Background: an optimization exercise with open tools, aiming at small area. Do not read the settings as production practice.
RTL that was checked went through simulation tests only; none was proved equivalent to the original.
Not every run is shown, and edits may drop behaviour that the tests do not exercise.
Function not checked in runs 3 to 9: the RTL went through the layout flow alone.
Power is estimated from default activity; no workload was simulated.

run_1/met3.png
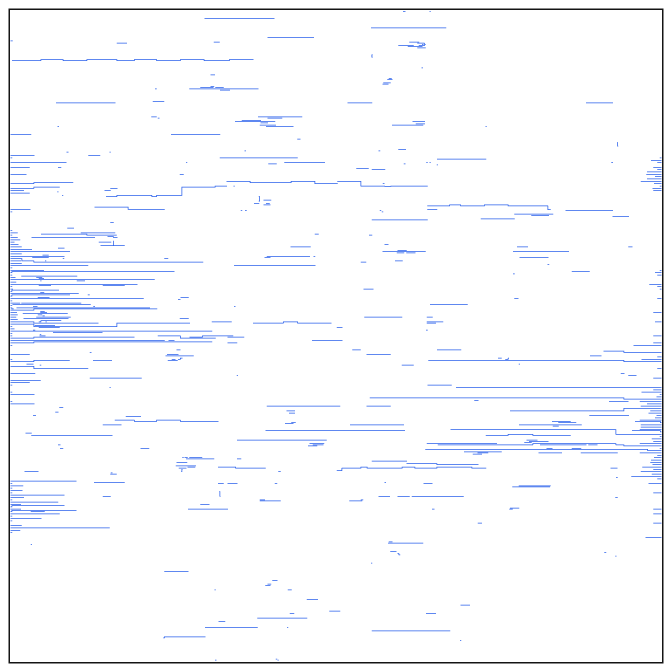
run_1/zoom.png
Window x 271 to 296, y 82 to 107 um. Cells in grey, sequential cells in the stronger grey; small squares are vias.
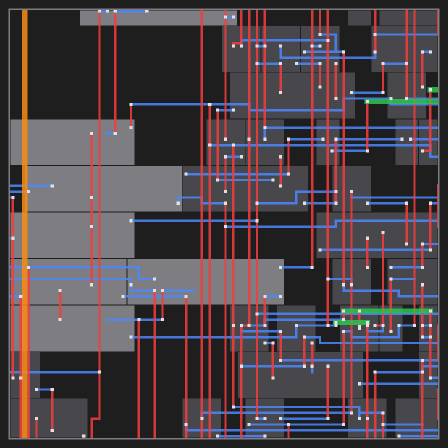
run_1/cts_layout.png
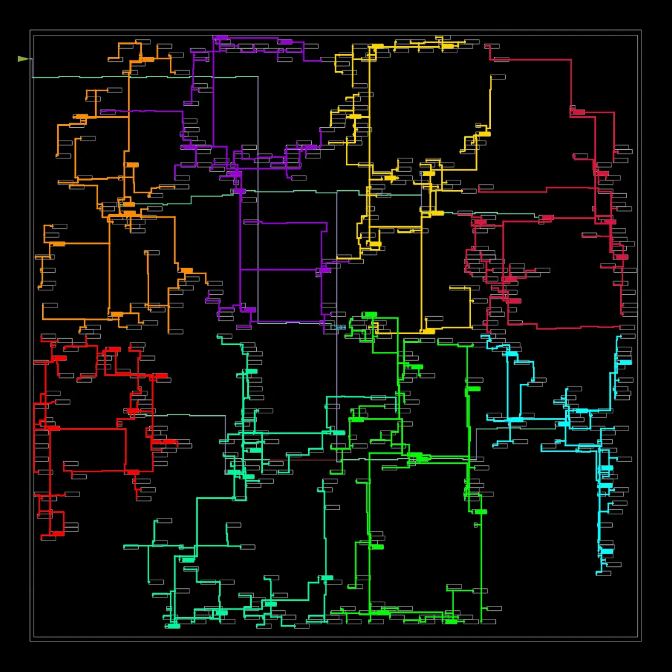
### flow/config.mk
export PLATFORM = sky130hd
export DESIGN_NAME = Matrix_Multiplication
export DESIGN_NICKNAME = Matrix_Multiplication
export VERILOG_FILES = /design/flow/design.v
export SDC_FILE = /design/flow/constraint.sdc
export NUM_CORES = 4
export LEC_CHECK = 0
export CAP_MARGIN = 20
export CORE_MARGIN = 2
export CORE_UTILIZATION = 40
export SLEW_MARGIN = 20
### flow/constraint.sdc
create_clock -name core_clock -period 8.0 [get_ports {clk}]
set_input_delay 1.6000 -clock core_clock [delete_from_list [all_inputs] [get_ports {clk}]]
set_output_delay 1.6000 -clock core_clock [all_outputs]
set_load 0.01 [all_outputs]
### flow/design.v
module Systolic_array (
    input clk, reset,
    input [7:0] in_a, in_b,
    output reg [7:0] out_a, out_b,
    output reg [16:0] out_c
);
    always @(posedge clk or posedge reset) 
		begin
			if (reset) begin
				out_a <= 8'b0;
				out_b <= 8'b0;
				out_c <= 17'b0;
        end
			else 
				begin
					out_c <= out_c + (in_a * in_b);
					out_a <= in_a;
					out_b <= in_b;
				end
			end
endmodule
module Matrix_Multiplication (
  input clk, reset,
  input [7:0] a1, a2, a3, a4, b1, b2, b3, b4,
  output [16:0] c1, c2, c3, c4, c5, c6, c7, c8, c9, c10, c11, c12, c13, c14, c15, c16
);
  wire [7:0] 
  p12, p15, p23, p26, 
  p34, p37, p48, p56, 
  p59, p610, p67, p78, 
  p711, p812, p913, p910, 
  p1014, p1011, p1115, p1112, 
  p1216, p1314, p1415, p1516;
  Systolic_array B1(
    .clk(clk),
    .reset(reset),
    .in_a(a1),
    .in_b(b1),
    .out_a(p15),
    .out_b(p12),
    .out_c(c1)
  );
  Systolic_array B2(
    .clk(clk),
    .reset(reset),
    .in_a(a2),
    .in_b(p12),
    .out_a(p26),
    .out_b(p23),
    .out_c(c2)
  );
  Systolic_array B3(
    .clk(clk),
    .reset(reset),
    .in_a(a3),
    .in_b(p23),
    .out_a(p37),
    .out_b(p34),
    .out_c(c3)
  );
  Systolic_array B4(
    .clk(clk),
    .reset(reset),
    .in_a(a4),
    .in_b(p34),
    .out_a(p48),
    .out_b(),
    .out_c(c4)
  );
  Systolic_array B5(
    .clk(clk),
    .reset(reset),
    .in_a(p15),
    .in_b(b2),
    .out_a(p59),
    .out_b(p56),
    .out_c(c5)
  );
  Systolic_array B6(
    .clk(clk),
    .reset(reset),
    .in_a(p26),
    .in_b(p56),
    .out_a(p610),
    .out_b(p67),
    .out_c(c6)
  );
  Systolic_array B7(
    .clk(clk),
    .reset(reset),
    .in_a(p37),
    .in_b(p67),
    .out_a(p711),
    .out_b(p78),
    .out_c(c7)
  );
  Systolic_array B8(
    .clk(clk),
    .reset(reset),
    .in_a(p48),
    .in_b(p78),
    .out_a(p812),
    .out_b(),
    .out_c(c8)
  );
  Systolic_array B9(
    .clk(clk),
    .reset(reset),
    .in_a(p59),
    .in_b(b3),
    .out_a(p913),
    .out_b(p910),
    .out_c(c9)
  );
  Systolic_array B10(
    .clk(clk),
    .reset(reset),
    .in_a(p610),
    .in_b(p910),
    .out_a(p1014),
    .out_b(p1011),
    .out_c(c10)
  );
  Systolic_array B11(
    .clk(clk),
    .reset(reset),
    .in_a(p711),
    .in_b(p1011),
    .out_a(p1115),
    .out_b(p1112),
    .out_c(c11)
  );
  Systolic_array B12(
    .clk(clk),
    .reset(reset),
    .in_a(p812),
    .in_b(p1112),
    .out_a(p1216),
    .out_b(),
    .out_c(c12)
  );
  Systolic_array B13(
    .clk(clk),
    .reset(reset),
    .in_a(p913),
    .in_b(b4),
    .out_a(),
    .out_b(p1314),
    .out_c(c13)
  );
  Systolic_array B14(
    .clk(clk),
    .reset(reset),
    .in_a(p1014),
    .in_b(p1314),
    .out_a(),
    .out_b(p1415),
    .out_c(c14)
  );
  Systolic_array B15(
    .clk(clk),
    .reset(reset),
    .in_a(p1115),
    .in_b(p1415),
    .out_a(),
    .out_b(p1516),
    .out_c(c15)
  );
  Systolic_array B16(
    .clk(clk),
    .reset(reset),
    .in_a(p1216),
    .in_b(p1516),
    .out_a(),
    .out_b(),
    .out_c(c16)
  );
endmodule
### flow/run.sh
#!/bin/bash
# synth_recipe.tcl (not shown) runs the flow's synth.tcl, then flattens the netlist and writes it again
# the make line also repeats each setting of config.mk as NAME=value (left out here)
make -C /OpenROAD-flow-scripts/flow DESIGN_CONFIG=/design/flow/config.mk WORK_HOME=/design/flow/orfs CLKGATE_MAP_FILE= SYNTH_SCRIPT=/design/flow/synth_recipe.tcl finish
==> impl_results.md, run 1 <==
* Status: timing/DRC/antenna clean
* Multi-input gate area in the final layout at 0.04088 mm2
* #FFs+latches synth at 464
* Gate Count Post-Synth at 5788
* Number of iterations in the first detailed-routing pass at 5
* Cell Rows at 137
* Switching part of the total at 0.4634
* Final Routed Wirelength at 135500 um
* Filler Cell Count at 13209
* Share of post-route cells with drive strength above 1 at 0.03029
* Number of DRC violations after detailed-routing iteration 0 at 1602
* Worst-path clk slew at 0.05 ns
* Post-synth cell types at 75
* Non-filler cells, final at 8116
* Count of max-cap constraint violations at 0
* Initial cell density of the core at 0.4029
* Max-slew violation count at 0
* H-tree depth at 3
* Count of vias placed by the detailed router at 40822
* Die Span Y at 378.6 um
* VDD IR max at 0.4437 mV
* Unrepaired setup endpoints after global routing: no
* Cell accounting for the most synthesized area: sky130_fd_sc_hd__fa_1
* Final estimated routing congestion in global placement at 0.8799
* Part of the Yosys area used for sequential elements at 0.2068
* Share of total power in sequential cells at 0.144
* DRC at 0
* Hold buffer count at CTS at 0
* Area Overhead vs Synth at 14.65%
* Setup Fix Bufs, Post-CTS at 0
* Classification of the worst-slack hold path: reg -> reg
* Cell types occupying the most area after synthesis: sky130_fd_sc_hd__fa_1 (21%), sky130_fd_sc_hd__dfrtp_1 (21%), sky130_fd_sc_hd__ha_1 (19%)
* Antenna Violating Nets Remaining at 0
* Resized Gates After CTS at 0
* Transition time at the pin with the least slew margin at 0.8608 ns
* Placed cell count at 7989
* Skew-Pair Late Insertion Delay at 0.67 ns
* DIE WIDTH at 378.6 um
* Proportion of power drawn by combinational gates at 0.741
* Antenna violations before repair at 11
* Clock power share at 0.115
* Port bufs at 337
* Switching component of the power at 13590 uW
* Synth Warn # at 1
* Ports at 338
* Power density cells at 455.5 mW/mm2
* Core area at 0.1394 mm2
* Sequential cell area at 0.01161 mm2
* Worst relative slew slack at 0.4261
* Critical path fanouts, max at 11
* Kind of start point of the critical path: input pin
* Average wire length per cell after detail routing at 16.70 um
* Maximum clock path buffer count at 3
* Arrival time of data at the critical path endpoint at 7.38 ns
* Share of async-settable or async-resettable flops after synthesis at 1.000
Notes on met3.png above:
wire length on this layer: 7170 um
longest straight run: 147 um
nets with wire on the layer: 369
main direction: horizontal
share of all routed wire: 5.3%

Notes on zoom.png above:
| colour | layer |
|---|---|
| green | met3 |
| orange | met4 |
| blue | met1 |
| red | met2 |
cells with their middle in the window: 31
netlist names of flops here include: B11.out_b (6)
most frequent: and2_1 (15), dfrtp_1 (6), fa_1 (5)
sequential cells in the window: 6

Notes on cts_layout.png above:
number of sequential cells: 464
Num Clock Sinks: 464
number of CTS-inserted buffers: 70

run 1: cells by family (layout without fill, tap and decap cells):
group,after synthesis,count (layout),synth area share
AO/OA/AOI/OAI,928,928,0.1087
XOR/XNOR,395,395,0.06162
adder cells (fa/ha/maj),1440,1440,0.4001
buffers and inverters,972,1423,0.06498
flip-flops,464,464,0.2068
multiplexers,6,6,0.001070
other,0,1,0
AND/OR/NAND/NOR,1583,1583,0.1568
run 1: worst max-delay path, stage by stage:
cell and delay, ns:
sky130_fd_sc_hd__clkdlybuf4s50_1 0.78, sky130_fd_sc_hd__nand2_1 0.15, sky130_fd_sc_hd__fa_1 0.52, sky130_fd_sc_hd__fa_1 0.56
sky130_fd_sc_hd__inv_1 0.05, sky130_fd_sc_hd__fa_1 0.48, sky130_fd_sc_hd__inv_1 0.06, sky130_fd_sc_hd__fa_1 0.48
sky130_fd_sc_hd__inv_1 0.04, sky130_fd_sc_hd__ha_1 0.22, sky130_fd_sc_hd__or3_1 0.38, sky130_fd_sc_hd__o22ai_1 0.22
sky130_fd_sc_hd__o21ba_2 0.17, sky130_fd_sc_hd__xnor2_1 0.06, sky130_fd_sc_hd__ha_1 0.48, sky130_fd_sc_hd__nand4_1 0.15
sky130_fd_sc_hd__or3_1 0.37, sky130_fd_sc_hd__a31oi_2 0.22, sky130_fd_sc_hd__nor4_1 0.07, sky130_fd_sc_hd__a311o_1 0.32
run 1: routing by layer:
metal | global-route usage | wire length [um] | part of all wire | up-vias
li1 | - | - | - | 19767
met3 | 0.04114 | 7172 | 0.053 | 183
met4 | 0.05487 | 3670 | 0.027 | 14
met1 | 0.2456 | 58530 | 0.43 | 20173
met2 | 0.3342 | 66050 | 0.49 | 685
met5 | 0 | 86 | 0.00063 | -
run 1: flip-flops by register name, summed over array words and instances (netlist names), 17 cells and up:
name	count
B1.out_c	17
B10.out_c	17
B11.out_c	17
B12.out_c	17
B13.out_c	17
B14.out_c	17
B15.out_c	17
B16.out_c	17
B2.out_c	17
B3.out_c	17
B4.out_c	17
B5.out_c	17
B6.out_c	17
B7.out_c	17
B8.out_c	17
B9.out_c	17
run 1: cell type report:
cell class	count	area share
repair buffers	348	0.05427
well taps	1876	0.03647
multi-input cells	4352	0.6352
diodes	1	0.00003888
clock inverters	38	0.007970
flip-flops and latches	464	0.1804
inverters	949	0.05540
clock buffers	88	0.03030
run 1: path summary, 6_finish.rpt:
kind / end / start / slack, ns / cells past startpoint
min: B12.out_c[16] / B12.out_c[16] / 0.47 / 1
max reg2reg: B16.out_c[16] / B15.out_b[2] / 2.17 / 22
max in group asynchronous: B4.out_c[4] / reset / 5.30 / 4
max: B1.out_c[14] / a1[4] / 1.15 / 20
min reg2reg: B12.out_c[16] / B12.out_c[16] / 0.47 / 1
min in group asynchronous: B10.out_c[3] / reset / 1.22 / 2
run 1: layout by cell type, fill, tap and decap left out, types with 117 or more instances in the layout:
cell	instances
sky130_fd_sc_hd__inv_1	948
sky130_fd_sc_hd__o21ai_0	117
sky130_fd_sc_hd__clkdlybuf4s50_1	337
sky130_fd_sc_hd__a21oi_1	309
sky130_fd_sc_hd__nor2_1	154
sky130_fd_sc_hd__and2_1	869
sky130_fd_sc_hd__xnor2_1	291
sky130_fd_sc_hd__ha_1	848
sky130_fd_sc_hd__a21o_1	149
sky130_fd_sc_hd__nand2_1	274
sky130_fd_sc_hd__fa_1	592
sky130_fd_sc_hd__dfrtp_1	464
run 1: power by group through the flow:
stage               clock (uW)  sequential [uW]  combinational, uW
floorplan                    0             4350              16300
global placement             0             4280              21300
global route              3560             4330              24600
finish                    3360             4220              21700
CTS                       3490             4260              21800
detailed placement           0             4280              21600
run 1: synth_stat cells, drive strengths merged (7+ instances only):
master	count
a2111o	11
a2111oi	16
a211oi	18
a21o	149
a21oi	327
a311oi	10
a31o	7
a31oi	33
and2	869
and3	19
clkbuf	19
dfrtp	464
fa	592
ha	848
inv	949
nand2	274
nand2b	27
nand3	35
nand4	35
nor2	154
nor2b	25
nor3	51
nor4	16
o211ai	15
o21a	47
o21ai	124
o21bai	86
o31ai	25
or2	18
or3	19
or4	13
xnor2	291
xor2	104
run_1/final_congestion.png
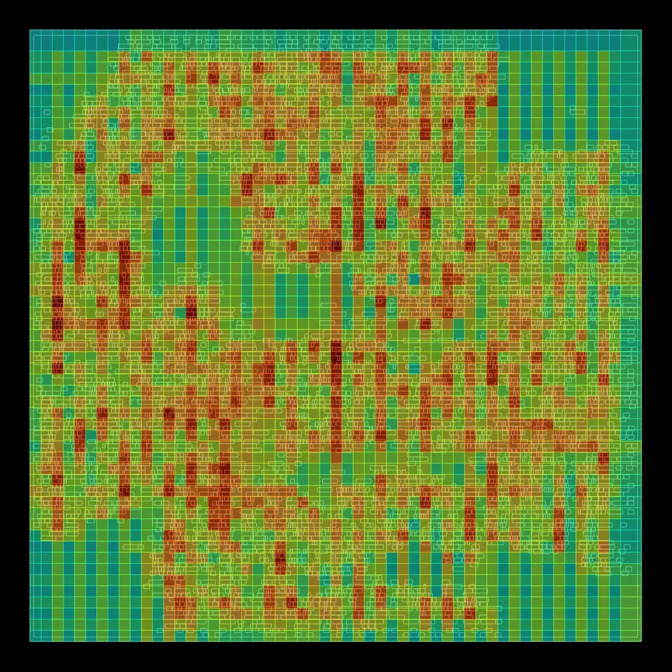

==> run 2: a larger rewrite; changed files in full <==
==> flow/design.v <==
module Systolic_array (
    input clk, reset,
    input [7:0] in_a, in_b,
    output reg [7:0] out_a, out_b,
    output reg [16:0] out_c
);
  wire [16:0] nxt;
  wire [63:0] pp;
  Systolic_pp P (.a(in_a), .b(in_b), .p(pp));
  wire hs1 = pp[0] ^ out_c[0];
  wire hc2 = (~pp[0]) & (out_c[0]);
  wire s3, c4;
  assign {c4, s3} = {1'b0, ~out_c[1]} + {1'b0, pp[1]} + {1'b0, pp[8]};
  wire hs5 = hc2 ^ s3;
  wire hc6 = (hc2) & (~s3);
  wire s7, c8;
  assign {c8, s7} = {1'b0, ~out_c[2]} + {1'b0, pp[2]} + {1'b0, pp[9]};
  wire s9, c10;
  assign {c10, s9} = {1'b0, pp[16]} + {1'b0, c4} + {1'b0, s7};
  wire hs11 = hc6 ^ s9;
  wire hc12 = (hc6) & (~s9);
  wire s13, c14;
  assign {c14, s13} = {1'b0, ~out_c[3]} + {1'b0, pp[3]} + {1'b0, pp[10]};
  wire s15, c16;
  assign {c16, s15} = {1'b0, pp[17]} + {1'b0, pp[24]} + {1'b0, c8};
  wire s17, c18;
  assign {c18, s17} = {1'b0, s13} + {1'b0, c10} + {1'b0, s15};
  wire hs19 = hc12 ^ s17;
  wire hc20 = (hc12) & (~s17);
  wire s21, c22;
  assign {c22, s21} = {1'b0, ~out_c[4]} + {1'b0, pp[4]} + {1'b0, pp[11]};
  wire s23, c24;
  assign {c24, s23} = {1'b0, pp[18]} + {1'b0, pp[25]} + {1'b0, pp[32]};
  wire s25, c26;
  assign {c26, s25} = {1'b0, c14} + {1'b0, s21} + {1'b0, s23};
  wire s27, c28;
  assign {c28, s27} = {1'b0, c16} + {1'b0, s25} + {1'b0, c18};
  wire hs29 = hc20 ^ s27;
  wire hc30 = (hc20) & (~s27);
  wire s31, c32;
  assign {c32, s31} = {1'b0, ~out_c[5]} + {1'b0, pp[5]} + {1'b0, pp[12]};
  wire s33, c34;
  assign {c34, s33} = {1'b0, pp[19]} + {1'b0, pp[26]} + {1'b0, pp[33]};
  wire s35, c36;
  assign {c36, s35} = {1'b0, pp[40]} + {1'b0, c22} + {1'b0, c24};
  wire s37, c38;
  assign {c38, s37} = {1'b0, s31} + {1'b0, s33} + {1'b0, c26};
  wire s39, c40;
  assign {c40, s39} = {1'b0, s35} + {1'b0, s37} + {1'b0, c28};
  wire hs41 = hc30 ^ s39;
  wire hc42 = (hc30) & (~s39);
  wire s43, c44;
  assign {c44, s43} = {1'b0, ~out_c[6]} + {1'b0, pp[6]} + {1'b0, pp[13]};
  wire s45, c46;
  assign {c46, s45} = {1'b0, pp[20]} + {1'b0, pp[27]} + {1'b0, pp[34]};
  wire s47, c48;
  assign {c48, s47} = {1'b0, pp[41]} + {1'b0, pp[48]} + {1'b0, c32};
  wire s49, c50;
  assign {c50, s49} = {1'b0, c34} + {1'b0, s43} + {1'b0, s45};
  wire s51, c52;
  assign {c52, s51} = {1'b0, c36} + {1'b0, s47} + {1'b0, s49};
  wire s53, c54;
  assign {c54, s53} = {1'b0, c38} + {1'b0, s51} + {1'b0, c40};
  wire hs55 = hc42 ^ s53;
  wire hc56 = (hc42) & (~s53);
  wire s57, c58;
  assign {c58, s57} = {1'b0, ~out_c[7]} + {1'b0, pp[7]} + {1'b0, pp[14]};
  wire s59, c60;
  assign {c60, s59} = {1'b0, pp[21]} + {1'b0, pp[28]} + {1'b0, pp[35]};
  wire s61, c62;
  assign {c62, s61} = {1'b0, pp[42]} + {1'b0, pp[49]} + {1'b0, pp[56]};
  wire s63, c64;
  assign {c64, s63} = {1'b0, c44} + {1'b0, c46} + {1'b0, s57};
  wire s65, c66;
  assign {c66, s65} = {1'b0, s59} + {1'b0, s61} + {1'b0, c48};
  wire s67, c68;
  assign {c68, s67} = {1'b0, c50} + {1'b0, s63} + {1'b0, s65};
  wire s69, c70;
  assign {c70, s69} = {1'b0, c52} + {1'b0, s67} + {1'b0, c54};
  wire hs71 = hc56 ^ s69;
  wire hc72 = (hc56) & (~s69);
  wire s73, c74;
  assign {c74, s73} = {1'b0, ~out_c[8]} + {1'b0, pp[15]} + {1'b0, pp[22]};
  wire s75, c76;
  assign {c76, s75} = {1'b0, pp[29]} + {1'b0, pp[36]} + {1'b0, pp[43]};
  wire s77, c78;
  assign {c78, s77} = {1'b0, pp[50]} + {1'b0, pp[57]} + {1'b0, c58};
  wire s79, c80;
  assign {c80, s79} = {1'b0, c60} + {1'b0, c62} + {1'b0, s73};
  wire s81, c82;
  assign {c82, s81} = {1'b0, s75} + {1'b0, c64} + {1'b0, s77};
  wire s83, c84;
  assign {c84, s83} = {1'b0, s79} + {1'b0, c66} + {1'b0, s81};
  wire s85, c86;
  assign {c86, s85} = {1'b0, c68} + {1'b0, s83} + {1'b0, c70};
  wire hs87 = hc72 ^ s85;
  wire hc88 = (hc72) & (~s85);
  wire s89, c90;
  assign {c90, s89} = {1'b0, ~out_c[9]} + {1'b0, pp[23]} + {1'b0, pp[30]};
  wire s91, c92;
  assign {c92, s91} = {1'b0, pp[37]} + {1'b0, pp[44]} + {1'b0, pp[51]};
  wire s93, c94;
  assign {c94, s93} = {1'b0, pp[58]} + {1'b0, c74} + {1'b0, c76};
  wire s95, c96;
  assign {c96, s95} = {1'b0, s89} + {1'b0, s91} + {1'b0, c78};
  wire s97, c98;
  assign {c98, s97} = {1'b0, c80} + {1'b0, s93} + {1'b0, c82};
  wire s99, c100;
  assign {c100, s99} = {1'b0, s95} + {1'b0, c84} + {1'b0, s97};
  wire s101, c102;
  assign {c102, s101} = {1'b0, s99} + {1'b0, c86} + {1'b0, ~hc88};
  wire s103, c104;
  assign {c104, s103} = {1'b0, ~out_c[10]} + {1'b0, pp[31]} + {1'b0, pp[38]};
  wire s105, c106;
  assign {c106, s105} = {1'b0, pp[45]} + {1'b0, pp[52]} + {1'b0, pp[59]};
  wire s107, c108;
  assign {c108, s107} = {1'b0, c90} + {1'b0, c92} + {1'b0, s103};
  wire s109, c110;
  assign {c110, s109} = {1'b0, s105} + {1'b0, c94} + {1'b0, s107};
  wire s111, c112;
  assign {c112, s111} = {1'b0, c96} + {1'b0, s109} + {1'b0, c98};
  wire s113, c114;
  assign {c114, s113} = {1'b0, c100} + {1'b0, s111} + {1'b0, c102};
  wire s115, c116;
  assign {c116, s115} = {1'b0, ~out_c[11]} + {1'b0, pp[39]} + {1'b0, pp[46]};
  wire s117, c118;
  assign {c118, s117} = {1'b0, pp[53]} + {1'b0, pp[60]} + {1'b0, c104};
  wire s119, c120;
  assign {c120, s119} = {1'b0, c106} + {1'b0, s115} + {1'b0, c108};
  wire s121, c122;
  assign {c122, s121} = {1'b0, s117} + {1'b0, c110} + {1'b0, s119};
  wire s123, c124;
  assign {c124, s123} = {1'b0, s121} + {1'b0, c112} + {1'b0, c114};
  wire s125, c126;
  assign {c126, s125} = {1'b0, ~out_c[12]} + {1'b0, pp[47]} + {1'b0, pp[54]};
  wire s127, c128;
  assign {c128, s127} = {1'b0, pp[61]} + {1'b0, c116} + {1'b0, s125};
  wire s129, c130;
  assign {c130, s129} = {1'b0, c118} + {1'b0, s127} + {1'b0, c120};
  wire s131, c132;
  assign {c132, s131} = {1'b0, c122} + {1'b0, s129} + {1'b0, c124};
  wire s133, c134;
  assign {c134, s133} = {1'b0, ~out_c[13]} + {1'b0, pp[55]} + {1'b0, pp[62]};
  wire s135, c136;
  assign {c136, s135} = {1'b0, c126} + {1'b0, s133} + {1'b0, c128};
  wire s137, c138;
  assign {c138, s137} = {1'b0, s135} + {1'b0, c130} + {1'b0, c132};
  wire s139, c140;
  assign {c140, s139} = {1'b0, ~out_c[14]} + {1'b0, pp[63]} + {1'b0, c134};
  wire s141, c142;
  assign {c142, s141} = {1'b0, s139} + {1'b0, c136} + {1'b0, c138};
  wire s143, c144;
  assign {c144, s143} = {1'b0, ~out_c[15]} + {1'b0, c140} + {1'b0, c142};
  wire x145 = out_c[16] ^ c144;
  assign nxt[0] = ~hs1;
  assign nxt[1] = ~hs5;
  assign nxt[2] = ~hs11;
  assign nxt[3] = ~hs19;
  assign nxt[4] = ~hs29;
  assign nxt[5] = ~hs41;
  assign nxt[6] = ~hs55;
  assign nxt[7] = ~hs71;
  assign nxt[8] = ~hs87;
  assign nxt[9] = ~s101;
  assign nxt[10] = ~s113;
  assign nxt[11] = ~s123;
  assign nxt[12] = ~s131;
  assign nxt[13] = ~s137;
  assign nxt[14] = ~s141;
  assign nxt[15] = ~s143;
  assign nxt[16] = ~x145;
  always @(posedge clk or posedge reset) begin
    if (reset) begin
      out_a <= 8'b0;
      out_b <= 8'b0;
      out_c <= 17'b0;
    end else begin
      out_c <= nxt;
      out_a <= in_a;
      out_b <= in_b;
    end
  end
endmodule
module Systolic_pp (
    input [7:0] a, b,
    output [63:0] p
);
  genvar i, j;
  generate
    for (i = 0; i < 8; i = i + 1) begin : g_i
      for (j = 0; j < 8; j = j + 1) begin : g_j
        assign p[8*i+j] = ~(a[i] & b[j]);
      end
    end
  endgenerate
endmodule
module Matrix_Multiplication (
  input clk, reset,
  input [7:0] a1, a2, a3, a4, b1, b2, b3, b4,
  output [16:0] c1, c2, c3, c4, c5, c6, c7, c8, c9, c10, c11, c12, c13, c14, c15, c16
);
  wire [7:0] 
  p12, p15, p23, p26, 
  p34, p37, p48, p56, 
  p59, p610, p67, p78, 
  p711, p812, p913, p910, 
  p1014, p1011, p1115, p1112, 
  p1216, p1314, p1415, p1516;
  Systolic_array B1(
    .clk(clk),
    .reset(reset),
    .in_a(a1),
    .in_b(b1),
    .out_a(p15),
    .out_b(p12),
    .out_c(c1)
  );
  Systolic_array B2(
    .clk(clk),
    .reset(reset),
    .in_a(a2),
    .in_b(p12),
    .out_a(p26),
    .out_b(p23),
    .out_c(c2)
  );
  Systolic_array B3(
    .clk(clk),
    .reset(reset),
    .in_a(a3),
    .in_b(p23),
    .out_a(p37),
    .out_b(p34),
    .out_c(c3)
  );
  Systolic_array B4(
    .clk(clk),
    .reset(reset),
    .in_a(a4),
    .in_b(p34),
    .out_a(p48),
    .out_b(),
    .out_c(c4)
  );
  Systolic_array B5(
    .clk(clk),
    .reset(reset),
    .in_a(p15),
    .in_b(b2),
    .out_a(p59),
    .out_b(p56),
    .out_c(c5)
  );
  Systolic_array B6(
    .clk(clk),
    .reset(reset),
    .in_a(p26),
    .in_b(p56),
    .out_a(p610),
    .out_b(p67),
    .out_c(c6)
  );
  Systolic_array B7(
    .clk(clk),
    .reset(reset),
    .in_a(p37),
    .in_b(p67),
    .out_a(p711),
    .out_b(p78),
    .out_c(c7)
  );
  Systolic_array B8(
    .clk(clk),
    .reset(reset),
    .in_a(p48),
    .in_b(p78),
    .out_a(p812),
    .out_b(),
    .out_c(c8)
  );
  Systolic_array B9(
    .clk(clk),
    .reset(reset),
    .in_a(p59),
    .in_b(b3),
    .out_a(p913),
    .out_b(p910),
    .out_c(c9)
  );
  Systolic_array B10(
    .clk(clk),
    .reset(reset),
    .in_a(p610),
    .in_b(p910),
    .out_a(p1014),
    .out_b(p1011),
    .out_c(c10)
  );
  Systolic_array B11(
    .clk(clk),
    .reset(reset),
    .in_a(p711),
    .in_b(p1011),
    .out_a(p1115),
    .out_b(p1112),
    .out_c(c11)
  );
  Systolic_array B12(
    .clk(clk),
    .reset(reset),
    .in_a(p812),
    .in_b(p1112),
    .out_a(p1216),
    .out_b(),
    .out_c(c12)
  );
  Systolic_array B13(
    .clk(clk),
    .reset(reset),
    .in_a(p913),
    .in_b(b4),
    .out_a(),
    .out_b(p1314),
    .out_c(c13)
  );
  Systolic_array B14(
    .clk(clk),
    .reset(reset),
    .in_a(p1014),
    .in_b(p1314),
    .out_a(),
    .out_b(p1415),
    .out_c(c14)
  );
  Systolic_array B15(
    .clk(clk),
    .reset(reset),
    .in_a(p1115),
    .in_b(p1415),
    .out_a(),
    .out_b(p1516),
    .out_c(c15)
  );
  Systolic_array B16(
    .clk(clk),
    .reset(reset),
    .in_a(p1216),
    .in_b(p1516),
    .out_a(),
    .out_b(),
    .out_c(c16)
  );
endmodule
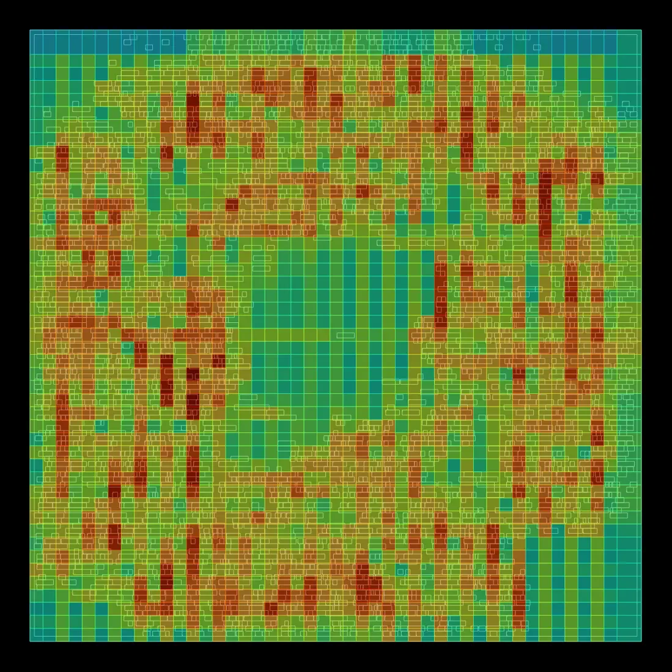
run_2/final_congestion.png
global-route met1 utilization: 0.2707
GRT Overall Usage: 0.2002

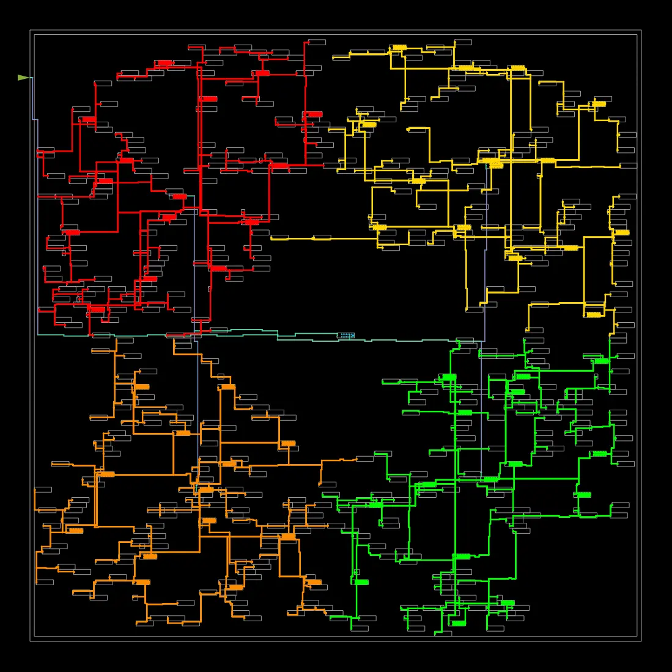
run_2/cts_layout.png
H-tree depth: 2
cell chosen for the clock root: sky130_fd_sc_hd__clkbuf_16
number of CTS-inserted buffers: 60

==> run 2 against run 1 <==
Register-to-register slack worse by 1.8 ns. Flip-flop and latch count is the same. Hold slack worse by 0.0041 ns. Die area down 27%. Area after synthesis down 27%. Maximum frequency shrank 12%. Non-clock buffer count rose by 118. Utilization is 2.4 points higher. Via count decreased by 44%. Setup slack worse by 0.98 ns. Sequential share of layout area is 5.5 points higher. Synthesized cell count is 51% lower. Critical endpoint is now B1.out_c[16]. Largest cell class unchanged. Highest routed layer unchanged.
==> impl_results.md, run 2 <==
* Status: timing/DRC/antenna clean (unchanged)
* VDD IR max at 0.2528 mV (was 0.4437 mV)
* Most instantiated library cell after synthesis: sky130_fd_sc_hd__and2_1 (was sky130_fd_sc_hd__inv_1)
* Ports at 338 (unchanged)
* Power density cells at 425.4 mW/mm2 (was 455.5 mW/mm2)
* Num Clock Sinks at 464 (unchanged)
* Worst-path clk slew at 0.06 ns (was 0.05 ns)
* Antenna Violating Nets Remaining at 0 (unchanged)
* Worst relative slew slack at 0.3632 (was 0.4261)
* Count of max-cap constraint violations at 0 (unchanged)
* Transition time at the pin with the least slew margin at 0.9552 ns (was 0.8608 ns)
* Core area at 0.1014 mm2 (was 0.1394 mm2)
* Met3 layer usage reported by global route at 0.04245 (was 0.04114)
* Post-synth cell types at 6 (was 75)
* Part of the Yosys area used for sequential elements at 0.2846 (was 0.2068)
* Critical path fanouts, max at 5 (was 11)
* Share of total power in sequential cells at 0.212 (was 0.144)
* Skew-Pair Late Insertion Delay at 0.65 ns (was 0.67 ns)
* Kind of start point of the critical path: input pin (unchanged)
* Port bufs at 337 (unchanged)
* Antenna violations before repair at 5 (was 11)
* Number of DRC violations after detailed-routing iteration 0 at 977 (was 1602)
* Share of async-settable or async-resettable flops after synthesis at 1.000 (unchanged)
* Final estimated routing congestion in global placement at 0.8437 (was 0.8799)
* Die Span Y at 323.4 um (was 378.6 um)
* DRC at 0 (unchanged)
* Maximum clock path buffer count at 3 (unchanged)
* Count of vias placed by the detailed router at 22665 (was 40822)
* Setup Fix Bufs, Post-CTS at 0 (unchanged)
run 2: worst paths after layout:
path	slack (ns)	from	cells after the start	to
worst max-delay path	0.18	b1[3]	20	B1.out_c[16]
worst min-delay path	0.46	B16.out_c[16]	1	B16.out_c[16]
worst max register to register	0.37	B11.out_b[2]	19	B12.out_c[16]
worst min register to register	0.46	B16.out_c[16]	1	B16.out_c[16]
max in group asynchronous	5.05	reset	4	B5.out_c[9]
min in group asynchronous	1.45	reset	2	B3.out_c[4]
run 2: timing repair:
action	CTS	global route
gates resized for setup	7	37
endpoints found under the setup margin	4	14
hold buffers	0	0
pin swaps	0	6
run 2: power by group through the flow:
stage	clock (uW)	sequential [uW]	combinational, uW
floorplan	0	4530	8850
global placement	0	4530	13600
detailed placement	0	4510	13700
CTS	3140	4490	14000
global route	3220	4600	16100
finish	3040	4450	13500
run 2: worst max-delay path: stages:
cell                              delay (ns)
sky130_fd_sc_hd__clkdlybuf4s50_1        0.54
sky130_fd_sc_hd__and2_1                 0.17
sky130_fd_sc_hd__fa_1                   0.44
sky130_fd_sc_hd__fa_2                   0.36
sky130_fd_sc_hd__fa_1                   0.52
sky130_fd_sc_hd__fa_1                   0.17
sky130_fd_sc_hd__inv_1                  0.06
sky130_fd_sc_hd__fa_2                   0.40
sky130_fd_sc_hd__fa_2                   0.41
sky130_fd_sc_hd__fa_1                   0.53
sky130_fd_sc_hd__inv_1                  0.04
sky130_fd_sc_hd__ha_1                   0.21
sky130_fd_sc_hd__fa_2                   0.41
sky130_fd_sc_hd__fa_2                   0.40
sky130_fd_sc_hd__fa_2                   0.38
sky130_fd_sc_hd__fa_2                   0.40
sky130_fd_sc_hd__fa_2                   0.37
sky130_fd_sc_hd__fa_2                   0.37
sky130_fd_sc_hd__fa_1                   0.40
sky130_fd_sc_hd__xor2_1                 0.17
run 2: logic make-up (layout without fill, tap and decap cells):
kind of cell	after synthesis	after routing	synth area share
other	0	1	0
AND/OR/NAND/NOR	1024	1024	0.1570
buffers and inverters	177	755	0.01628
flip-flops	464	464	0.2846
XOR/XNOR	16	16	0.003434
adder cells (fa/ha/maj)	1152	1152	0.5387
run 2: layout make-up:
cell class                 instances  area (um2)
antenna                            1       2.502
clock buffer                      81        1692
clock inverter                    31       503.0
fill                            8895       52160
inverter                         177       668.1
multi-input combinational       2192       28690
sequential                       464       11610
tap                             1368        1712
timing repair buffer             466        4415
run 2: metal layers:
layer  wire length [um]  vias to the layer above
li1                   -                     9642
met1              40990                    12479
met2              47950                      391
met3               5065                      145
met4               2368                        8
met5                 55                        -
run 2: metrics by stage:
step / power, uW / hold WS [ns] / setup TNS, ns / setup slack [ns] / instance area (um2)
6_report: 20970 / 0.4640 / 0 / 0.1753 / 49290
5_1_grt: 23910 / 0.4776 / 0 / 0.01175 / 49290
4_1_cts: 21640 / 0.4661 / 0 / 0.001301 / 49210
3_5_place_dp: 18200 / 0.4562 / -11.50 / -0.8405 / 47030
3_3_place_gp: 18100 / 0.4525 / -9.944 / -0.7106 / 47030
2_1_floorplan: 13380 / 0.4310 / 0 / 0.02962 / 40950
run_2/port_nets.png
Scale bar: 100 um.
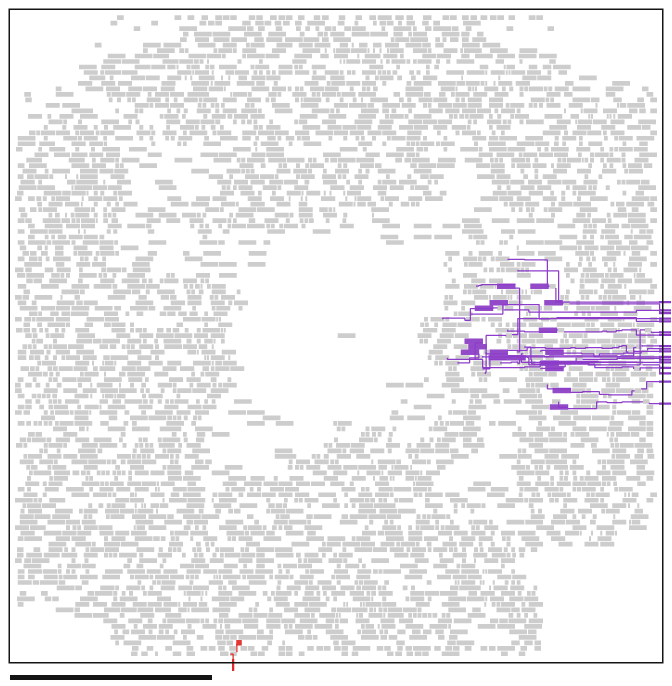

--- run 3 (changed files replaced; the others as in run 2) ---
removed: flow/run.sh
==> flow/design.v <==
module Systolic_array (
    input clk, reset,
    input [7:0] in_a, in_b,
    output reg [7:0] out_a, out_b,
    output reg [16:0] out_c
);
  wire [16:0] nxt;
  wire w1;
  Systolic_and2 u2 (.a(in_a[0]), .b(in_b[0]), .y(w1));
  wire w3;
  Systolic_nand2 u4 (.a(in_a[0]), .b(in_b[1]), .y(w3));
  wire w5;
  Systolic_nand2 u6 (.a(in_a[0]), .b(in_b[2]), .y(w5));
  wire w7;
  Systolic_nand2 u8 (.a(in_a[0]), .b(in_b[3]), .y(w7));
  wire w9;
  Systolic_nand2 u10 (.a(in_a[0]), .b(in_b[4]), .y(w9));
  wire w11;
  Systolic_nand2 u12 (.a(in_a[0]), .b(in_b[5]), .y(w11));
  wire w13;
  Systolic_nand2 u14 (.a(in_a[0]), .b(in_b[6]), .y(w13));
  wire w15;
  Systolic_nand2 u16 (.a(in_a[0]), .b(in_b[7]), .y(w15));
  wire w17;
  Systolic_nand2 u18 (.a(in_a[1]), .b(in_b[0]), .y(w17));
  wire w19;
  Systolic_nand2 u20 (.a(in_a[1]), .b(in_b[1]), .y(w19));
  wire w21;
  Systolic_nand2 u22 (.a(in_a[1]), .b(in_b[2]), .y(w21));
  wire w23;
  Systolic_nand2 u24 (.a(in_a[1]), .b(in_b[3]), .y(w23));
  wire w25;
  Systolic_nand2 u26 (.a(in_a[1]), .b(in_b[4]), .y(w25));
  wire w27;
  Systolic_nand2 u28 (.a(in_a[1]), .b(in_b[5]), .y(w27));
  wire w29;
  Systolic_nand2 u30 (.a(in_a[1]), .b(in_b[6]), .y(w29));
  wire w31;
  Systolic_nand2 u32 (.a(in_a[1]), .b(in_b[7]), .y(w31));
  wire w33;
  Systolic_nand2 u34 (.a(in_a[2]), .b(in_b[0]), .y(w33));
  wire w35;
  Systolic_nand2 u36 (.a(in_a[2]), .b(in_b[1]), .y(w35));
  wire w37;
  Systolic_nand2 u38 (.a(in_a[2]), .b(in_b[2]), .y(w37));
  wire w39;
  Systolic_nand2 u40 (.a(in_a[2]), .b(in_b[3]), .y(w39));
  wire w41;
  Systolic_nand2 u42 (.a(in_a[2]), .b(in_b[4]), .y(w41));
  wire w43;
  Systolic_nand2 u44 (.a(in_a[2]), .b(in_b[5]), .y(w43));
  wire w45;
  Systolic_nand2 u46 (.a(in_a[2]), .b(in_b[6]), .y(w45));
  wire w47;
  Systolic_nand2 u48 (.a(in_a[2]), .b(in_b[7]), .y(w47));
  wire w49;
  Systolic_nand2 u50 (.a(in_a[3]), .b(in_b[0]), .y(w49));
  wire w51;
  Systolic_nand2 u52 (.a(in_a[3]), .b(in_b[1]), .y(w51));
  wire w53;
  Systolic_nand2 u54 (.a(in_a[3]), .b(in_b[2]), .y(w53));
  wire w55;
  Systolic_nand2 u56 (.a(in_a[3]), .b(in_b[3]), .y(w55));
  wire w57;
  Systolic_nand2 u58 (.a(in_a[3]), .b(in_b[4]), .y(w57));
  wire w59;
  Systolic_nand2 u60 (.a(in_a[3]), .b(in_b[5]), .y(w59));
  wire w61;
  Systolic_nand2 u62 (.a(in_a[3]), .b(in_b[6]), .y(w61));
  wire w63;
  Systolic_nand2 u64 (.a(in_a[3]), .b(in_b[7]), .y(w63));
  wire w65;
  Systolic_nand2 u66 (.a(in_a[4]), .b(in_b[0]), .y(w65));
  wire w67;
  Systolic_nand2 u68 (.a(in_a[4]), .b(in_b[1]), .y(w67));
  wire w69;
  Systolic_nand2 u70 (.a(in_a[4]), .b(in_b[2]), .y(w69));
  wire w71;
  Systolic_nand2 u72 (.a(in_a[4]), .b(in_b[3]), .y(w71));
  wire w73;
  Systolic_nand2 u74 (.a(in_a[4]), .b(in_b[4]), .y(w73));
  wire w75;
  Systolic_nand2 u76 (.a(in_a[4]), .b(in_b[5]), .y(w75));
  wire w77;
  Systolic_nand2 u78 (.a(in_a[4]), .b(in_b[6]), .y(w77));
  wire w79;
  Systolic_nand2 u80 (.a(in_a[4]), .b(in_b[7]), .y(w79));
  wire w81;
  Systolic_nand2 u82 (.a(in_a[5]), .b(in_b[0]), .y(w81));
  wire w83;
  Systolic_nand2 u84 (.a(in_a[5]), .b(in_b[1]), .y(w83));
  wire w85;
  Systolic_nand2 u86 (.a(in_a[5]), .b(in_b[2]), .y(w85));
  wire w87;
  Systolic_nand2 u88 (.a(in_a[5]), .b(in_b[3]), .y(w87));
  wire w89;
  Systolic_nand2 u90 (.a(in_a[5]), .b(in_b[4]), .y(w89));
  wire w91;
  Systolic_nand2 u92 (.a(in_a[5]), .b(in_b[5]), .y(w91));
  wire w93;
  Systolic_nand2 u94 (.a(in_a[5]), .b(in_b[6]), .y(w93));
  wire w95;
  Systolic_nand2 u96 (.a(in_a[5]), .b(in_b[7]), .y(w95));
  wire w97;
  Systolic_nand2 u98 (.a(in_a[6]), .b(in_b[0]), .y(w97));
  wire w99;
  Systolic_nand2 u100 (.a(in_a[6]), .b(in_b[1]), .y(w99));
  wire w101;
  Systolic_nand2 u102 (.a(in_a[6]), .b(in_b[2]), .y(w101));
  wire w103;
  Systolic_nand2 u104 (.a(in_a[6]), .b(in_b[3]), .y(w103));
  wire w105;
  Systolic_nand2 u106 (.a(in_a[6]), .b(in_b[4]), .y(w105));
  wire w107;
  Systolic_nand2 u108 (.a(in_a[6]), .b(in_b[5]), .y(w107));
  wire w109;
  Systolic_nand2 u110 (.a(in_a[6]), .b(in_b[6]), .y(w109));
  wire w111;
  Systolic_nand2 u112 (.a(in_a[6]), .b(in_b[7]), .y(w111));
  wire w113;
  Systolic_nand2 u114 (.a(in_a[7]), .b(in_b[0]), .y(w113));
  wire w115;
  Systolic_nand2 u116 (.a(in_a[7]), .b(in_b[1]), .y(w115));
  wire w117;
  Systolic_nand2 u118 (.a(in_a[7]), .b(in_b[2]), .y(w117));
  wire w119;
  Systolic_nand2 u120 (.a(in_a[7]), .b(in_b[3]), .y(w119));
  wire w121;
  Systolic_nand2 u122 (.a(in_a[7]), .b(in_b[4]), .y(w121));
  wire w123;
  Systolic_nand2 u124 (.a(in_a[7]), .b(in_b[5]), .y(w123));
  wire w125;
  Systolic_nand2 u126 (.a(in_a[7]), .b(in_b[6]), .y(w125));
  wire w127;
  Systolic_nand2 u128 (.a(in_a[7]), .b(in_b[7]), .y(w127));
  wire w129;
  wire w130;
  Systolic_xor2 u131 (.a(w1), .b(out_c[0]), .y(w129));
  Systolic_nand2 u132 (.a(w1), .b(out_c[0]), .y(w130));
  wire w133;
  Systolic_inv u134 (.a(out_c[1]), .y(w133));
  wire w135;
  wire w136;
  Systolic_fa u137 (.a(w3), .b(w17), .ci(w133), .s(w135), .co(w136));
  wire w138;
  wire w139;
  Systolic_xor2 u140 (.a(w130), .b(w135), .y(w138));
  Systolic_nor2 u141 (.a(w130), .b(w135), .y(w139));
  wire w142;
  wire w143;
  Systolic_fa u144 (.a(w5), .b(w19), .ci(w33), .s(w142), .co(w143));
  wire w145;
  Systolic_inv u146 (.a(out_c[2]), .y(w145));
  wire w147;
  wire w148;
  Systolic_fa u149 (.a(w145), .b(w142), .ci(w136), .s(w147), .co(w148));
  wire w150;
  Systolic_inv u151 (.a(w147), .y(w150));
  wire w152;
  wire w153;
  Systolic_xor2 u154 (.a(w139), .b(w150), .y(w152));
  Systolic_nand2 u155 (.a(w139), .b(w150), .y(w153));
  wire w156;
  wire w157;
  Systolic_fa u158 (.a(w7), .b(w21), .ci(w35), .s(w156), .co(w157));
  wire w159;
  Systolic_inv u160 (.a(out_c[3]), .y(w159));
  wire w161;
  wire w162;
  Systolic_fa u163 (.a(w49), .b(w159), .ci(w143), .s(w161), .co(w162));
  wire w164;
  wire w165;
  Systolic_fa u166 (.a(w156), .b(w161), .ci(w148), .s(w164), .co(w165));
  wire w167;
  wire w168;
  Systolic_xor2 u169 (.a(w153), .b(w164), .y(w167));
  Systolic_nor2 u170 (.a(w153), .b(w164), .y(w168));
  wire w171;
  wire w172;
  Systolic_fa u173 (.a(w9), .b(w23), .ci(w37), .s(w171), .co(w172));
  wire w174;
  Systolic_inv u175 (.a(out_c[4]), .y(w174));
  wire w176;
  wire w177;
  Systolic_fa u178 (.a(w51), .b(w65), .ci(w174), .s(w176), .co(w177));
  wire w179;
  wire w180;
  Systolic_fa u181 (.a(w157), .b(w171), .ci(w176), .s(w179), .co(w180));
  wire w182;
  wire w183;
  Systolic_fa u184 (.a(w162), .b(w179), .ci(w165), .s(w182), .co(w183));
  wire w185;
  Systolic_inv u186 (.a(w182), .y(w185));
  wire w187;
  wire w188;
  Systolic_xor2 u189 (.a(w168), .b(w185), .y(w187));
  Systolic_nand2 u190 (.a(w168), .b(w185), .y(w188));
  wire w191;
  wire w192;
  Systolic_fa u193 (.a(w11), .b(w25), .ci(w39), .s(w191), .co(w192));
  wire w194;
  wire w195;
  Systolic_fa u196 (.a(w53), .b(w67), .ci(w81), .s(w194), .co(w195));
  wire w197;
  Systolic_inv u198 (.a(out_c[5]), .y(w197));
  wire w199;
  wire w200;
  Systolic_fa u201 (.a(w197), .b(w172), .ci(w191), .s(w199), .co(w200));
  wire w202;
  wire w203;
  Systolic_fa u204 (.a(w194), .b(w177), .ci(w199), .s(w202), .co(w203));
  wire w205;
  wire w206;
  Systolic_fa u207 (.a(w180), .b(w202), .ci(w183), .s(w205), .co(w206));
  wire w208;
  wire w209;
  Systolic_xor2 u210 (.a(w188), .b(w205), .y(w208));
  Systolic_nor2 u211 (.a(w188), .b(w205), .y(w209));
  wire w212;
  wire w213;
  Systolic_fa u214 (.a(w13), .b(w27), .ci(w41), .s(w212), .co(w213));
  wire w215;
  wire w216;
  Systolic_fa u217 (.a(w55), .b(w69), .ci(w83), .s(w215), .co(w216));
  wire w218;
  Systolic_inv u219 (.a(out_c[6]), .y(w218));
  wire w220;
  wire w221;
  Systolic_fa u222 (.a(w97), .b(w218), .ci(w192), .s(w220), .co(w221));
  wire w223;
  wire w224;
  Systolic_fa u225 (.a(w195), .b(w212), .ci(w215), .s(w223), .co(w224));
  wire w226;
  wire w227;
  Systolic_fa u228 (.a(w220), .b(w200), .ci(w223), .s(w226), .co(w227));
  wire w229;
  wire w230;
  Systolic_fa u231 (.a(w203), .b(w226), .ci(w206), .s(w229), .co(w230));
  wire w232;
  Systolic_inv u233 (.a(w229), .y(w232));
  wire w234;
  wire w235;
  Systolic_xor2 u236 (.a(w209), .b(w232), .y(w234));
  Systolic_nand2 u237 (.a(w209), .b(w232), .y(w235));
  wire w238;
  wire w239;
  Systolic_fa u240 (.a(w15), .b(w29), .ci(w43), .s(w238), .co(w239));
  wire w241;
  wire w242;
  Systolic_fa u243 (.a(w57), .b(w71), .ci(w85), .s(w241), .co(w242));
  wire w244;
  Systolic_inv u245 (.a(out_c[7]), .y(w244));
  wire w246;
  wire w247;
  Systolic_fa u248 (.a(w99), .b(w113), .ci(w244), .s(w246), .co(w247));
  wire w249;
  wire w250;
  Systolic_fa u251 (.a(w213), .b(w216), .ci(w238), .s(w249), .co(w250));
  wire w252;
  wire w253;
  Systolic_fa u254 (.a(w241), .b(w246), .ci(w221), .s(w252), .co(w253));
  wire w255;
  wire w256;
  Systolic_fa u257 (.a(w249), .b(w224), .ci(w252), .s(w255), .co(w256));
  wire w258;
  wire w259;
  Systolic_fa u260 (.a(w227), .b(w255), .ci(w230), .s(w258), .co(w259));
  wire w261;
  wire w262;
  Systolic_xor2 u263 (.a(w235), .b(w258), .y(w261));
  Systolic_nor2 u264 (.a(w235), .b(w258), .y(w262));
  wire w265;
  wire w266;
  Systolic_fa u267 (.a(w31), .b(w45), .ci(w59), .s(w265), .co(w266));
  wire w268;
  wire w269;
  Systolic_fa u270 (.a(w73), .b(w87), .ci(w101), .s(w268), .co(w269));
  wire w271;
  Systolic_inv u272 (.a(out_c[8]), .y(w271));
  wire w273;
  wire w274;
  Systolic_fa u275 (.a(w115), .b(w271), .ci(w239), .s(w273), .co(w274));
  wire w276;
  wire w277;
  Systolic_fa u278 (.a(w242), .b(w265), .ci(w268), .s(w276), .co(w277));
  wire w279;
  wire w280;
  Systolic_fa u281 (.a(w247), .b(w273), .ci(w250), .s(w279), .co(w280));
  wire w282;
  wire w283;
  Systolic_fa u284 (.a(w276), .b(w253), .ci(w279), .s(w282), .co(w283));
  wire w285;
  wire w286;
  Systolic_fa u287 (.a(w256), .b(w282), .ci(w259), .s(w285), .co(w286));
  wire w288;
  Systolic_inv u289 (.a(w285), .y(w288));
  wire w290;
  wire w291;
  Systolic_xor2 u292 (.a(w262), .b(w288), .y(w290));
  Systolic_nand2 u293 (.a(w262), .b(w288), .y(w291));
  wire w294;
  wire w295;
  Systolic_fa u296 (.a(w47), .b(w61), .ci(w75), .s(w294), .co(w295));
  wire w297;
  wire w298;
  Systolic_fa u299 (.a(w89), .b(w103), .ci(w117), .s(w297), .co(w298));
  wire w300;
  Systolic_inv u301 (.a(out_c[9]), .y(w300));
  wire w302;
  wire w303;
  Systolic_fa u304 (.a(w300), .b(w266), .ci(w269), .s(w302), .co(w303));
  wire w305;
  wire w306;
  Systolic_fa u307 (.a(w294), .b(w297), .ci(w274), .s(w305), .co(w306));
  wire w308;
  wire w309;
  Systolic_fa u310 (.a(w302), .b(w277), .ci(w305), .s(w308), .co(w309));
  wire w311;
  wire w312;
  Systolic_fa u313 (.a(w280), .b(w308), .ci(w283), .s(w311), .co(w312));
  wire w314;
  wire w315;
  Systolic_fa u316 (.a(w311), .b(w286), .ci(w291), .s(w314), .co(w315));
  wire w317;
  wire w318;
  Systolic_fa u319 (.a(w63), .b(w77), .ci(w91), .s(w317), .co(w318));
  wire w320;
  Systolic_inv u321 (.a(out_c[10]), .y(w320));
  wire w322;
  wire w323;
  Systolic_fa u324 (.a(w105), .b(w119), .ci(w320), .s(w322), .co(w323));
  wire w325;
  wire w326;
  Systolic_fa u327 (.a(w295), .b(w298), .ci(w317), .s(w325), .co(w326));
  wire w328;
  wire w329;
  Systolic_fa u330 (.a(w322), .b(w303), .ci(w325), .s(w328), .co(w329));
  wire w331;
  wire w332;
  Systolic_fa u333 (.a(w306), .b(w328), .ci(w309), .s(w331), .co(w332));
  wire w334;
  wire w335;
  Systolic_fa u336 (.a(w331), .b(w312), .ci(w315), .s(w334), .co(w335));
  wire w337;
  wire w338;
  Systolic_fa u339 (.a(w79), .b(w93), .ci(w107), .s(w337), .co(w338));
  wire w340;
  Systolic_inv u341 (.a(out_c[11]), .y(w340));
  wire w342;
  wire w343;
  Systolic_fa u344 (.a(w121), .b(w340), .ci(w318), .s(w342), .co(w343));
  wire w345;
  wire w346;
  Systolic_fa u347 (.a(w337), .b(w323), .ci(w342), .s(w345), .co(w346));
  wire w348;
  wire w349;
  Systolic_fa u350 (.a(w326), .b(w345), .ci(w329), .s(w348), .co(w349));
  wire w351;
  wire w352;
  Systolic_fa u353 (.a(w348), .b(w332), .ci(w335), .s(w351), .co(w352));
  wire w354;
  wire w355;
  Systolic_fa u356 (.a(w95), .b(w109), .ci(w123), .s(w354), .co(w355));
  wire w357;
  Systolic_inv u358 (.a(out_c[12]), .y(w357));
  wire w359;
  wire w360;
  Systolic_fa u361 (.a(w357), .b(w338), .ci(w354), .s(w359), .co(w360));
  wire w362;
  wire w363;
  Systolic_fa u364 (.a(w343), .b(w359), .ci(w346), .s(w362), .co(w363));
  wire w365;
  wire w366;
  Systolic_fa u367 (.a(w362), .b(w349), .ci(w352), .s(w365), .co(w366));
  wire w368;
  Systolic_inv u369 (.a(out_c[13]), .y(w368));
  wire w370;
  wire w371;
  Systolic_fa u372 (.a(w111), .b(w125), .ci(w368), .s(w370), .co(w371));
  wire w373;
  wire w374;
  Systolic_fa u375 (.a(w355), .b(w370), .ci(w360), .s(w373), .co(w374));
  wire w376;
  wire w377;
  Systolic_fa u378 (.a(w373), .b(w363), .ci(w366), .s(w376), .co(w377));
  wire w379;
  Systolic_inv u380 (.a(out_c[14]), .y(w379));
  wire w381;
  wire w382;
  Systolic_fa u383 (.a(w127), .b(w379), .ci(w371), .s(w381), .co(w382));
  wire w384;
  wire w385;
  Systolic_fa u386 (.a(w381), .b(w374), .ci(w377), .s(w384), .co(w385));
  wire w387;
  Systolic_inv u388 (.a(out_c[15]), .y(w387));
  wire w389;
  wire w390;
  Systolic_fa u391 (.a(w387), .b(w382), .ci(w385), .s(w389), .co(w390));
  wire w392;
  Systolic_xnor2 u393 (.a(out_c[16]), .b(w390), .y(w392));
  assign nxt[0] = w129;
  assign nxt[1] = w138;
  assign nxt[2] = w152;
  assign nxt[3] = w167;
  assign nxt[4] = w187;
  assign nxt[5] = w208;
  assign nxt[6] = w234;
  assign nxt[7] = w261;
  assign nxt[8] = w290;
  wire w394;
  Systolic_inv u395 (.a(w314), .y(w394));
  assign nxt[9] = w394;
  wire w396;
  Systolic_inv u397 (.a(w334), .y(w396));
  assign nxt[10] = w396;
  wire w398;
  Systolic_inv u399 (.a(w351), .y(w398));
  assign nxt[11] = w398;
  wire w400;
  Systolic_inv u401 (.a(w365), .y(w400));
  assign nxt[12] = w400;
  wire w402;
  Systolic_inv u403 (.a(w376), .y(w402));
  assign nxt[13] = w402;
  wire w404;
  Systolic_inv u405 (.a(w384), .y(w404));
  assign nxt[14] = w404;
  wire w406;
  Systolic_inv u407 (.a(w389), .y(w406));
  assign nxt[15] = w406;
  assign nxt[16] = w392;
  always @(posedge clk or posedge reset) begin
    if (reset) begin
      out_a <= 8'b0;
      out_b <= 8'b0;
      out_c <= 17'b0;
    end else begin
      out_c <= nxt;
      out_a <= in_a;
      out_b <= in_b;
    end
  end
endmodule
module Systolic_and2 (input a, b, output y);
  assign y = a & b;
endmodule
module Systolic_fa (input a, b, ci, output s, co);
  assign s = a ^ b ^ ci;
  assign co = (a & b) | (a & ci) | (b & ci);
endmodule
module Systolic_ha (input a, b, output s, co);
  assign s = a ^ b;
  assign co = a & b;
endmodule
module Systolic_inv (input a, output y);
  assign y = ~a;
endmodule
module Systolic_nand2 (input a, b, output y);
  assign y = ~(a & b);
endmodule
module Systolic_nor2 (input a, b, output y);
  assign y = ~(a | b);
endmodule
module Systolic_or2 (input a, b, output y);
  assign y = a | b;
endmodule
module Systolic_xnor2 (input a, b, output y);
  assign y = ~(a ^ b);
endmodule
module Systolic_xor2 (input a, b, output y);
  assign y = a ^ b;
endmodule
module Matrix_Multiplication (
  input clk, reset,
  input [7:0] a1, a2, a3, a4, b1, b2, b3, b4,
  output [16:0] c1, c2, c3, c4, c5, c6, c7, c8, c9, c10, c11, c12, c13, c14, c15, c16
);
  wire [7:0] 
  p12, p15, p23, p26, 
  p34, p37, p48, p56, 
  p59, p610, p67, p78, 
  p711, p812, p913, p910, 
  p1014, p1011, p1115, p1112, 
  p1216, p1314, p1415, p1516;
  Systolic_array B1(
    .clk(clk),
    .reset(reset),
    .in_a(a1),
    .in_b(b1),
    .out_a(p15),
    .out_b(p12),
    .out_c(c1)
  );
  Systolic_array B2(
    .clk(clk),
    .reset(reset),
    .in_a(a2),
    .in_b(p12),
    .out_a(p26),
    .out_b(p23),
    .out_c(c2)
  );
  Systolic_array B3(
    .clk(clk),
    .reset(reset),
    .in_a(a3),
    .in_b(p23),
    .out_a(p37),
    .out_b(p34),
    .out_c(c3)
  );
  Systolic_array B4(
    .clk(clk),
    .reset(reset),
    .in_a(a4),
    .in_b(p34),
    .out_a(p48),
    .out_b(),
    .out_c(c4)
  );
  Systolic_array B5(
    .clk(clk),
    .reset(reset),
    .in_a(p15),
    .in_b(b2),
    .out_a(p59),
    .out_b(p56),
    .out_c(c5)
  );
  Systolic_array B6(
    .clk(clk),
    .reset(reset),
    .in_a(p26),
    .in_b(p56),
    .out_a(p610),
    .out_b(p67),
    .out_c(c6)
  );
  Systolic_array B7(
    .clk(clk),
    .reset(reset),
    .in_a(p37),
    .in_b(p67),
    .out_a(p711),
    .out_b(p78),
    .out_c(c7)
  );
  Systolic_array B8(
    .clk(clk),
    .reset(reset),
    .in_a(p48),
    .in_b(p78),
    .out_a(p812),
    .out_b(),
    .out_c(c8)
  );
  Systolic_array B9(
    .clk(clk),
    .reset(reset),
    .in_a(p59),
    .in_b(b3),
    .out_a(p913),
    .out_b(p910),
    .out_c(c9)
  );
  Systolic_array B10(
    .clk(clk),
    .reset(reset),
    .in_a(p610),
    .in_b(p910),
    .out_a(p1014),
    .out_b(p1011),
    .out_c(c10)
  );
  Systolic_array B11(
    .clk(clk),
    .reset(reset),
    .in_a(p711),
    .in_b(p1011),
    .out_a(p1115),
    .out_b(p1112),
    .out_c(c11)
  );
  Systolic_array B12(
    .clk(clk),
    .reset(reset),
    .in_a(p812),
    .in_b(p1112),
    .out_a(p1216),
    .out_b(),
    .out_c(c12)
  );
  Systolic_array B13(
    .clk(clk),
    .reset(reset),
    .in_a(p913),
    .in_b(b4),
    .out_a(),
    .out_b(p1314),
    .out_c(c13)
  );
  Systolic_array B14(
    .clk(clk),
    .reset(reset),
    .in_a(p1014),
    .in_b(p1314),
    .out_a(),
    .out_b(p1415),
    .out_c(c14)
  );
  Systolic_array B15(
    .clk(clk),
    .reset(reset),
    .in_a(p1115),
    .in_b(p1415),
    .out_a(),
    .out_b(p1516),
    .out_c(c15)
  );
  Systolic_array B16(
    .clk(clk),
    .reset(reset),
    .in_a(p1216),
    .in_b(p1516),
    .out_a(),
    .out_b(),
    .out_c(c16)
  );
endmodule
==> flow/flow/run.sh <==
#!/bin/bash
# Own flow: the standard layout, with the PE's leaf modules mapped one-to-one
# onto standard cells before synthesis, buf_1 port buffers and synthesis
# buffers removed at floorplan.  Each tool's output goes to a log in this folder.
set -euo pipefail
python3 flow/map.py design.v > design_mapped.v 2> map.log
EXTRA=()
[[ -f flow/cts_args ]] && EXTRA+=("CTS_ARGS=$(cat flow/cts_args)")
bash standard.sh VERILOG_FILES=$PWD/design_mapped.v \
  "BUFFER_PORTS_ARGS=-buffer_cell sky130_fd_sc_hd__buf_1" \
  REMOVE_ABC_BUFFERS=1 "${EXTRA[@]}" \
  finish > standard.log 2>&1
==> flow/flow/map.py <==
#!/usr/bin/env python3
"""Map the leaf modules of the PE netlist (Systolic_fa, Systolic_nand2, ...)
one-to-one onto sky130hd cells.  Reads design.v, writes the mapped design to
stdout.  Each leaf module keeps its name and ports; only its body becomes a
single standard-cell instance with the same function."""
import re, sys

CELLS = {
    'fa':    ("input a, b, ci, output s, co", "sky130_fd_sc_hd__fa_1 c (.A(a), .B(b), .CIN(ci), .SUM(s), .COUT(co));"),
    'ha':    ("input a, b, output s, co", "sky130_fd_sc_hd__ha_1 c (.A(a), .B(b), .SUM(s), .COUT(co));"),
    'nand2': ("input a, b, output y", "sky130_fd_sc_hd__nand2_1 c (.A(a), .B(b), .Y(y));"),
    'and2':  ("input a, b, output y", "sky130_fd_sc_hd__and2_1 c (.A(a), .B(b), .X(y));"),
    'nor2':  ("input a, b, output y", "sky130_fd_sc_hd__nor2_1 c (.A(a), .B(b), .Y(y));"),
    'or2':   ("input a, b, output y", "sky130_fd_sc_hd__or2_1 c (.A(a), .B(b), .X(y));"),
    'xor2':  ("input a, b, output y", "sky130_fd_sc_hd__xor2_1 c (.A(a), .B(b), .X(y));"),
    'xnor2': ("input a, b, output y", "sky130_fd_sc_hd__xnor2_1 c (.A(a), .B(b), .Y(y));"),
    'inv':   ("input a, output y", "sky130_fd_sc_hd__inv_1 c (.A(a), .Y(y));"),
}

src = open(sys.argv[1]).read()
n = 0
for m, (ports, body) in CELLS.items():
    pat = re.compile(r'\bmodule\s+Systolic_' + m + r'\b.*?\bendmodule\b', re.S)
    src, k = pat.subn(f"module Systolic_{m} ({ports});\n  {body}\nendmodule", src)
    n += k
sys.stdout.write(src)
print(f"map.py: mapped {n} leaf modules", file=sys.stderr)
==> flow/standard.sh <==
#!/bin/bash
# synth_recipe.tcl (not shown) runs the flow's synth.tcl, then flattens the netlist and writes it again
# the make line also repeats each setting of config.mk as NAME=value (left out here)
make -C /OpenROAD-flow-scripts/flow DESIGN_CONFIG=/design/flow/config.mk WORK_HOME=/design/flow/orfs CLKGATE_MAP_FILE= SYNTH_SCRIPT=/design/flow/synth_recipe.tcl "${@:-finish}"
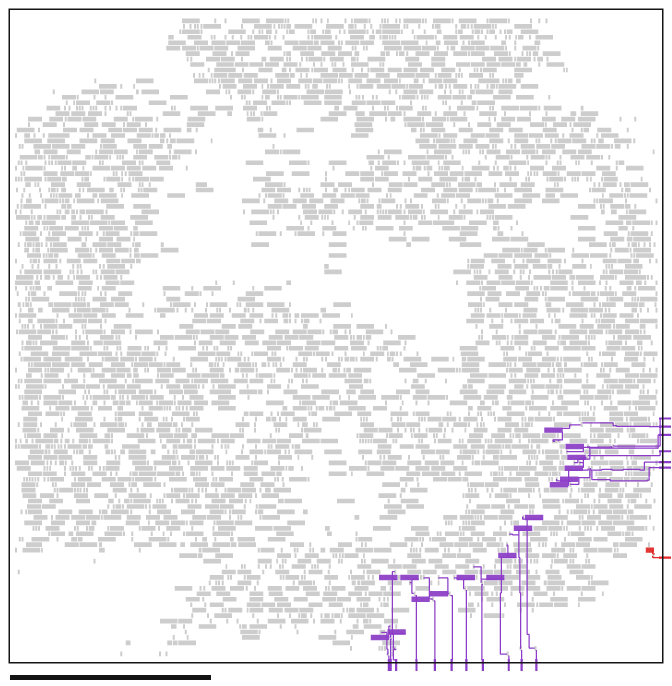
run_3/port_nets.png
Scale bar: 100 um.
| colour | port | direction | end cells | buffers | wire |
|---|---|---|---|---|---|
| purple | c11 | output | 17 | 17 | 942 um |
| red | reset | input | 1 | 1 | 7.70 um |
port bufs: 337
Ports: 338

==> run 3 against run 2 <==
Still clean. Final cell count is 8.1% higher. Total power down 3.3%. Design area decreased by 8.1%. Combinational power barely moved. Hold slack improved by 0.0031 ns. Largest power group unchanged.
==> impl_results.md, run 3 <==
* Cell chosen for the clock root: sky130_fd_sc_hd__clkbuf_16 (unchanged)
* Setup Fix Bufs, Post-CTS at 0 (unchanged)
* Core area at 0.1020 mm2 (was 0.1014 mm2)
* VDD IR max at 0.2866 mV (was 0.2528 mV)
* Proportion of power drawn by combinational gates at 0.658 (was 0.643)
* Cell Rows at 117 (unchanged)
* Switching part of the total at 0.4485 (was 0.4201)
* Met3 layer usage reported by global route at 0.05165 (was 0.04245)
* List of cells traversed by the critical path: buf_1 > buf_4 > nand2_1 > fa_1 > fa_1 > fa_1 > fa_1 > fa_1 > fa_1 > fa_1 > fa_1 > inv_1 > nand2_1 > fa_1 > fa_1 > fa_1 > fa_1 > fa_1 > fa_1 > fa_1 > inv_1 (was clkdlybuf4s50_1 > and2_1 > fa_1 > fa_2 > fa_1 > fa_1 > inv_1 > fa_2 > fa_2 > fa_1 > inv_1 > ha_1 > fa_2 > fa_2 > fa_2 > fa_2 > fa_2 > fa_2 > fa_1 > xor2_1)
* Count of vias placed by the detailed router at 24534 (was 22665)
* #FFs+latches synth at 464 (unchanged)
* Post-layout worst setup margin at 0.2483 ns (was 0.1753 ns)
* Worst relative slew slack at 0.4336 (was 0.3632)
* Maximum clock path buffer count at 3 (unchanged)
* Average wire length per cell after detail routing at 19.18 um (was 20.17 um)
* Initial cell density of the core at 0.4040 (was 0.4022)
* Power density cells at 447.7 mW/mm2 (was 425.4 mW/mm2)
* Cell accounting for the most synthesized area: sky130_fd_sc_hd__fa_1 (unchanged)
* Synth cell count leaders: sky130_fd_sc_hd__nand2_1 (1088), sky130_fd_sc_hd__fa_1 (1008), sky130_fd_sc_hd__dfrtp_1 (464), sky130_fd_sc_hd__inv_1 (417), sky130_fd_sc_hd__buf_4 (272) (was sky130_fd_sc_hd__and2_1 (1024), sky130_fd_sc_hd__fa_1 (1008), sky130_fd_sc_hd__dfrtp_1 (464), sky130_fd_sc_hd__inv_1 (177), sky130_fd_sc_hd__ha_1 (144))
* Grt peak-use layer: met2 (unchanged)
* Gate Count Post-Synth at 3489 (was 2833)
* Arrival time of data at the critical path endpoint at 8.30 ns (was 8.35 ns)
* Switching component of the power at 9095 uW (was 8809 uW)
* Unrepaired setup endpoints after global routing: no (unchanged)
* Global-route met1 utilization at 0.2644 (was 0.2707)
* Critical path fanouts, max at 4 (was 5)
* Antenna violations before repair at 7 (was 5)
* Share of post-route cells with drive strength above 1 at 0.06373 (was 0.08678)
* Top library cells by usage in the layout, fill and taps aside: sky130_fd_sc_hd__nand2_1 (1088), sky130_fd_sc_hd__fa_1 (1005), sky130_fd_sc_hd__dfrtp_1 (464) (was sky130_fd_sc_hd__and2_1 (1023), sky130_fd_sc_hd__fa_1 (946), sky130_fd_sc_hd__dfrtp_1 (464))
* WHS at 0.4671 ns (was 0.4640 ns)
* Antenna Violating Nets Remaining at 0 (unchanged)
* Max-slew violation count at 0 (unchanged)
* Final estimated routing congestion in global placement at 0.8812 (was 0.8437)
* Adder and majority gate portion of the synthesized area at 0.4895 (was 0.5387)
* Cell repeated most along the worst path: sky130_fd_sc_hd__fa_1 (was sky130_fd_sc_hd__fa_2)
* Worst-path clk slew at 0.06 ns (about the same)
* Die Span Y at 325.0 um (was 323.4 um)
* Status: timing/DRC/antenna clean (unchanged)
* Main combinational cell family by area after synthesis: adder cells (unchanged)
* Critical-path top delay cell: sky130_fd_sc_hd__fa_1 (was sky130_fd_sc_hd__clkdlybuf4s50_1)
* Post-synth cell types at 9 (was 6)
* Sum of negative setup slack at 0 ns (unchanged)
* DIE WIDTH at 325.0 um (was 323.4 um)
* Share of async-settable or async-resettable flops after synthesis at 1.000 (unchanged)
* DRC at 0 (unchanged)
* Number of iterations in the first detailed-routing pass at 7 (was 4)
* Area Overhead vs Synth at 9.864% (was 20.80%)
* Post-synthesis mux area share at 0 (unchanged)
* Kind of start point of the critical path: input pin (unchanged)
* Leading cell type in the layout, fill and taps excluded: sky130_fd_sc_hd__nand2_1 (was sky130_fd_sc_hd__and2_1)
* Num Clock Sinks at 464 (unchanged)
* H-tree depth at 2 (unchanged)
* Global Route met2 Usage at 0.3274 (was 0.3283)
* Cell types occupying the most area after synthesis: sky130_fd_sc_hd__fa_1 (49%), sky130_fd_sc_hd__dfrtp_1 (28%), sky130_fd_sc_hd__nand2_1 (9.9%) (was sky130_fd_sc_hd__fa_1 (49%), sky130_fd_sc_hd__dfrtp_1 (28%), sky130_fd_sc_hd__and2_1 (16%))
* Post-route total power at 20280 uW (was 20970 uW)
* Final Routed Wirelength at 99050 um (was 96430 um)
* Number of DRC violations after detailed-routing iteration 0 at 1274 (was 977)
* Transition time at the pin with the least slew margin at 0.8496 ns (was 0.9552 ns)
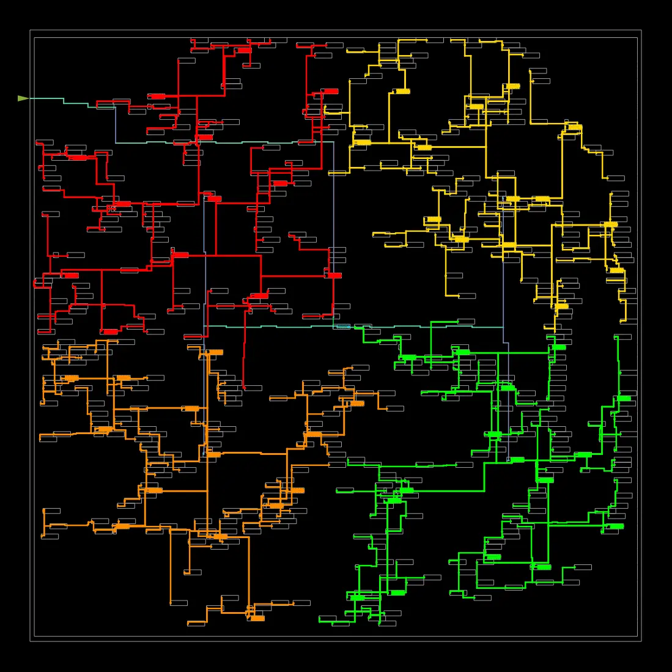
run_3/cts_layout.png
number of CTS-inserted buffers: 58

-- run 3: cell count changes after synthesis --
cell,change
sky130_fd_sc_hd__nor2_1,+64
sky130_fd_sc_hd__xnor2_1,+16
sky130_fd_sc_hd__and2_1,-1008
sky130_fd_sc_hd__xor2_1,+128
sky130_fd_sc_hd__buf_4,+272
sky130_fd_sc_hd__ha_1,-144
sky130_fd_sc_hd__nand2_1,+1088
sky130_fd_sc_hd__inv_1,+240
-- run 3: stage by stage --
stage / instances / area, um2
floorplan: 3217 / 39180
global placement: 5059 / 43260
detailed placement: 5059 / 43260
CTS: 5165 / 45280
global route: 5165 / 45290
finish: 5165 / 45290
-- run 3: final timing paths --
check,from,end,slack (ns),cells after the start
worst max-delay path,a1[1],B1.out_c[15],0.25,21
worst min-delay path,B4.out_c[16],B4.out_c[16],0.47,1
worst max register to register,B1.out_a[0],B5.out_c[15],0.67,19
worst min register to register,B4.out_c[16],B4.out_c[16],0.47,1
max in group asynchronous,reset,B13.out_c[13],5.63,3
min in group asynchronous,reset,B15.out_c[8],1.03,2
-- run 3: kinds of logic (layout without fill, tap and decap cells) --
group                    after synthesis  after routing
AND/OR/NAND/NOR                     1168           1168
adder cells (fa/ha/maj)             1008           1008
buffers and inverters                689            997
flip-flops                           464            464
XOR/XNOR                             160            160
-- run 3: cell type report --
| class | count | area, um2 |
|---|---|---|
| multi-input cells | 2336 | 26010 |
| flip-flops and latches | 464 | 11610 |
| well taps | 1368 | 1712 |
| clock buffers | 78 | 1647 |
| fillers | 9642 | 56740 |
| repair buffers | 474 | 2360 |
| clock inverters | 28 | 375.4 |
| inverters | 417 | 1573 |
-- run 3: power groups by stage --
stage	clock (uW)	combinational, uW	sequential, uW
finish	2810	13300	4120
global route	3000	15800	4230
CTS	2910	13800	4130
detailed placement	0	13700	4150
global placement	0	13300	4130
floorplan	0	9560	4320
-- run 3: critical path: cells and delay by family --
kind	cells	cell delay (ns)
simple gates	2	0.13
buf+inv	4	0.43
fa+ha+maj	15	6.15
-- run 3: repair_timing --
item / CTS / global route
hold buffers: 0 / 0
resized for setup: 0 / 6
endpoints found under the setup margin: 0 / 5
-- run 3: routing by layer --
layer	up-vias	wire length, um	part of all wire
met3	141	7783	0.079
met1	13248	39930	0.40
met5	-	75	0.00076
met4	12	2794	0.028
li1	10422	-	-
met2	711	48460	0.49
run_3/final_congestion.png
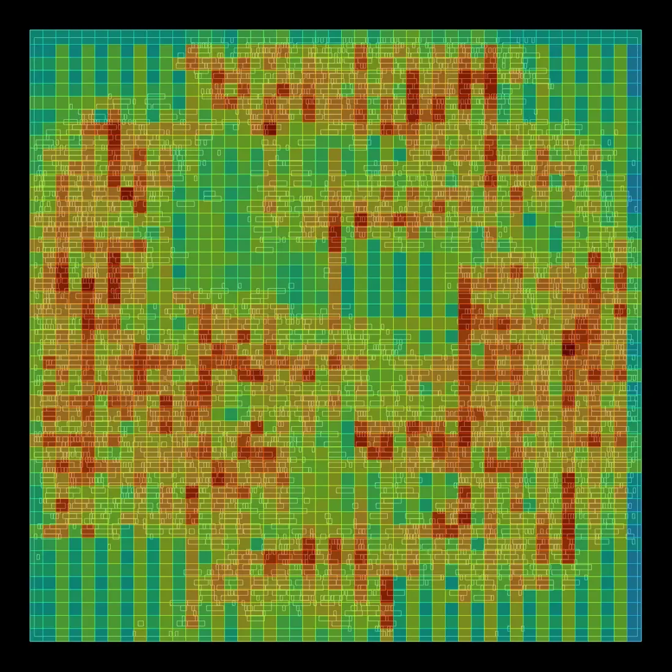

==> run 4: changes to the inputs <==
==> flow/flow/cts_args (new file) <==
-sink_clustering_enable -repair_clock_nets -dont_use_dummy_load -buf_list sky130_fd_sc_hd__clkbuf_4
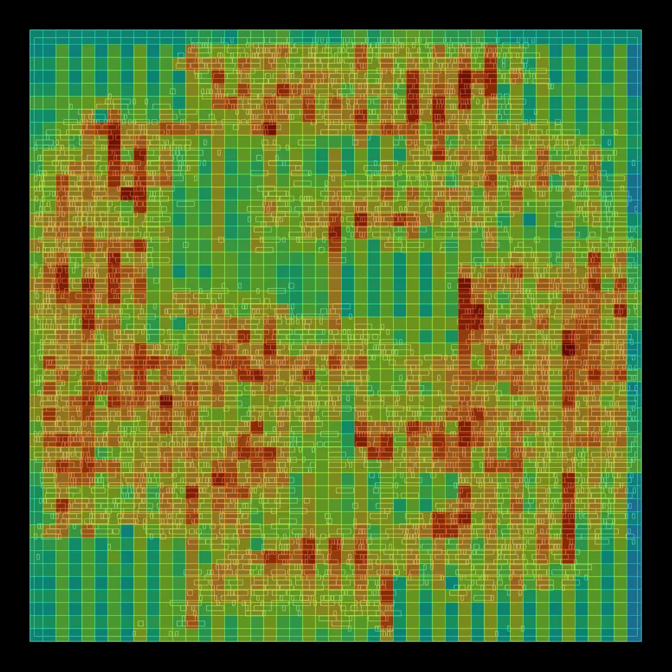
run_4/final_congestion.png
Global Route met2 Usage: 0.3247
global-route met1 utilization: 0.2601
GRT Overall Usage: 0.2016

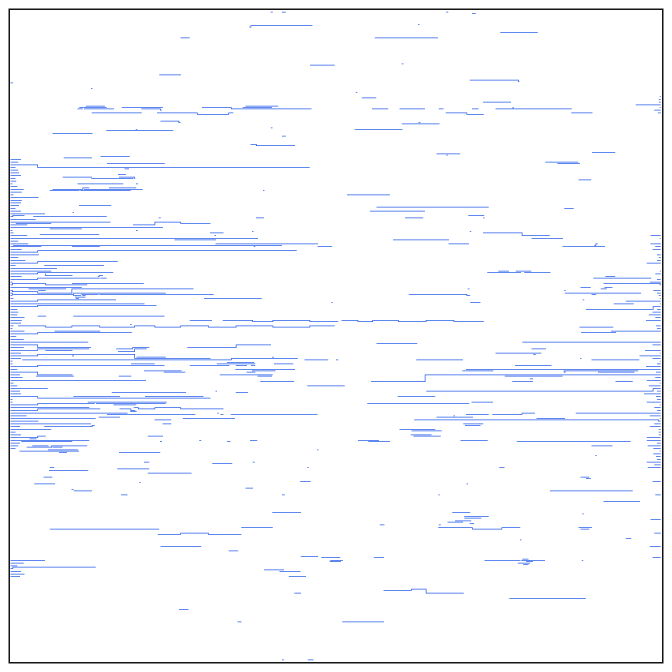
run_4/met3.png
main direction: horizontal
wire length on this layer: 8030 um
share of all routed wire: 8.1%
longest straight run: 136 um
nets with wire on the layer: 366

==> run 4 against run 3 <==
Combinational power is essentially flat. Largest power group unchanged. Sequential share of layout area up 0.55 points. Global-route usage grew 0.16 points. Setup slack improved by 0.22 ns. Clock-buffer cell count increased by 66. Critical path depth down 1. Area after synthesis is the same. Clock skew grew 0.099 ns. Final cell count rose by 0.77%. Non-clock buffer count is the same. Hold slack got worse by 0.0026 ns. First-iteration DRC count shrank 1.6%.
==> impl_results.md, run 4 <==
* Status: timing/DRC/antenna clean (unchanged)
* Setup Fix Bufs, Post-CTS at 0 (unchanged)
* Worst-path clk slew at 0.06 ns (about the same)
* Share of total power in sequential cells at 0.214 (was 0.203)
* WHS at 0.4645 ns (was 0.4671 ns)
* Number of CTS-inserted buffers at 144 (was 58)
* Placed standard-cell area at 0.04326 mm2 (unchanged)
* Complex-gate fraction of the synthesized area at 0 (unchanged)
* Cell chosen for the clock root: sky130_fd_sc_hd__clkbuf_4 (was sky130_fd_sc_hd__clkbuf_16)
* Main combinational cell family by area after synthesis: adder cells (unchanged)
* Average wire length per cell after detail routing at 19.10 um (was 19.18 um)
* Synth Warn # at 1 (unchanged)
* Maximum clock path buffer count at 3 (unchanged)
* Cell accounting for the most synthesized area: sky130_fd_sc_hd__fa_1 (unchanged)
* Number of iterations in the first detailed-routing pass at 6 (was 7)
* Switching component of the power at 8952 uW (was 9095 uW)
* Non-Filler Cell Area, Final at 0.04434 mm2 (was 0.04529 mm2)
* #FFs+latches synth at 464 (unchanged)
* Initial cell density of the core at 0.4040 (unchanged)
* Max-slew violation count at 0 (unchanged)
* Final Routed Wirelength at 99440 um (was 99050 um)
* H-tree depth at 4 (was 2)
* Count of max-cap constraint violations at 0 (unchanged)
* Number of cells on the worst hold path at 1 (unchanged)
* Critical path fanouts, max at 6 (was 4)
* Ports at 338 (unchanged)
* Transition time at the pin with the least slew margin at 0.8349 ns (was 0.8496 ns)
* Num Clock Sinks at 464 (unchanged)
* Capture point of the worst reg-to-reg path: B5.out_c[16] (was B5.out_c[15])
* DIE WIDTH at 325.0 um (unchanged)
* Proportion of power drawn by combinational gates at 0.693 (was 0.658)
* Arrival time of data at the critical path endpoint at 8.48 ns (was 8.30 ns)
* Hold buffer count at CTS at 0 (unchanged)
* Gate Count Post-Synth at 3489 (unchanged)
* VDD IR max at 0.2554 mV (was 0.2866 mV)
* Cell Rows at 117 (unchanged)
* Classification of the worst-slack hold path: reg -> reg (unchanged)
* Top library cells by usage in the layout, fill and taps aside: sky130_fd_sc_hd__nand2_1 (1088), sky130_fd_sc_hd__fa_1 (1008), sky130_fd_sc_hd__dfrtp_1 (464) (was sky130_fd_sc_hd__nand2_1 (1088), sky130_fd_sc_hd__fa_1 (1005), sky130_fd_sc_hd__dfrtp_1 (464))
* Number of DRC violations after detailed-routing iteration 0 at 1253 (was 1274)
* Adder and majority gate portion of the synthesized area at 0.4895 (unchanged)
* Launch point of the worst hold path: B10.out_c[16] (was B4.out_c[16])
* Share of async-settable or async-resettable flops after synthesis at 1.000 (unchanged)
* Leading cell type in the layout, fill and taps excluded: sky130_fd_sc_hd__nand2_1 (unchanged)
* Setup slack on the worst flop-to-flop path at 0.65 ns (was 0.67 ns)
* Clock power share at 0.093 (was 0.139)
* Share of post-route cells with drive strength above 1 at 0.07353 (was 0.06373)
* Die Span Y at 325.0 um (unchanged)
* Core area at 0.1020 mm2 (unchanged)
* Post-synthesis mux area share at 0 (unchanged)
* Synth cell count leaders: sky130_fd_sc_hd__nand2_1 (1088), sky130_fd_sc_hd__fa_1 (1008), sky130_fd_sc_hd__dfrtp_1 (464), sky130_fd_sc_hd__inv_1 (417), sky130_fd_sc_hd__buf_4 (272) (unchanged)
[run 4: cell counts after synthesis]
No cell type changed its count.
[run 4: per-layer routing]
metal	share of wire	vias to the layer above	GRT usage	wire length (um)
li1	-	10578	-	-
met1	0.40	13247	0.2601	40160
met2	0.48	732	0.3247	48180
met3	0.081	176	0.06305	8029
met4	0.030	12	0.06582	2994
met5	0.00074	-	0	74
[run 4: cell type report]
type | instances | area [um2]
clock buffer | 144 | 1081
inverter | 417 | 1573
antenna | 2 | 5.005
tap | 1368 | 1712
timing repair buffer | 474 | 2356
sequential | 464 | 11610
multi-input combinational | 2336 | 26000
fill | 9797 | 57690
[run 4: power by group through the flow]
stage	Sequential, uW	Clock, uW	Combinational (uW)
3_5_place_dp	4150	0	13700
4_1_cts	4130	1900	13800
6_report	4120	1800	13300
3_3_place_gp	4130	0	13300
5_1_grt	4230	2010	15800
2_1_floorplan	4320	0	9560
[run 4: worst max-delay path, stage by stage]
cell,delay [ns]
sky130_fd_sc_hd__buf_1,0.27
sky130_fd_sc_hd__nand2_1,0.13
sky130_fd_sc_hd__fa_1,0.43
sky130_fd_sc_hd__fa_1,0.48
sky130_fd_sc_hd__fa_1,0.42
sky130_fd_sc_hd__fa_1,0.39
sky130_fd_sc_hd__fa_1,0.39
sky130_fd_sc_hd__fa_1,0.38
sky130_fd_sc_hd__fa_1,0.39
sky130_fd_sc_hd__fa_1,0.44
sky130_fd_sc_hd__inv_1,0.08
sky130_fd_sc_hd__nand2_1,0.08
sky130_fd_sc_hd__fa_1,0.41
sky130_fd_sc_hd__fa_1,0.44
sky130_fd_sc_hd__fa_1,0.41
sky130_fd_sc_hd__fa_1,0.39
sky130_fd_sc_hd__fa_1,0.40
sky130_fd_sc_hd__fa_1,0.40
sky130_fd_sc_hd__fa_1,0.50
sky130_fd_sc_hd__inv_1,0.04
[run 4: metrics by stage]
| step | setup TNS (ns) | setup slack, ns | instances | power (uW) |
|---|---|---|---|---|
| 2_1_floorplan | -3034.07 | -6.539 | 3217 | 13880 |
| 3_3_place_gp | -4.850 | -0.4509 | 5059 | 17410 |
| 3_5_place_dp | -6.882 | -0.6350 | 5059 | 17820 |
| 4_1_cts | 0 | 0.5896 | 5203 | 19810 |
| 5_1_grt | 0 | 0.3194 | 5204 | 22010 |
| 6_report | 0 | 0.4674 | 5205 | 19240 |
[run 4: kinds of logic (layout without fill, tap and decap cells)]
family | Yosys count | count (layout)
adders and majority gates | 1008 | 1008
other | 0 | 2
and+or+nand+nor | 1168 | 1168
buffers and inverters | 689 | 1035
xor gates and xnor gates | 160 | 160
DFF | 464 | 464
[run 4: how the worst max path moves through the flow]
stage,cells past startpoint,to,slack [ns],start
6_report,20,B2.out_c[15],0.47,a2[1]
5_1_grt,20,B2.out_c[15],0.32,a2[1]
4_1_cts,20,B2.out_c[15],0.59,a2[1]
3_5_place_dp,20,B2.out_c[16],-0.63,a2[1]
3_3_place_gp,20,B1.out_c[15],-0.45,a1[0]
2_1_floorplan,1,B1.out_a[0],-6.54,reset
run_4/port_nets.png
Scale bar: 100 um.
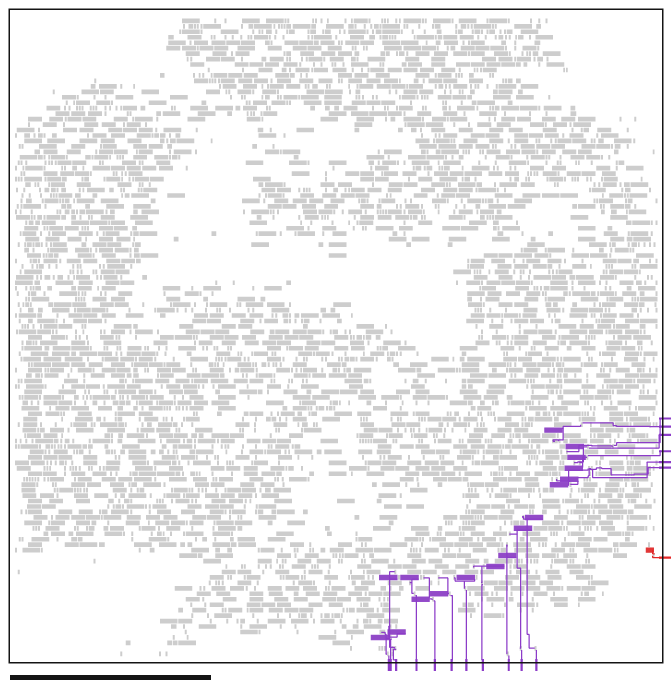

==> run 5: changes to the inputs <==
==> flow/flow/run.sh (replaced) <==
#!/bin/bash
# Own flow: the standard layout, with the PE's leaf modules mapped one-to-one
# onto standard cells before synthesis (flow/map.py), buf_1 port buffers,
# synthesis buffers removed at floorplan, and the extra ORFS settings listed
# one per line in flow/make_args.  Each tool's output goes to a log here.
set -euo pipefail
python3 flow/map.py design.v > design_mapped.v 2> map.log
EXTRA=()
if [[ -f flow/make_args ]]; then
  while IFS= read -r line; do
    [[ -n "$line" && "$line" != \#* ]] && EXTRA+=("$line")
  done < flow/make_args
fi
bash standard.sh VERILOG_FILES=$PWD/design_mapped.v \
  "BUFFER_PORTS_ARGS=-buffer_cell sky130_fd_sc_hd__buf_1" \
  REMOVE_ABC_BUFFERS=1 "${EXTRA[@]}" \
  finish > standard.log 2>&1
==> flow/flow/make_args (new file) <==
CTS_ARGS=-sink_clustering_enable -repair_clock_nets -dont_use_dummy_load -buf_list sky130_fd_sc_hd__clkbuf_4
--- a/flow/config.mk
+++ b/flow/config.mk
@@ -7,5 +7,5 @@
 export LEC_CHECK = 0
 export CAP_MARGIN = 20
 export CORE_MARGIN = 2
-export CORE_UTILIZATION = 40
+export CORE_UTILIZATION = 65
 export SLEW_MARGIN = 20
removed: flow/flow/cts_args
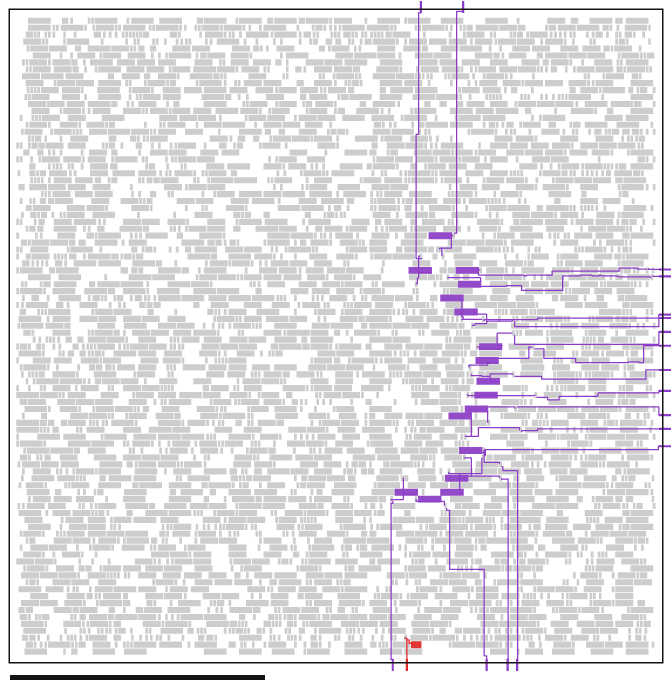
run_5/port_nets.png
Scale bar: 100 um.
| colour | port | direction | end cells | buffers | wire |
|---|---|---|---|---|---|
| red | reset | input | 1 | 1 | 13.9 um |
| purple | c11 | output | 17 | 17 | 1550 um |

==> run 5 against run 4 <==
Flip-flop and latch count is the same. Critical path depth unchanged. Total power down 0.47%. Global-route usage increased by 11 points. Sequential share of layout area increased by 0.59 points. Combinational power hardly changed. Critical endpoint is now B5.out_c[15]. Area after synthesis unchanged. Setup slack got worse by 0.030 ns. First-iteration DRC count increased by 7.5%. Design area down 2.2%. Still clean.
==> impl_results.md, run 5 <==
* Status: timing/DRC/antenna clean (unchanged)
* CP peak stage delay at 0.50 ns (about the same)
* Launch point of the worst hold path: B1.out_c[16] (was B10.out_c[16])
* Cell accounting for the most synthesized area: sky130_fd_sc_hd__fa_1 (unchanged)
* Cell Rows at 92 (was 117)
* Port bufs at 337 (unchanged)
* Number of DRC violations after detailed-routing iteration 0 at 1347 (was 1253)
* Classification of the worst-slack hold path: reg -> reg (unchanged)
* GRT Overall Usage at 0.3104 (was 0.2016)
* Share of async-settable or async-resettable flops after synthesis at 1.000 (unchanged)
* Cell repeated most along the worst path: sky130_fd_sc_hd__fa_1 (unchanged)
* Max-slew violation count at 0 (unchanged)
* DIE WIDTH at 255.8 um (was 325.0 um)
* Final estimated routing congestion in global placement at 0.9227 (was 0.8812)
* Antenna violations before repair at 4 (was 8)
* Hold buffer count at CTS at 0 (unchanged)
* Launching point of the worst reg2reg path: B2.out_a[0] (was B1.out_a[0])
* Num Clock Sinks at 464 (unchanged)
* Share of post-route cells with drive strength above 1 at 0.06426 (was 0.07353)
* Leading cell type in the layout, fill and taps excluded: sky130_fd_sc_hd__nand2_1 (unchanged)
* Unrepaired setup endpoints after global routing: no (unchanged)
* Synth cell count leaders: sky130_fd_sc_hd__nand2_1 (1088), sky130_fd_sc_hd__fa_1 (1008), sky130_fd_sc_hd__dfrtp_1 (464), sky130_fd_sc_hd__inv_1 (417), sky130_fd_sc_hd__buf_4 (272) (unchanged)
* DRC at 0 (unchanged)
* Core area at 0.06285 mm2 (was 0.1020 mm2)
* Placed standard-cell area at 0.04234 mm2 (was 0.04326 mm2)
* Count of max-cap constraint violations at 0 (unchanged)
* VDD IR max at 0.4346 mV (was 0.2554 mV)
* Die Span Y at 255.8 um (was 325.0 um)
* Post-synth cell types at 9 (unchanged)
* Power density cells at 441.6 mW/mm2 (was 433.9 mW/mm2)
* Sum of negative setup slack at 0 ns (unchanged)
* Part of the Yosys area used for sequential elements at 0.2817 (unchanged)
* Skew-Pair Late Insertion Delay at 0.99 ns (was 1.05 ns)
* Count of vias placed by the detailed router at 24818 (was 24745)
* CP Launch Point: b2[2] (was a2[1])
* Most instantiated library cell after synthesis: sky130_fd_sc_hd__nand2_1 (unchanged)
* Synth Warn # at 1 (unchanged)
* Ports at 338 (unchanged)
* Worst relative slew slack at 0.3692 (was 0.4434)
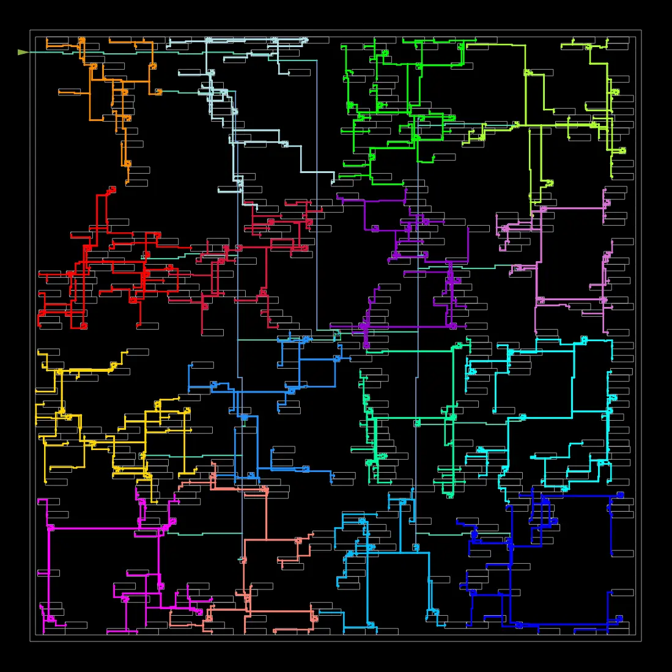
run_5/cts_layout.png
cell chosen for the clock root: sky130_fd_sc_hd__clkbuf_4
number of CTS-inserted buffers: 135
H-tree depth: 4

[run 5: layout make-up]
class                   instances  area (um2)
multi-input cells            2336       26000
fillers                      4752       19490
flip-flops and latches        464       11610
repair buffers                445        2088
well taps                     846        1059
inverters                     417        1573
clock buffers                 135        1013
diodes                          4       10.01
[run 5: cell families (layout without fill, tap and decap cells)]
family,count (synthesis),after routing,share of synthesized area
AND/OR/NAND/NOR,1168,1168,0.1073
flip-flops,464,464,0.2817
other,0,4,0
adder cells (fa/ha/maj),1008,1008,0.4895
XOR/XNOR,160,160,0.03399
buffers and inverters,689,997,0.08750
[run 5: routing by layer]
layer,wire length [um],GRT usage,part of all wire,up-vias
met5,0,0,0,-
met2,47330,0.5152,0.52,902
li1,-,-,-,10483
met1,34030,0.4006,0.37,13222
met3,6839,0.07417,0.075,211
met4,3422,0.1254,0.037,0
[run 5: worst paths after layout]
path / end / slack, ns / cells after the start
worst max-delay path: B5.out_c[15] / 0.44 / 20
worst min-delay path: B1.out_c[16] / 0.47 / 1
worst max register to register: B6.out_c[16] / 0.55 / 19
worst min register to register: B1.out_c[16] / 0.47 / 1
max in group asynchronous: B1.out_c[9] / 5.56 / 3
min in group asynchronous: B12.out_c[2] / 0.86 / 2
[run 5: metrics by stage]
| stage | cells | setup WS, ns | total power, uW |
|---|---|---|---|
| final | 4647 | 0.4370 | 19150 |
| after global routing | 4646 | 0.2565 | 21810 |
| after global placement | 4508 | -0.4716 | 17200 |
| after CTS | 4643 | 0.4941 | 19580 |
| after detailed placement | 4508 | -0.5118 | 17710 |
| after floorplan | 3217 | -6.539 | 13880 |
[run 5: worst max-delay path: cells and delay by family]
family	cells	cell delay, ns
adder cells (fa/ha/maj)	15	6.26
buffers and inverters	3	0.30
AND/OR/NAND/NOR	2	0.18
[run 5: power by group]
part | leakage, uW | internal (uW) | switching, uW | total [uW]
logic | 0.0120 | 5990 | 7280 | 13300
clock network | 0.000621 | 762 | 939 | 1700
registers | 0.00541 | 3490 | 687 | 4180
run_5/zoom.png
Window x 179 to 204, y 51 to 76 um. Cells in grey, sequential cells in the stronger grey; small squares are vias.
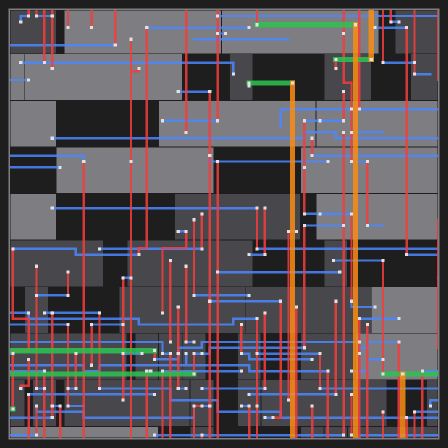

==> run 6: changes to the inputs <==
--- a/flow/config.mk
+++ b/flow/config.mk
@@ -8,4 +8,5 @@
 export CAP_MARGIN = 20
 export CORE_MARGIN = 2
 export CORE_UTILIZATION = 65
+export GPL_TIMING_DRIVEN = 0
 export SLEW_MARGIN = 20
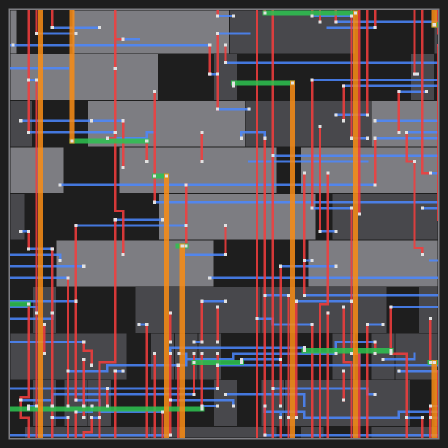
run_6/zoom.png
Window x 179 to 204, y 51 to 76 um. Cells in grey, sequential cells in the stronger grey; small squares are vias.
| colour | layer |
|---|---|
| green | met3 |
| blue | met1 |
| red | met2 |
| orange | met4 |
sequential cells in the window: 8
cells with their middle in the window: 28
netlist names of flops here include: B8.out_a (5), B11.out_b (3)
most frequent: nand2_1 (11), dfrtp_1 (8), fa_1 (7)

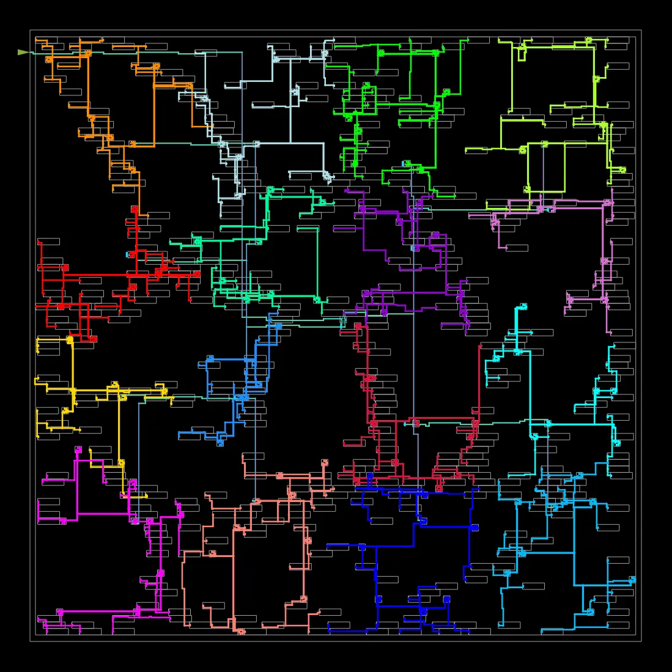
run_6/cts_layout.png

==> run 6 against run 5 <==
Still clean. Non-clock buffer count down 104. Clock-buffer cell count did not move. Area after synthesis did not move. Design area is 1.6% lower. Sequential share of layout area is 0.43 points higher. Total power decreased by 2.6%. Combinational power decreased by 4%. Register-to-register slack improved by 0.05 ns.
==> impl_results.md, run 6 <==
* Status: timing/DRC/antenna clean (unchanged)
* Count of max-cap constraint violations at 0 (unchanged)
* Average wire length per cell after detail routing at 19.26 um (was 19.71 um)
* Skew-Pair Late Insertion Delay at 0.99 ns (about the same)
* Part of the Yosys area used for sequential elements at 0.2817 (unchanged)
* Initial cell density of the core at 0.6559 (unchanged)
* Antenna violations before repair at 5 (was 4)
* Share of total power in sequential cells at 0.222 (was 0.218)
* Maximum clock path buffer count at 3 (unchanged)
* Unrepaired setup endpoints after global routing: no (unchanged)
* Number of DRC violations after detailed-routing iteration 0 at 1359 (was 1347)
* Highest metal layer used by the detailed router: met4 (unchanged)
* Arrival time of data at the critical path endpoint at 8.58 ns (was 8.35 ns)
* Cell Rows at 92 (unchanged)
* Met1 routed wirelength after detailed routing at 33230 um (was 34030 um)
* Max-slew violation count at 0 (unchanged)
* Kind of start point of the critical path: input pin (unchanged)
* Synth Warn # at 1 (unchanged)
* Gate Count Post-Synth at 3489 (unchanged)
* Worst relative slew slack at 0.5307 (was 0.3692)
* Critical path fanouts, max at 9 (was 2)
* Kind of cell with the highest combined delay on the critical path: adder cells (unchanged)
* Leading cell type in the layout, fill and taps excluded: sky130_fd_sc_hd__nand2_1 (unchanged)
* Post-synth cell types at 9 (unchanged)
* List of cells traversed by the critical path: buf_1 > nand2_1 > fa_1 > fa_1 > fa_1 > fa_1 > fa_1 > fa_1 > fa_1 > fa_1 > inv_1 > nand2_1 > fa_1 > fa_1 > fa_1 > fa_1 > fa_1 > fa_1 > fa_1 > inv_1 (unchanged)
* Sum of negative setup slack at 0 ns (unchanged)
* Port bufs at 337 (unchanged)
* Number of iterations in the first detailed-routing pass at 5 (unchanged)
* Cell repeated most along the worst path: sky130_fd_sc_hd__fa_1 (unchanged)
* Final Routed Wirelength at 87630 um (was 91610 um)
* Final estimated routing congestion in global placement at 0.8805 (was 0.9227)
* Num Clock Sinks at 464 (unchanged)
* Count of vias placed by the detailed router at 24509 (was 24818)
* Cell accounting for the most synthesized area: sky130_fd_sc_hd__fa_1 (unchanged)
* Transition time at the pin with the least slew margin at 0.7040 ns (was 0.9463 ns)
* Critical-path top delay cell: sky130_fd_sc_hd__fa_1 (unchanged)
* Met2 wire len at 44490 um (was 47330 um)
* Share of async-settable or async-resettable flops after synthesis at 1.000 (unchanged)
* Number of CTS-inserted buffers at 135 (unchanged)
* Area Overhead vs Synth at 3.506% (was 5.181%)
* DRC at 0 (unchanged)
* H-tree depth at 4 (unchanged)
* Switching part of the total at 0.4687 (was 0.4649)
* Ports at 338 (unchanged)
* Top library cells by usage in the layout, fill and taps aside: sky130_fd_sc_hd__nand2_1 (1088), sky130_fd_sc_hd__fa_1 (1008), sky130_fd_sc_hd__dfrtp_1 (464) (unchanged)
* Int Power at 9907 uW (was 10250 uW)
* Power density cells at 437.0 mW/mm2 (was 441.6 mW/mm2)
* Core area at 0.06285 mm2 (unchanged)
* Share of post-route cells with drive strength above 1 at 0.03953 (was 0.06426)
* Die Span Y at 255.8 um (unchanged)
* DIE WIDTH at 255.8 um (unchanged)
* Post-route total power at 18650 uW (was 19150 uW)
* Most instantiated library cell after synthesis: sky130_fd_sc_hd__nand2_1 (unchanged)
## run 6: changes by cell type in the layout (fill, tap and decap cells not counted), sizes merged
cell    change
buf       -110
clkbuf      +6
diode       +6
## run 6: layout make-up
type                    instances  area (um2)  area share
diodes                         10       25.02   0.0005865
inverters                     417        1573     0.03686
repair buffers                341        1383     0.03240
clock buffers                 135        1013     0.02375
multi-input cells            2336       26000      0.6095
well taps                     846        1059     0.02481
flip-flops and latches        464       11610      0.2721
## run 6: path summary, 6_finish.rpt
path	depth (start not counted)	slack [ns]	to	from
setup / recovery	20	0.25	B1.out_c[15]	b1[1]
hold / removal	1	0.47	B10.out_c[16]	B10.out_c[16]
setup reg to reg	19	0.60	B6.out_c[15]	B5.out_b[2]
hold reg to reg	1	0.47	B10.out_c[16]	B10.out_c[16]
max in group asynchronous	5	5.42	B5.out_c[16]	reset
min in group asynchronous	2	0.75	B8.out_c[15]	reset
## run 6: logic make-up after synthesis
kind of cell / after synthesis / synth area share
AND/OR/NAND/NOR: 1168 / 0.1073
flip-flops: 464 / 0.2817
adder cells (fa/ha/maj): 1008 / 0.4895
buffers and inverters: 689 / 0.08750
XOR/XNOR: 160 / 0.03399
## run 6: power by group through the flow
stage	Sequential, uW	Clock (uW)	Combinational, uW
final	4130	1700	12800
after global placement	4150	0	12600
after global routing	4230	1910	15100
after floorplan	4320	0	9560
after CTS	4140	1780	13200
after detailed placement	4160	0	13000
## run 6: worst register-to-register path: cells and delay by family, from the launching register on
family,cells,cell delay (ns)
adder cells (fa/ha/maj),15,6.25
AND/OR/NAND/NOR,2,0.23
buffers and inverters,2,0.14
flip-flops,1,0.64
## run 6: metal layers
layer / vias up / global-route usage
li1: 10277 / -
met1: 13090 / 0.3824
met2: 909 / 0.4872
met3: 233 / 0.06576
met4: 0 / 0.1358
met5: - / 0
## run 6: per-stage QoR
stage,cell area (um2),hold WS [ns],std cells,util,setup slack [ns]
finish,42670,0.4670,4549,0.6789,0.2474
global route,42660,0.4926,4547,0.6788,0.05973
CTS,42640,0.4739,4539,0.6784,0.2600
detailed placement,41620,0.4604,4404,0.6622,-0.7984
global placement,41500,0.4578,4400,0.6604,-11.27
floorplan,39180,0.4790,3217,-,-6.539
## run 6: what timing repair did
action	CTS	global route
gates resized for setup	0	6
setup endpoints to repair	0	5
hold buffers	0	0
run_6/final_congestion.png
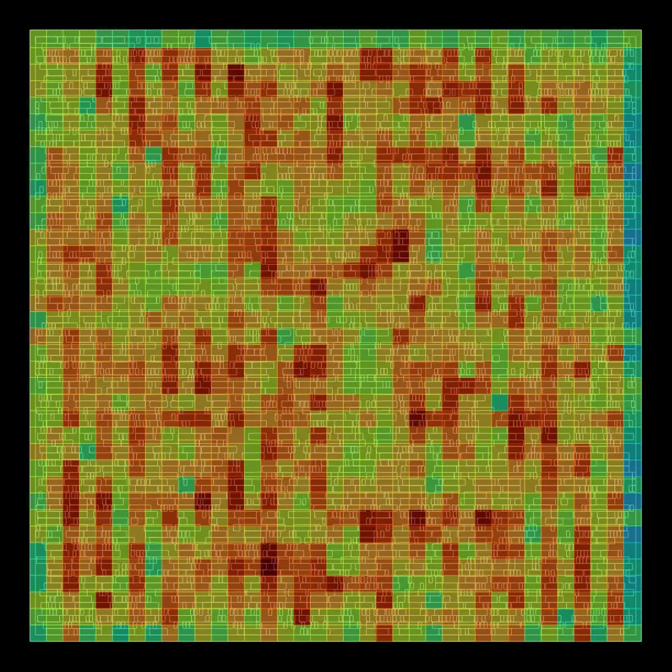

==> run 7: changes to the inputs <==
==> flow/flow/make_args (replaced) <==
CTS_ARGS=-sink_clustering_enable -repair_clock_nets -dont_use_dummy_load -buf_list sky130_fd_sc_hd__clkbuf_8 -sink_clustering_size 20 -sink_clustering_max_diameter 60
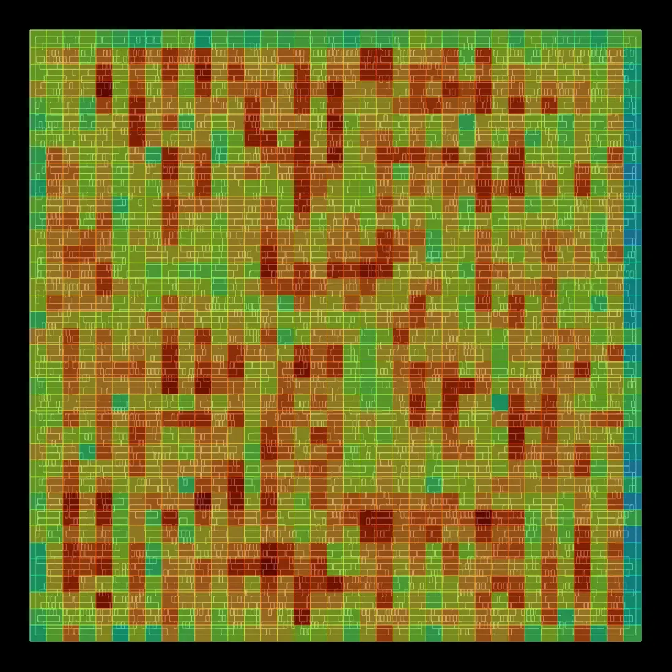
run_7/final_congestion.png
global-route met1 utilization: 0.3833
final core occ: 0.6737
Global Route met2 Usage: 0.4866
grt peak-use layer: met2
GRT Overall Usage: 0.2901

==> run 7 against run 6 <==
Still clean. Clock skew is 0.012 ns lower. Global-route usage is 0.61 points lower. Hold slack better by 0.0080 ns. Synthesized cell count stayed put. Die area stayed put. Sequential power hardly changed. Setup slack worse by 0.053 ns. Non-clock buffer count stayed put. Critical path type unchanged. Highest routed layer unchanged.
==> impl_results.md, run 7 <==
* H-tree depth at 2 (was 4)
* Number of DRC violations after detailed-routing iteration 0 at 1451 (was 1359)
* Port bufs at 337 (unchanged)
* Status: timing/DRC/antenna clean (unchanged)
* Worst relative slew slack at 0.5301 (was 0.5307)
* CP peak stage delay at 0.59 ns (was 0.53 ns)
* DIE WIDTH at 255.8 um (unchanged)
* Count of max-cap constraint violations at 0 (unchanged)
* Synth Warn # at 1 (unchanged)
* Synth cell count leaders: sky130_fd_sc_hd__nand2_1 (1088), sky130_fd_sc_hd__fa_1 (1008), sky130_fd_sc_hd__dfrtp_1 (464), sky130_fd_sc_hd__inv_1 (417), sky130_fd_sc_hd__buf_4 (272) (unchanged)
* Final estimated routing congestion in global placement at 0.8805 (unchanged)
* Setup Fix Bufs, Post-CTS at 0 (unchanged)
* Hold buffer count at CTS at 0 (unchanged)
* Post-synth cell types at 9 (unchanged)
* Cell types occupying the most area after synthesis: sky130_fd_sc_hd__fa_1 (49%), sky130_fd_sc_hd__dfrtp_1 (28%), sky130_fd_sc_hd__nand2_1 (9.9%) (unchanged)
* Transition time at the pin with the least slew margin at 0.7048 ns (was 0.7040 ns)
* Cell repeated most along the worst path: sky130_fd_sc_hd__fa_1 (unchanged)
* Leading cell type in the layout, fill and taps excluded: sky130_fd_sc_hd__nand2_1 (unchanged)
* List of cells traversed by the critical path: buf_1 > nand2_1 > fa_1 > fa_1 > fa_1 > fa_1 > fa_1 > fa_1 > fa_1 > inv_1 > nand2_1 > fa_1 > fa_1 > fa_1 > fa_1 > fa_1 > fa_1 > fa_1 > xnor2_1 (was buf_1 > nand2_1 > fa_1 > fa_1 > fa_1 > fa_1 > fa_1 > fa_1 > fa_1 > fa_1 > inv_1 > nand2_1 > fa_1 > fa_1 > fa_1 > fa_1 > fa_1 > fa_1 > fa_1 > inv_1)
* Share of post-route cells with drive strength above 1 at 0.02275 (was 0.03953)
* Arrival time of data at the critical path endpoint at 8.35 ns (was 8.58 ns)
* Part of the Yosys area used for sequential elements at 0.2817 (unchanged)
* Max-slew violation count at 0 (unchanged)
* Maximum clock path buffer count at 3 (unchanged)
* Initial cell density of the core at 0.6559 (unchanged)
* Unrepaired setup endpoints after global routing: no (unchanged)
* Die Span Y at 255.8 um (unchanged)
* Final Routed Wirelength at 86390 um (was 87630 um)
* Top library cells by usage in the layout, fill and taps aside: sky130_fd_sc_hd__nand2_1 (1088), sky130_fd_sc_hd__fa_1 (1004), sky130_fd_sc_hd__dfrtp_1 (464) (was sky130_fd_sc_hd__nand2_1 (1088), sky130_fd_sc_hd__fa_1 (1008), sky130_fd_sc_hd__dfrtp_1 (464))
* Classification of the worst-slack hold path: reg -> reg (unchanged)
* Critical path fanouts, max at 9 (unchanged)
* Worst-path clk slew at 0.08 ns (was 0.05 ns)
* Most instantiated library cell after synthesis: sky130_fd_sc_hd__nand2_1 (unchanged)
* Kind of start point of the critical path: input pin (unchanged)
* Antenna violations before repair at 4 (was 5)
* Ports at 338 (unchanged)
* Cell chosen for the clock root: sky130_fd_sc_hd__clkbuf_8 (was sky130_fd_sc_hd__clkbuf_4)
* Skew-Pair Late Insertion Delay at 0.69 ns (was 0.99 ns)
* Share of async-settable or async-resettable flops after synthesis at 1.000 (unchanged)
* VDD IR max at 0.3304 mV (was 0.3308 mV)
* Non-Filler Cell Area, Final at 0.04234 mm2 (was 0.04267 mm2)
* Area Overhead vs Synth at 2.720% (was 3.506%)
* Critical-path top delay cell: sky130_fd_sc_hd__fa_1 (unchanged)
* Cell accounting for the most synthesized area: sky130_fd_sc_hd__fa_1 (unchanged)
* Core area at 0.06285 mm2 (unchanged)
* Number of CTS-inserted buffers at 47 (was 135)
* DRC at 0 (unchanged)
* #FFs+latches synth at 464 (unchanged)
* Cell Rows at 92 (unchanged)
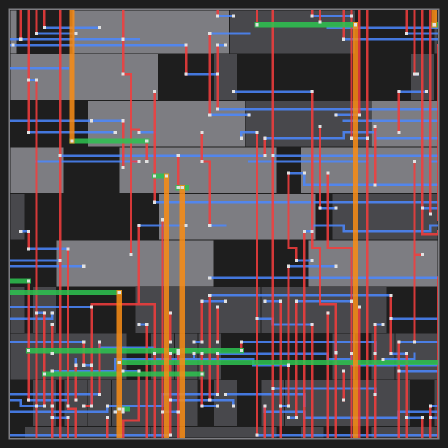
run_7/zoom.png
Window x 179 to 204, y 51 to 76 um. Cells in grey, sequential cells in the stronger grey; small squares are vias.
| colour | layer |
|---|---|
| green | met3 |
| blue | met1 |
| red | met2 |
| orange | met4 |
cells with their middle in the window: 29
most frequent: nand2_1 (11), dfrtp_1 (8), fa_1 (7)
sequential cells in the window: 8
netlist names of flops here include: B8.out_a (5), B11.out_b (3)

-- run 7: cell type report --
type,instances,area [um2]
Sequential cell,464,11610
Timing Repair Buffer,341,1433
Multi-Input combinational cell,2336,26020
Inverter,417,1573
Fill cell,4883,20510
Clock buffer,47,646.9
Tap cell,846,1059
Antenna cell,3,7.507
-- run 7: per-stage QoR --
stage / total power [uW] / std cells / setup TNS [ns] / worst slack, ns / hold WS (ns)
floorplan: 13880 / 3217 / -3034.07 / -6.539 / 0.4790
global placement: 16730 / 4400 / -5200.81 / -11.27 / 0.4578
detailed placement: 17190 / 4404 / -12.22 / -0.7984 / 0.4604
CTS: 18690 / 4451 / 0 / 0.004204 / 0.4765
global route: 20870 / 4453 / 0 / 0.004617 / 0.5018
finish: 18260 / 4454 / 0 / 0.1945 / 0.4750
-- run 7: report_power, final --
group	internal, uW	switching, uW
clock network	521	813
registers	3480	644
logic	5660	7150
total	9660	8610
-- run 7: cell families (layout without fill, tap and decap cells) --
logic type	count (synthesis)	after routing	share of synthesized area
buf+inv	689	805	0.08750
other cells	0	3	0
xor+xnor	160	160	0.03399
simple gates	1168	1168	0.1073
fa+ha+maj	1008	1008	0.4895
flops	464	464	0.2817
-- run 7: routing by layer --
metal / vias up / global-route usage / wire [um]
met5: - / 0 / 0
met4: 0 / 0.1093 / 3517
met3: 194 / 0.05466 / 5745
met2: 786 / 0.4866 / 44080
met1: 12900 / 0.3833 / 33050
li1: 10061 / - / -
-- run 7: path summary, 6_finish.rpt --
path,cells after the start,slack [ns],endpoint,from
max in group asynchronous,5,5.11,B1.out_c[15],reset
setup reg to reg,19,0.55,B6.out_c[15],B5.out_b[2]
min in group asynchronous,2,1.06,B7.out_c[2],reset
setup / recovery,19,0.19,B5.out_c[16],b2[4]
hold reg to reg,1,0.47,B12.out_c[16],B12.out_c[16]
hold / removal,1,0.47,B12.out_c[16],B12.out_c[16]
-- run 7: repair_timing --
action,CTS,global route
pin swaps,0,2
gates resized for setup,6,40
endpoints found under the setup margin,5,14
-- run 7: worst max-delay path, delay by kind of cell --
family                   cells  cell delay, ns
adder cells (fa/ha/maj)     14            5.86
AND/OR/NAND/NOR              2            0.25
XOR/XNOR                     1            0.14
buffers and inverters        2            0.49
run_7/cts_layout.png
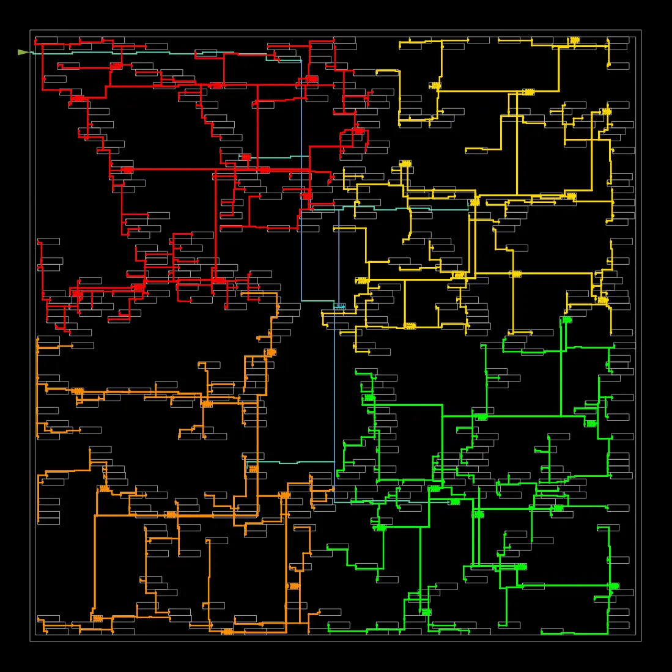

==> run 8: changes to the inputs <==
==> flow/flow/make_args (replaced) <==
CTS_ARGS=-sink_clustering_enable -repair_clock_nets -dont_use_dummy_load -buf_list sky130_fd_sc_hd__clkbuf_16 -sink_clustering_size 30 -sink_clustering_max_diameter 60
--- a/flow/flow/map.py
+++ b/flow/flow/map.py
@@ -15,6 +15,8 @@
     'xor2':  ("input a, b, output y", "sky130_fd_sc_hd__xor2_1 c (.A(a), .B(b), .X(y));"),
     'xnor2': ("input a, b, output y", "sky130_fd_sc_hd__xnor2_1 c (.A(a), .B(b), .Y(y));"),
     'inv':   ("input a, output y", "sky130_fd_sc_hd__inv_1 c (.A(a), .Y(y));"),
+    'nor2b': ("input a, bn, output y", "sky130_fd_sc_hd__nor2b_1 c (.A(a), .B_N(bn), .Y(y));"),
+    'or2b':  ("input a, bn, output y", "sky130_fd_sc_hd__or2b_1 c (.A(a), .B_N(bn), .X(y));"),
 }
 
 src = open(sys.argv[1]).read()
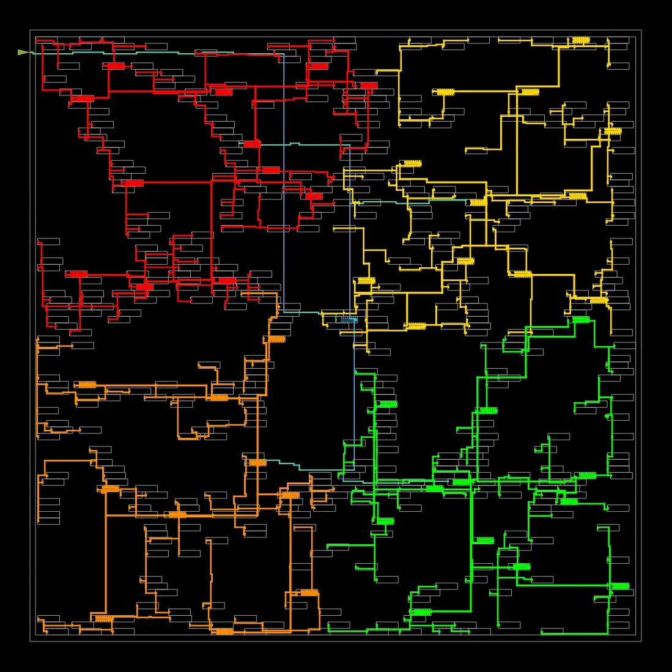
run_8/cts_layout.png
cell chosen for the clock root: sky130_fd_sc_hd__clkbuf_16
number of CTS-inserted buffers: 47
H-tree depth: 2

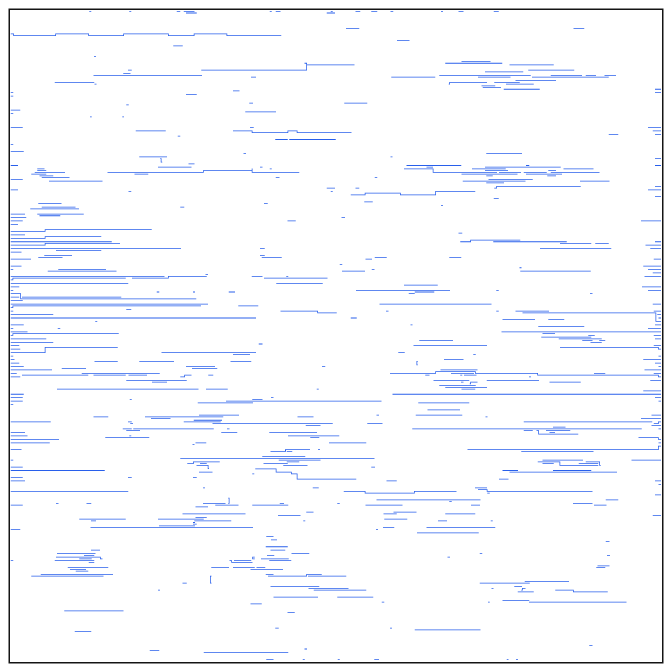
run_8/met3.png
nets with wire on the layer: 342
main direction: horizontal
longest straight run: 105 um
wire length on this layer: 6170 um

==> run 8 against run 7 <==
Still clean. Via count is 0.36% higher. Clock skew is 0.024 ns lower. Utilization is 0.90 points higher. Flip-flop and latch count stayed put. Clock-buffer cell count stayed put. Wire length is 0.79% higher. Area after synthesis stayed put. Design area is 1.3% higher. Critical endpoint is now B9.out_c[15]. Largest cell class unchanged. Highest routed layer is now met5.
==> impl_results.md, run 8 <==
* Final estimated routing congestion in global placement at 0.8805 (unchanged)
* Count of max-cap constraint violations at 0 (unchanged)
* Number of iterations in the first detailed-routing pass at 7 (was 6)
* Cell repeated most along the worst path: sky130_fd_sc_hd__fa_1 (unchanged)
* VDD IR max at 0.3327 mV (was 0.3304 mV)
* Capture point of the worst reg-to-reg path: B6.out_c[15] (unchanged)
* Final Routed Wirelength at 87070 um (was 86390 um)
* Max-slew violation count at 0 (unchanged)
* Num Clock Sinks at 464 (unchanged)
* Leading cell type in the layout, fill and taps excluded: sky130_fd_sc_hd__nand2_1 (unchanged)
* Number of DRC violations after detailed-routing iteration 0 at 1401 (was 1451)
* GRT Overall Usage at 0.2920 (was 0.2901)
* Worst Reg-to-Reg Cells at 19 (unchanged)
* Setup Fix Bufs, Post-CTS at 0 (unchanged)
* Critical path fanouts, max at 9 (unchanged)
* Worst relative slew slack at 0.5299 (was 0.5301)
* Ports at 338 (unchanged)
* Count of vias placed by the detailed router at 24027 (was 23941)
* Sequential cell area at 0.01161 mm2 (unchanged)
* Launching point of the worst reg2reg path: B5.out_b[2] (unchanged)
* Skew-Pair Late Insertion Delay at 0.60 ns (was 0.69 ns)
* Share of post-route cells with drive strength above 1 at 0.02607 (was 0.02275)
* Core area at 0.06285 mm2 (unchanged)
* Cell types occupying the most area after synthesis: sky130_fd_sc_hd__fa_1 (49%), sky130_fd_sc_hd__dfrtp_1 (28%), sky130_fd_sc_hd__nand2_1 (9.9%) (unchanged)
* Worst-path clk slew at 0.08 ns (about the same)
* Cell Rows at 92 (unchanged)
* Status: timing/DRC/antenna clean (unchanged)
* Cell accounting for the most synthesized area: sky130_fd_sc_hd__fa_1 (unchanged)
* Average wire length per cell after detail routing at 19.55 um (was 19.40 um)
* CP peak stage delay at 0.53 ns (was 0.59 ns)
* Initial cell density of the core at 0.6559 (unchanged)
* Sum of negative setup slack at 0 ns (unchanged)
* Share of async-settable or async-resettable flops after synthesis at 1.000 (unchanged)
* Maximum clock path buffer count at 3 (unchanged)
* DIE WIDTH at 255.8 um (unchanged)
* Kind of start point of the critical path: input pin (unchanged)
* Antenna violations before repair at 6 (was 4)
* Part of the Yosys area used for sequential elements at 0.2817 (unchanged)
* Antenna Violating Nets Remaining at 0 (unchanged)
* Capture point of the critical path: B9.out_c[15] (was B5.out_c[16])
* Arrival time of data at the critical path endpoint at 8.28 ns (was 8.35 ns)
* #FFs+latches synth at 464 (unchanged)
* Critical-path top delay cell: sky130_fd_sc_hd__fa_1 (unchanged)
* Gate Count Post-Synth at 3489 (unchanged)
* Post-synth cell types at 9 (unchanged)
* Setup slack on the worst flop-to-flop path at 0.58 ns (was 0.55 ns)
* Transition time at the pin with the least slew margin at 0.7051 ns (was 0.7048 ns)
* Classification of the worst-slack hold path: reg -> reg (unchanged)
* Post-route total power at 18890 uW (was 18260 uW)
* Area Overhead vs Synth at 4.088% (was 2.720%)
* Port bufs at 337 (unchanged)
* Launch point of the worst hold path: B10.out_c[16] (was B12.out_c[16])
* Synth Warn # at 1 (unchanged)
* Top library cells by usage in the layout, fill and taps aside: sky130_fd_sc_hd__nand2_1 (1088), sky130_fd_sc_hd__fa_1 (998), sky130_fd_sc_hd__dfrtp_1 (464) (was sky130_fd_sc_hd__nand2_1 (1088), sky130_fd_sc_hd__fa_1 (1004), sky130_fd_sc_hd__dfrtp_1 (464))
==> run 8: cell counts after synthesis <==
No cell type changed its count.
==> run 8: critical path: cells and delay by family <==
family | cells | cell delay (ns)
fa+ha+maj | 15 | 6.19
buf+inv | 3 | 0.32
simple gates | 2 | 0.17
==> run 8: worst min-delay path by stage <==
| stage | endpoint | slack [ns] | cells after the start |
|---|---|---|---|
| after floorplan | B10.out_a[0] | 0.48 | 0 |
| after global placement | B13.out_c[16] | 0.46 | 1 |
| after detailed placement | B3.out_c[16] | 0.46 | 1 |
| after CTS | B12.out_c[16] | 0.47 | 1 |
| after global routing | B10.out_c[16] | 0.50 | 1 |
| final | B10.out_c[16] | 0.47 | 1 |
==> run 8: area by class of cell <==
cell class,instances,area share
Multi-Input combinational cell,2336,0.6066
Tap cell,846,0.02467
Clock buffer,47,0.02741
Inverter,417,0.03665
Timing Repair Buffer,341,0.03385
Antenna cell,3,0.0001750
Sequential cell,464,0.2706
==> run 8: cell families after synthesis <==
family | after synthesis | share of synthesized area
XOR/XNOR | 160 | 0.03399
adder cells (fa/ha/maj) | 1008 | 0.4895
buffers and inverters | 689 | 0.08750
flip-flops | 464 | 0.2817
AND/OR/NAND/NOR | 1168 | 0.1073
==> run 8: what timing repair did <==
item / CTS / global route
resized for setup: 17 / 40
pin swaps: 0 / 2
hold buffers: 0 / 0
gates cloned: 0 / 0
setup endpoints to repair: 10 / 14
==> run 8: report_power, final <==
group,internal [uW],switching [uW]
sequential,3490,645
clock,1030,886
combinational,5670,7170
total,10200,8700
==> run 8: per-stage QoR <==
stage / cells / hold slack (ns) / util / cell area, um2 / setup slack (ns)
final: 4454 / 0.4698 / 0.6827 / 42910 / 0.1909
after global routing: 4454 / 0.4965 / 0.6827 / 42910 / 0.006224
after CTS: 4451 / 0.4732 / 0.6813 / 42820 / 0.007688
after detailed placement: 4404 / 0.4604 / 0.6622 / 41620 / -0.7984
after global placement: 4400 / 0.4578 / 0.6604 / 41500 / -11.27
after floorplan: 3217 / 0.4790 / - / 39180 / -6.539
==> run 8: metal layers <==
| metal | part of all wire | track usage | up-vias |
|---|---|---|---|
| li1 | - | - | 10072 |
| met1 | 0.38 | 0.3849 | 12900 |
| met2 | 0.51 | 0.4890 | 842 |
| met3 | 0.071 | 0.05466 | 211 |
| met4 | 0.043 | 0.1140 | 2 |
| met5 | 0.00015 | 0 | - |
run_8/pins.png
Pins as bars across the die edge, other pins in grey.
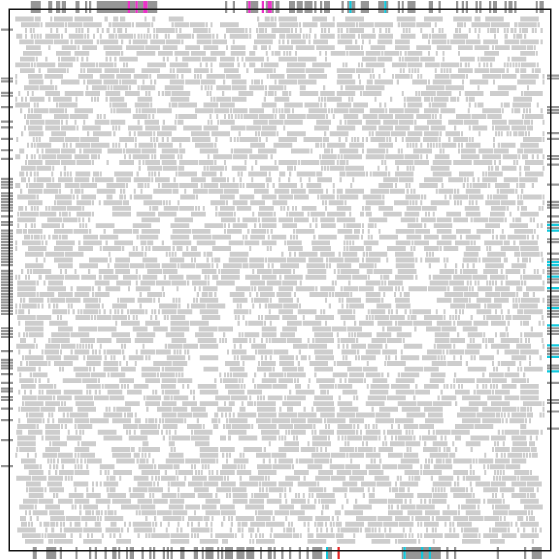

## Run 9: large edit since run 8, in outline
flow/design.v: 629 -> 1016 lines; modules unchanged: 9
  Systolic_array: edited, 443 -> 412 lines
  Systolic_array_in: new, 412 lines
  Systolic_nor2b: new, 3 lines
  Systolic_or2b: new, 3 lines
  Matrix_Multiplication: edited, 157 -> 157 lines
==> module Systolic_nor2b as of run 9 <==
module Systolic_nor2b (input a, bn, output y);
  assign y = ~(a | ~bn);
endmodule
==> module Systolic_or2b as of run 9 <==
module Systolic_or2b (input a, bn, output y);
  assign y = a | ~bn;
endmodule
==> flow/flow/make_args (replaced) <==
CTS_ARGS=-sink_clustering_enable -repair_clock_nets -dont_use_dummy_load -buf_list sky130_fd_sc_hd__clkbuf_8 -sink_clustering_size 20 -sink_clustering_max_diameter 60
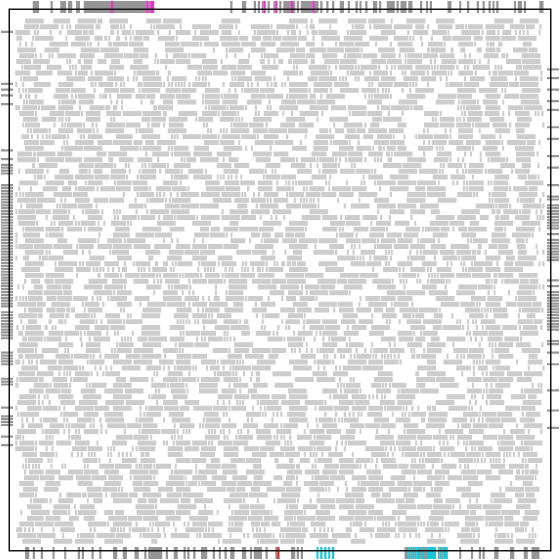
run_9/pins.png
Pins as bars across the die edge, other pins in grey.
| colour | port | pins | direction | edge |
|---|---|---|---|---|
| cyan | c11 | 17 | output | bottom |
| magenta | b3 | 8 | input | top |
| red | reset | 1 | input | bottom |
all pins by edge: 114 top, 92 bottom, 79 left, 53 right

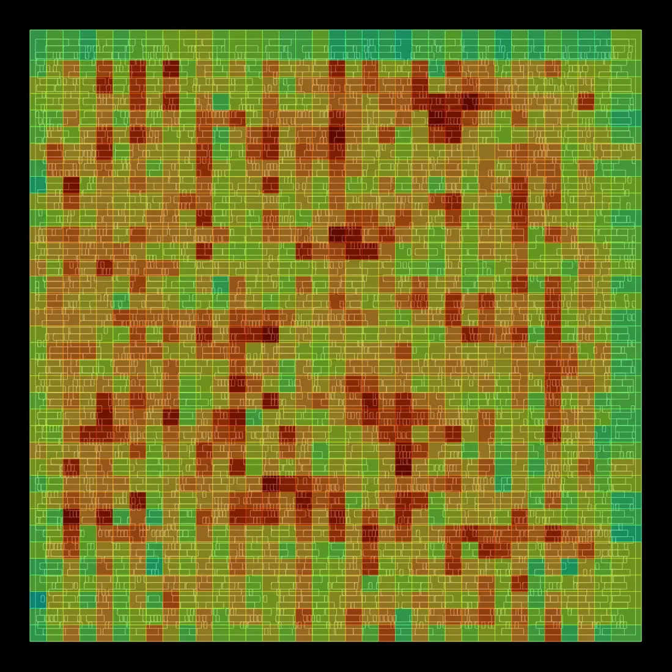
run_9/final_congestion.png
met3 layer usage reported by global route: 0.05531
final core occ: 0.6810
average wire length per cell after detail routing: 19.68 um
Global Route met2 Usage: 0.4675
global-route met1 utilization: 0.3646

==> run 9 against run 8 <==
Sequential share of layout area is 0.58 points higher. Die area is 1.4% lower. Clock-buffer cell count is 1 higher. Critical path type unchanged. Hold slack worse by 0.0038 ns. Final cell count is 7.4% lower. Utilization is 0.17 points lower. Wire length is 6.7% lower. Still clean.
==> impl_results.md, run 9 <==
* Post-placement setup slack at -1.050 ns (was -0.7984 ns)
* Skew-Pair Late Insertion Delay at 0.69 ns (was 0.60 ns)
* Placed cell count at 4076 (was 4404)
* Final estimated routing congestion in global placement at 0.8926 (was 0.8805)
* Cell accounting for the most synthesized area: sky130_fd_sc_hd__fa_1 (unchanged)
* Status: timing/DRC/antenna clean (unchanged)
* Adder and majority gate portion of the synthesized area at 0.5408 (was 0.4895)
* Post-Synth Simple-Gate Area at 0.09753 (was 0.1073)
* Cell repeated most along the worst path: sky130_fd_sc_hd__fa_1 (unchanged)
* Count of max-cap constraint violations at 0 (unchanged)
* Placed standard-cell area at 0.04106 mm2 (was 0.04162 mm2)
* Critical-path top delay cell: sky130_fd_sc_hd__fa_2 (was sky130_fd_sc_hd__fa_1)
* Share of post-route cells with drive strength above 1 at 0.05172 (was 0.02607)
* Kind of cell with the highest combined delay on the critical path: adder cells (unchanged)
* H-tree depth at 2 (unchanged)
* Setup slack on the worst flop-to-flop path at 0.36 ns (was 0.58 ns)
* Sum of negative setup slack at 0 ns (unchanged)
* Capture point of the critical path: B3.out_c[16] (was B9.out_c[15])
* Launching point of the worst reg2reg path: B9.out_b[2] (was B5.out_b[2])
* Worst Reg-to-Reg Cells at 21 (was 19)
* Total length of routed met3 wires at 5902 um (was 6172 um)
* Main combinational cell family by area after synthesis: adder cells (unchanged)
* Most instantiated library cell after synthesis: sky130_fd_sc_hd__fa_1 (was sky130_fd_sc_hd__nand2_1)
* DRC at 0 (unchanged)
* Num Clock Sinks at 464 (unchanged)
* Synth cell count leaders: sky130_fd_sc_hd__fa_1 (1008), sky130_fd_sc_hd__nand2_1 (976), sky130_fd_sc_hd__dfrtp_1 (464), sky130_fd_sc_hd__buf_4 (272), sky130_fd_sc_hd__inv_1 (241) (was sky130_fd_sc_hd__nand2_1 (1088), sky130_fd_sc_hd__fa_1 (1008), sky130_fd_sc_hd__dfrtp_1 (464), sky130_fd_sc_hd__inv_1 (417), sky130_fd_sc_hd__buf_4 (272))
## run 9: changes by cell type after synthesis, sizes merged
cell	change
and2	+32
nor2	-64
nand2	-112
inv	-176
xnor2	-16
xor2	-128
ha	+144
## run 9: cell families after synthesis
family | count (synthesis)
fa+ha+maj | 1152
simple gates | 1024
buf+inv | 513
flops | 464
xor+xnor | 16
## run 9: metrics by stage
stage / hold slack, ns / util
5_1_grt: 0.4897 / 0.6810
6_report: 0.4660 / 0.6810
3_3_place_gp: 0.4522 / 0.6630
3_5_place_dp: 0.4545 / 0.6653
4_1_cts: 0.4708 / 0.6774
2_1_floorplan: 0.4721 / -
## run 9: per-layer routing
layer  global-route usage  vias to the layer above
met3              0.05531                      173
met4              0.09681                        4
li1                     -                     9409
met1               0.3646                    12414
met5                    0                        -
met2               0.4675                      824
## run 9: where the power goes
part	internal [uW]	total (uW)	switching, uW
clock	533	1360	824
sequential	3460	4260	806
combinational	4350	9680	5330
## run 9: worst min path at each step
| stage | end | from | cells after the start | slack, ns |
|---|---|---|---|---|
| 2_1_floorplan | B10.out_a[0] | B6.out_a[0] | 0 | 0.47 |
| 3_3_place_gp | B6.out_c[16] | B6.out_c[16] | 1 | 0.45 |
| 3_5_place_dp | B8.out_c[16] | B8.out_c[16] | 1 | 0.45 |
| 4_1_cts | B12.out_c[16] | B12.out_c[16] | 1 | 0.47 |
| 5_1_grt | B3.out_c[16] | B3.out_c[16] | 1 | 0.49 |
| 6_report | B12.out_c[16] | B12.out_c[16] | 1 | 0.47 |
## run 9: cell type report
class	instances	area share
Antenna cell	2	0.0001191
Clock buffer	48	0.01572
Inverter	241	0.02170
Multi-Input combinational cell	2192	0.6244
Sequential cell	464	0.2764
Tap cell	837	0.02492
Timing Repair Buffer	342	0.03674
## run 9: what timing repair did
| item | 4_1_cts | 5_1_grt |
|---|---|---|
| setup endpoints to repair | 14 | 16 |
| setup buffers | 0 | 0 |
| pin swaps | 0 | 9 |
| resized for setup | 51 | 102 |

Check on run 9: ideal ports give 0.142 ns setup slack; a clkbuf_16 on the clock port and buf_2 on the inputs give 0.166 ns; moving port delays by the midpoint clock arrival (0.716 ns) as well gives -0.549 ns.
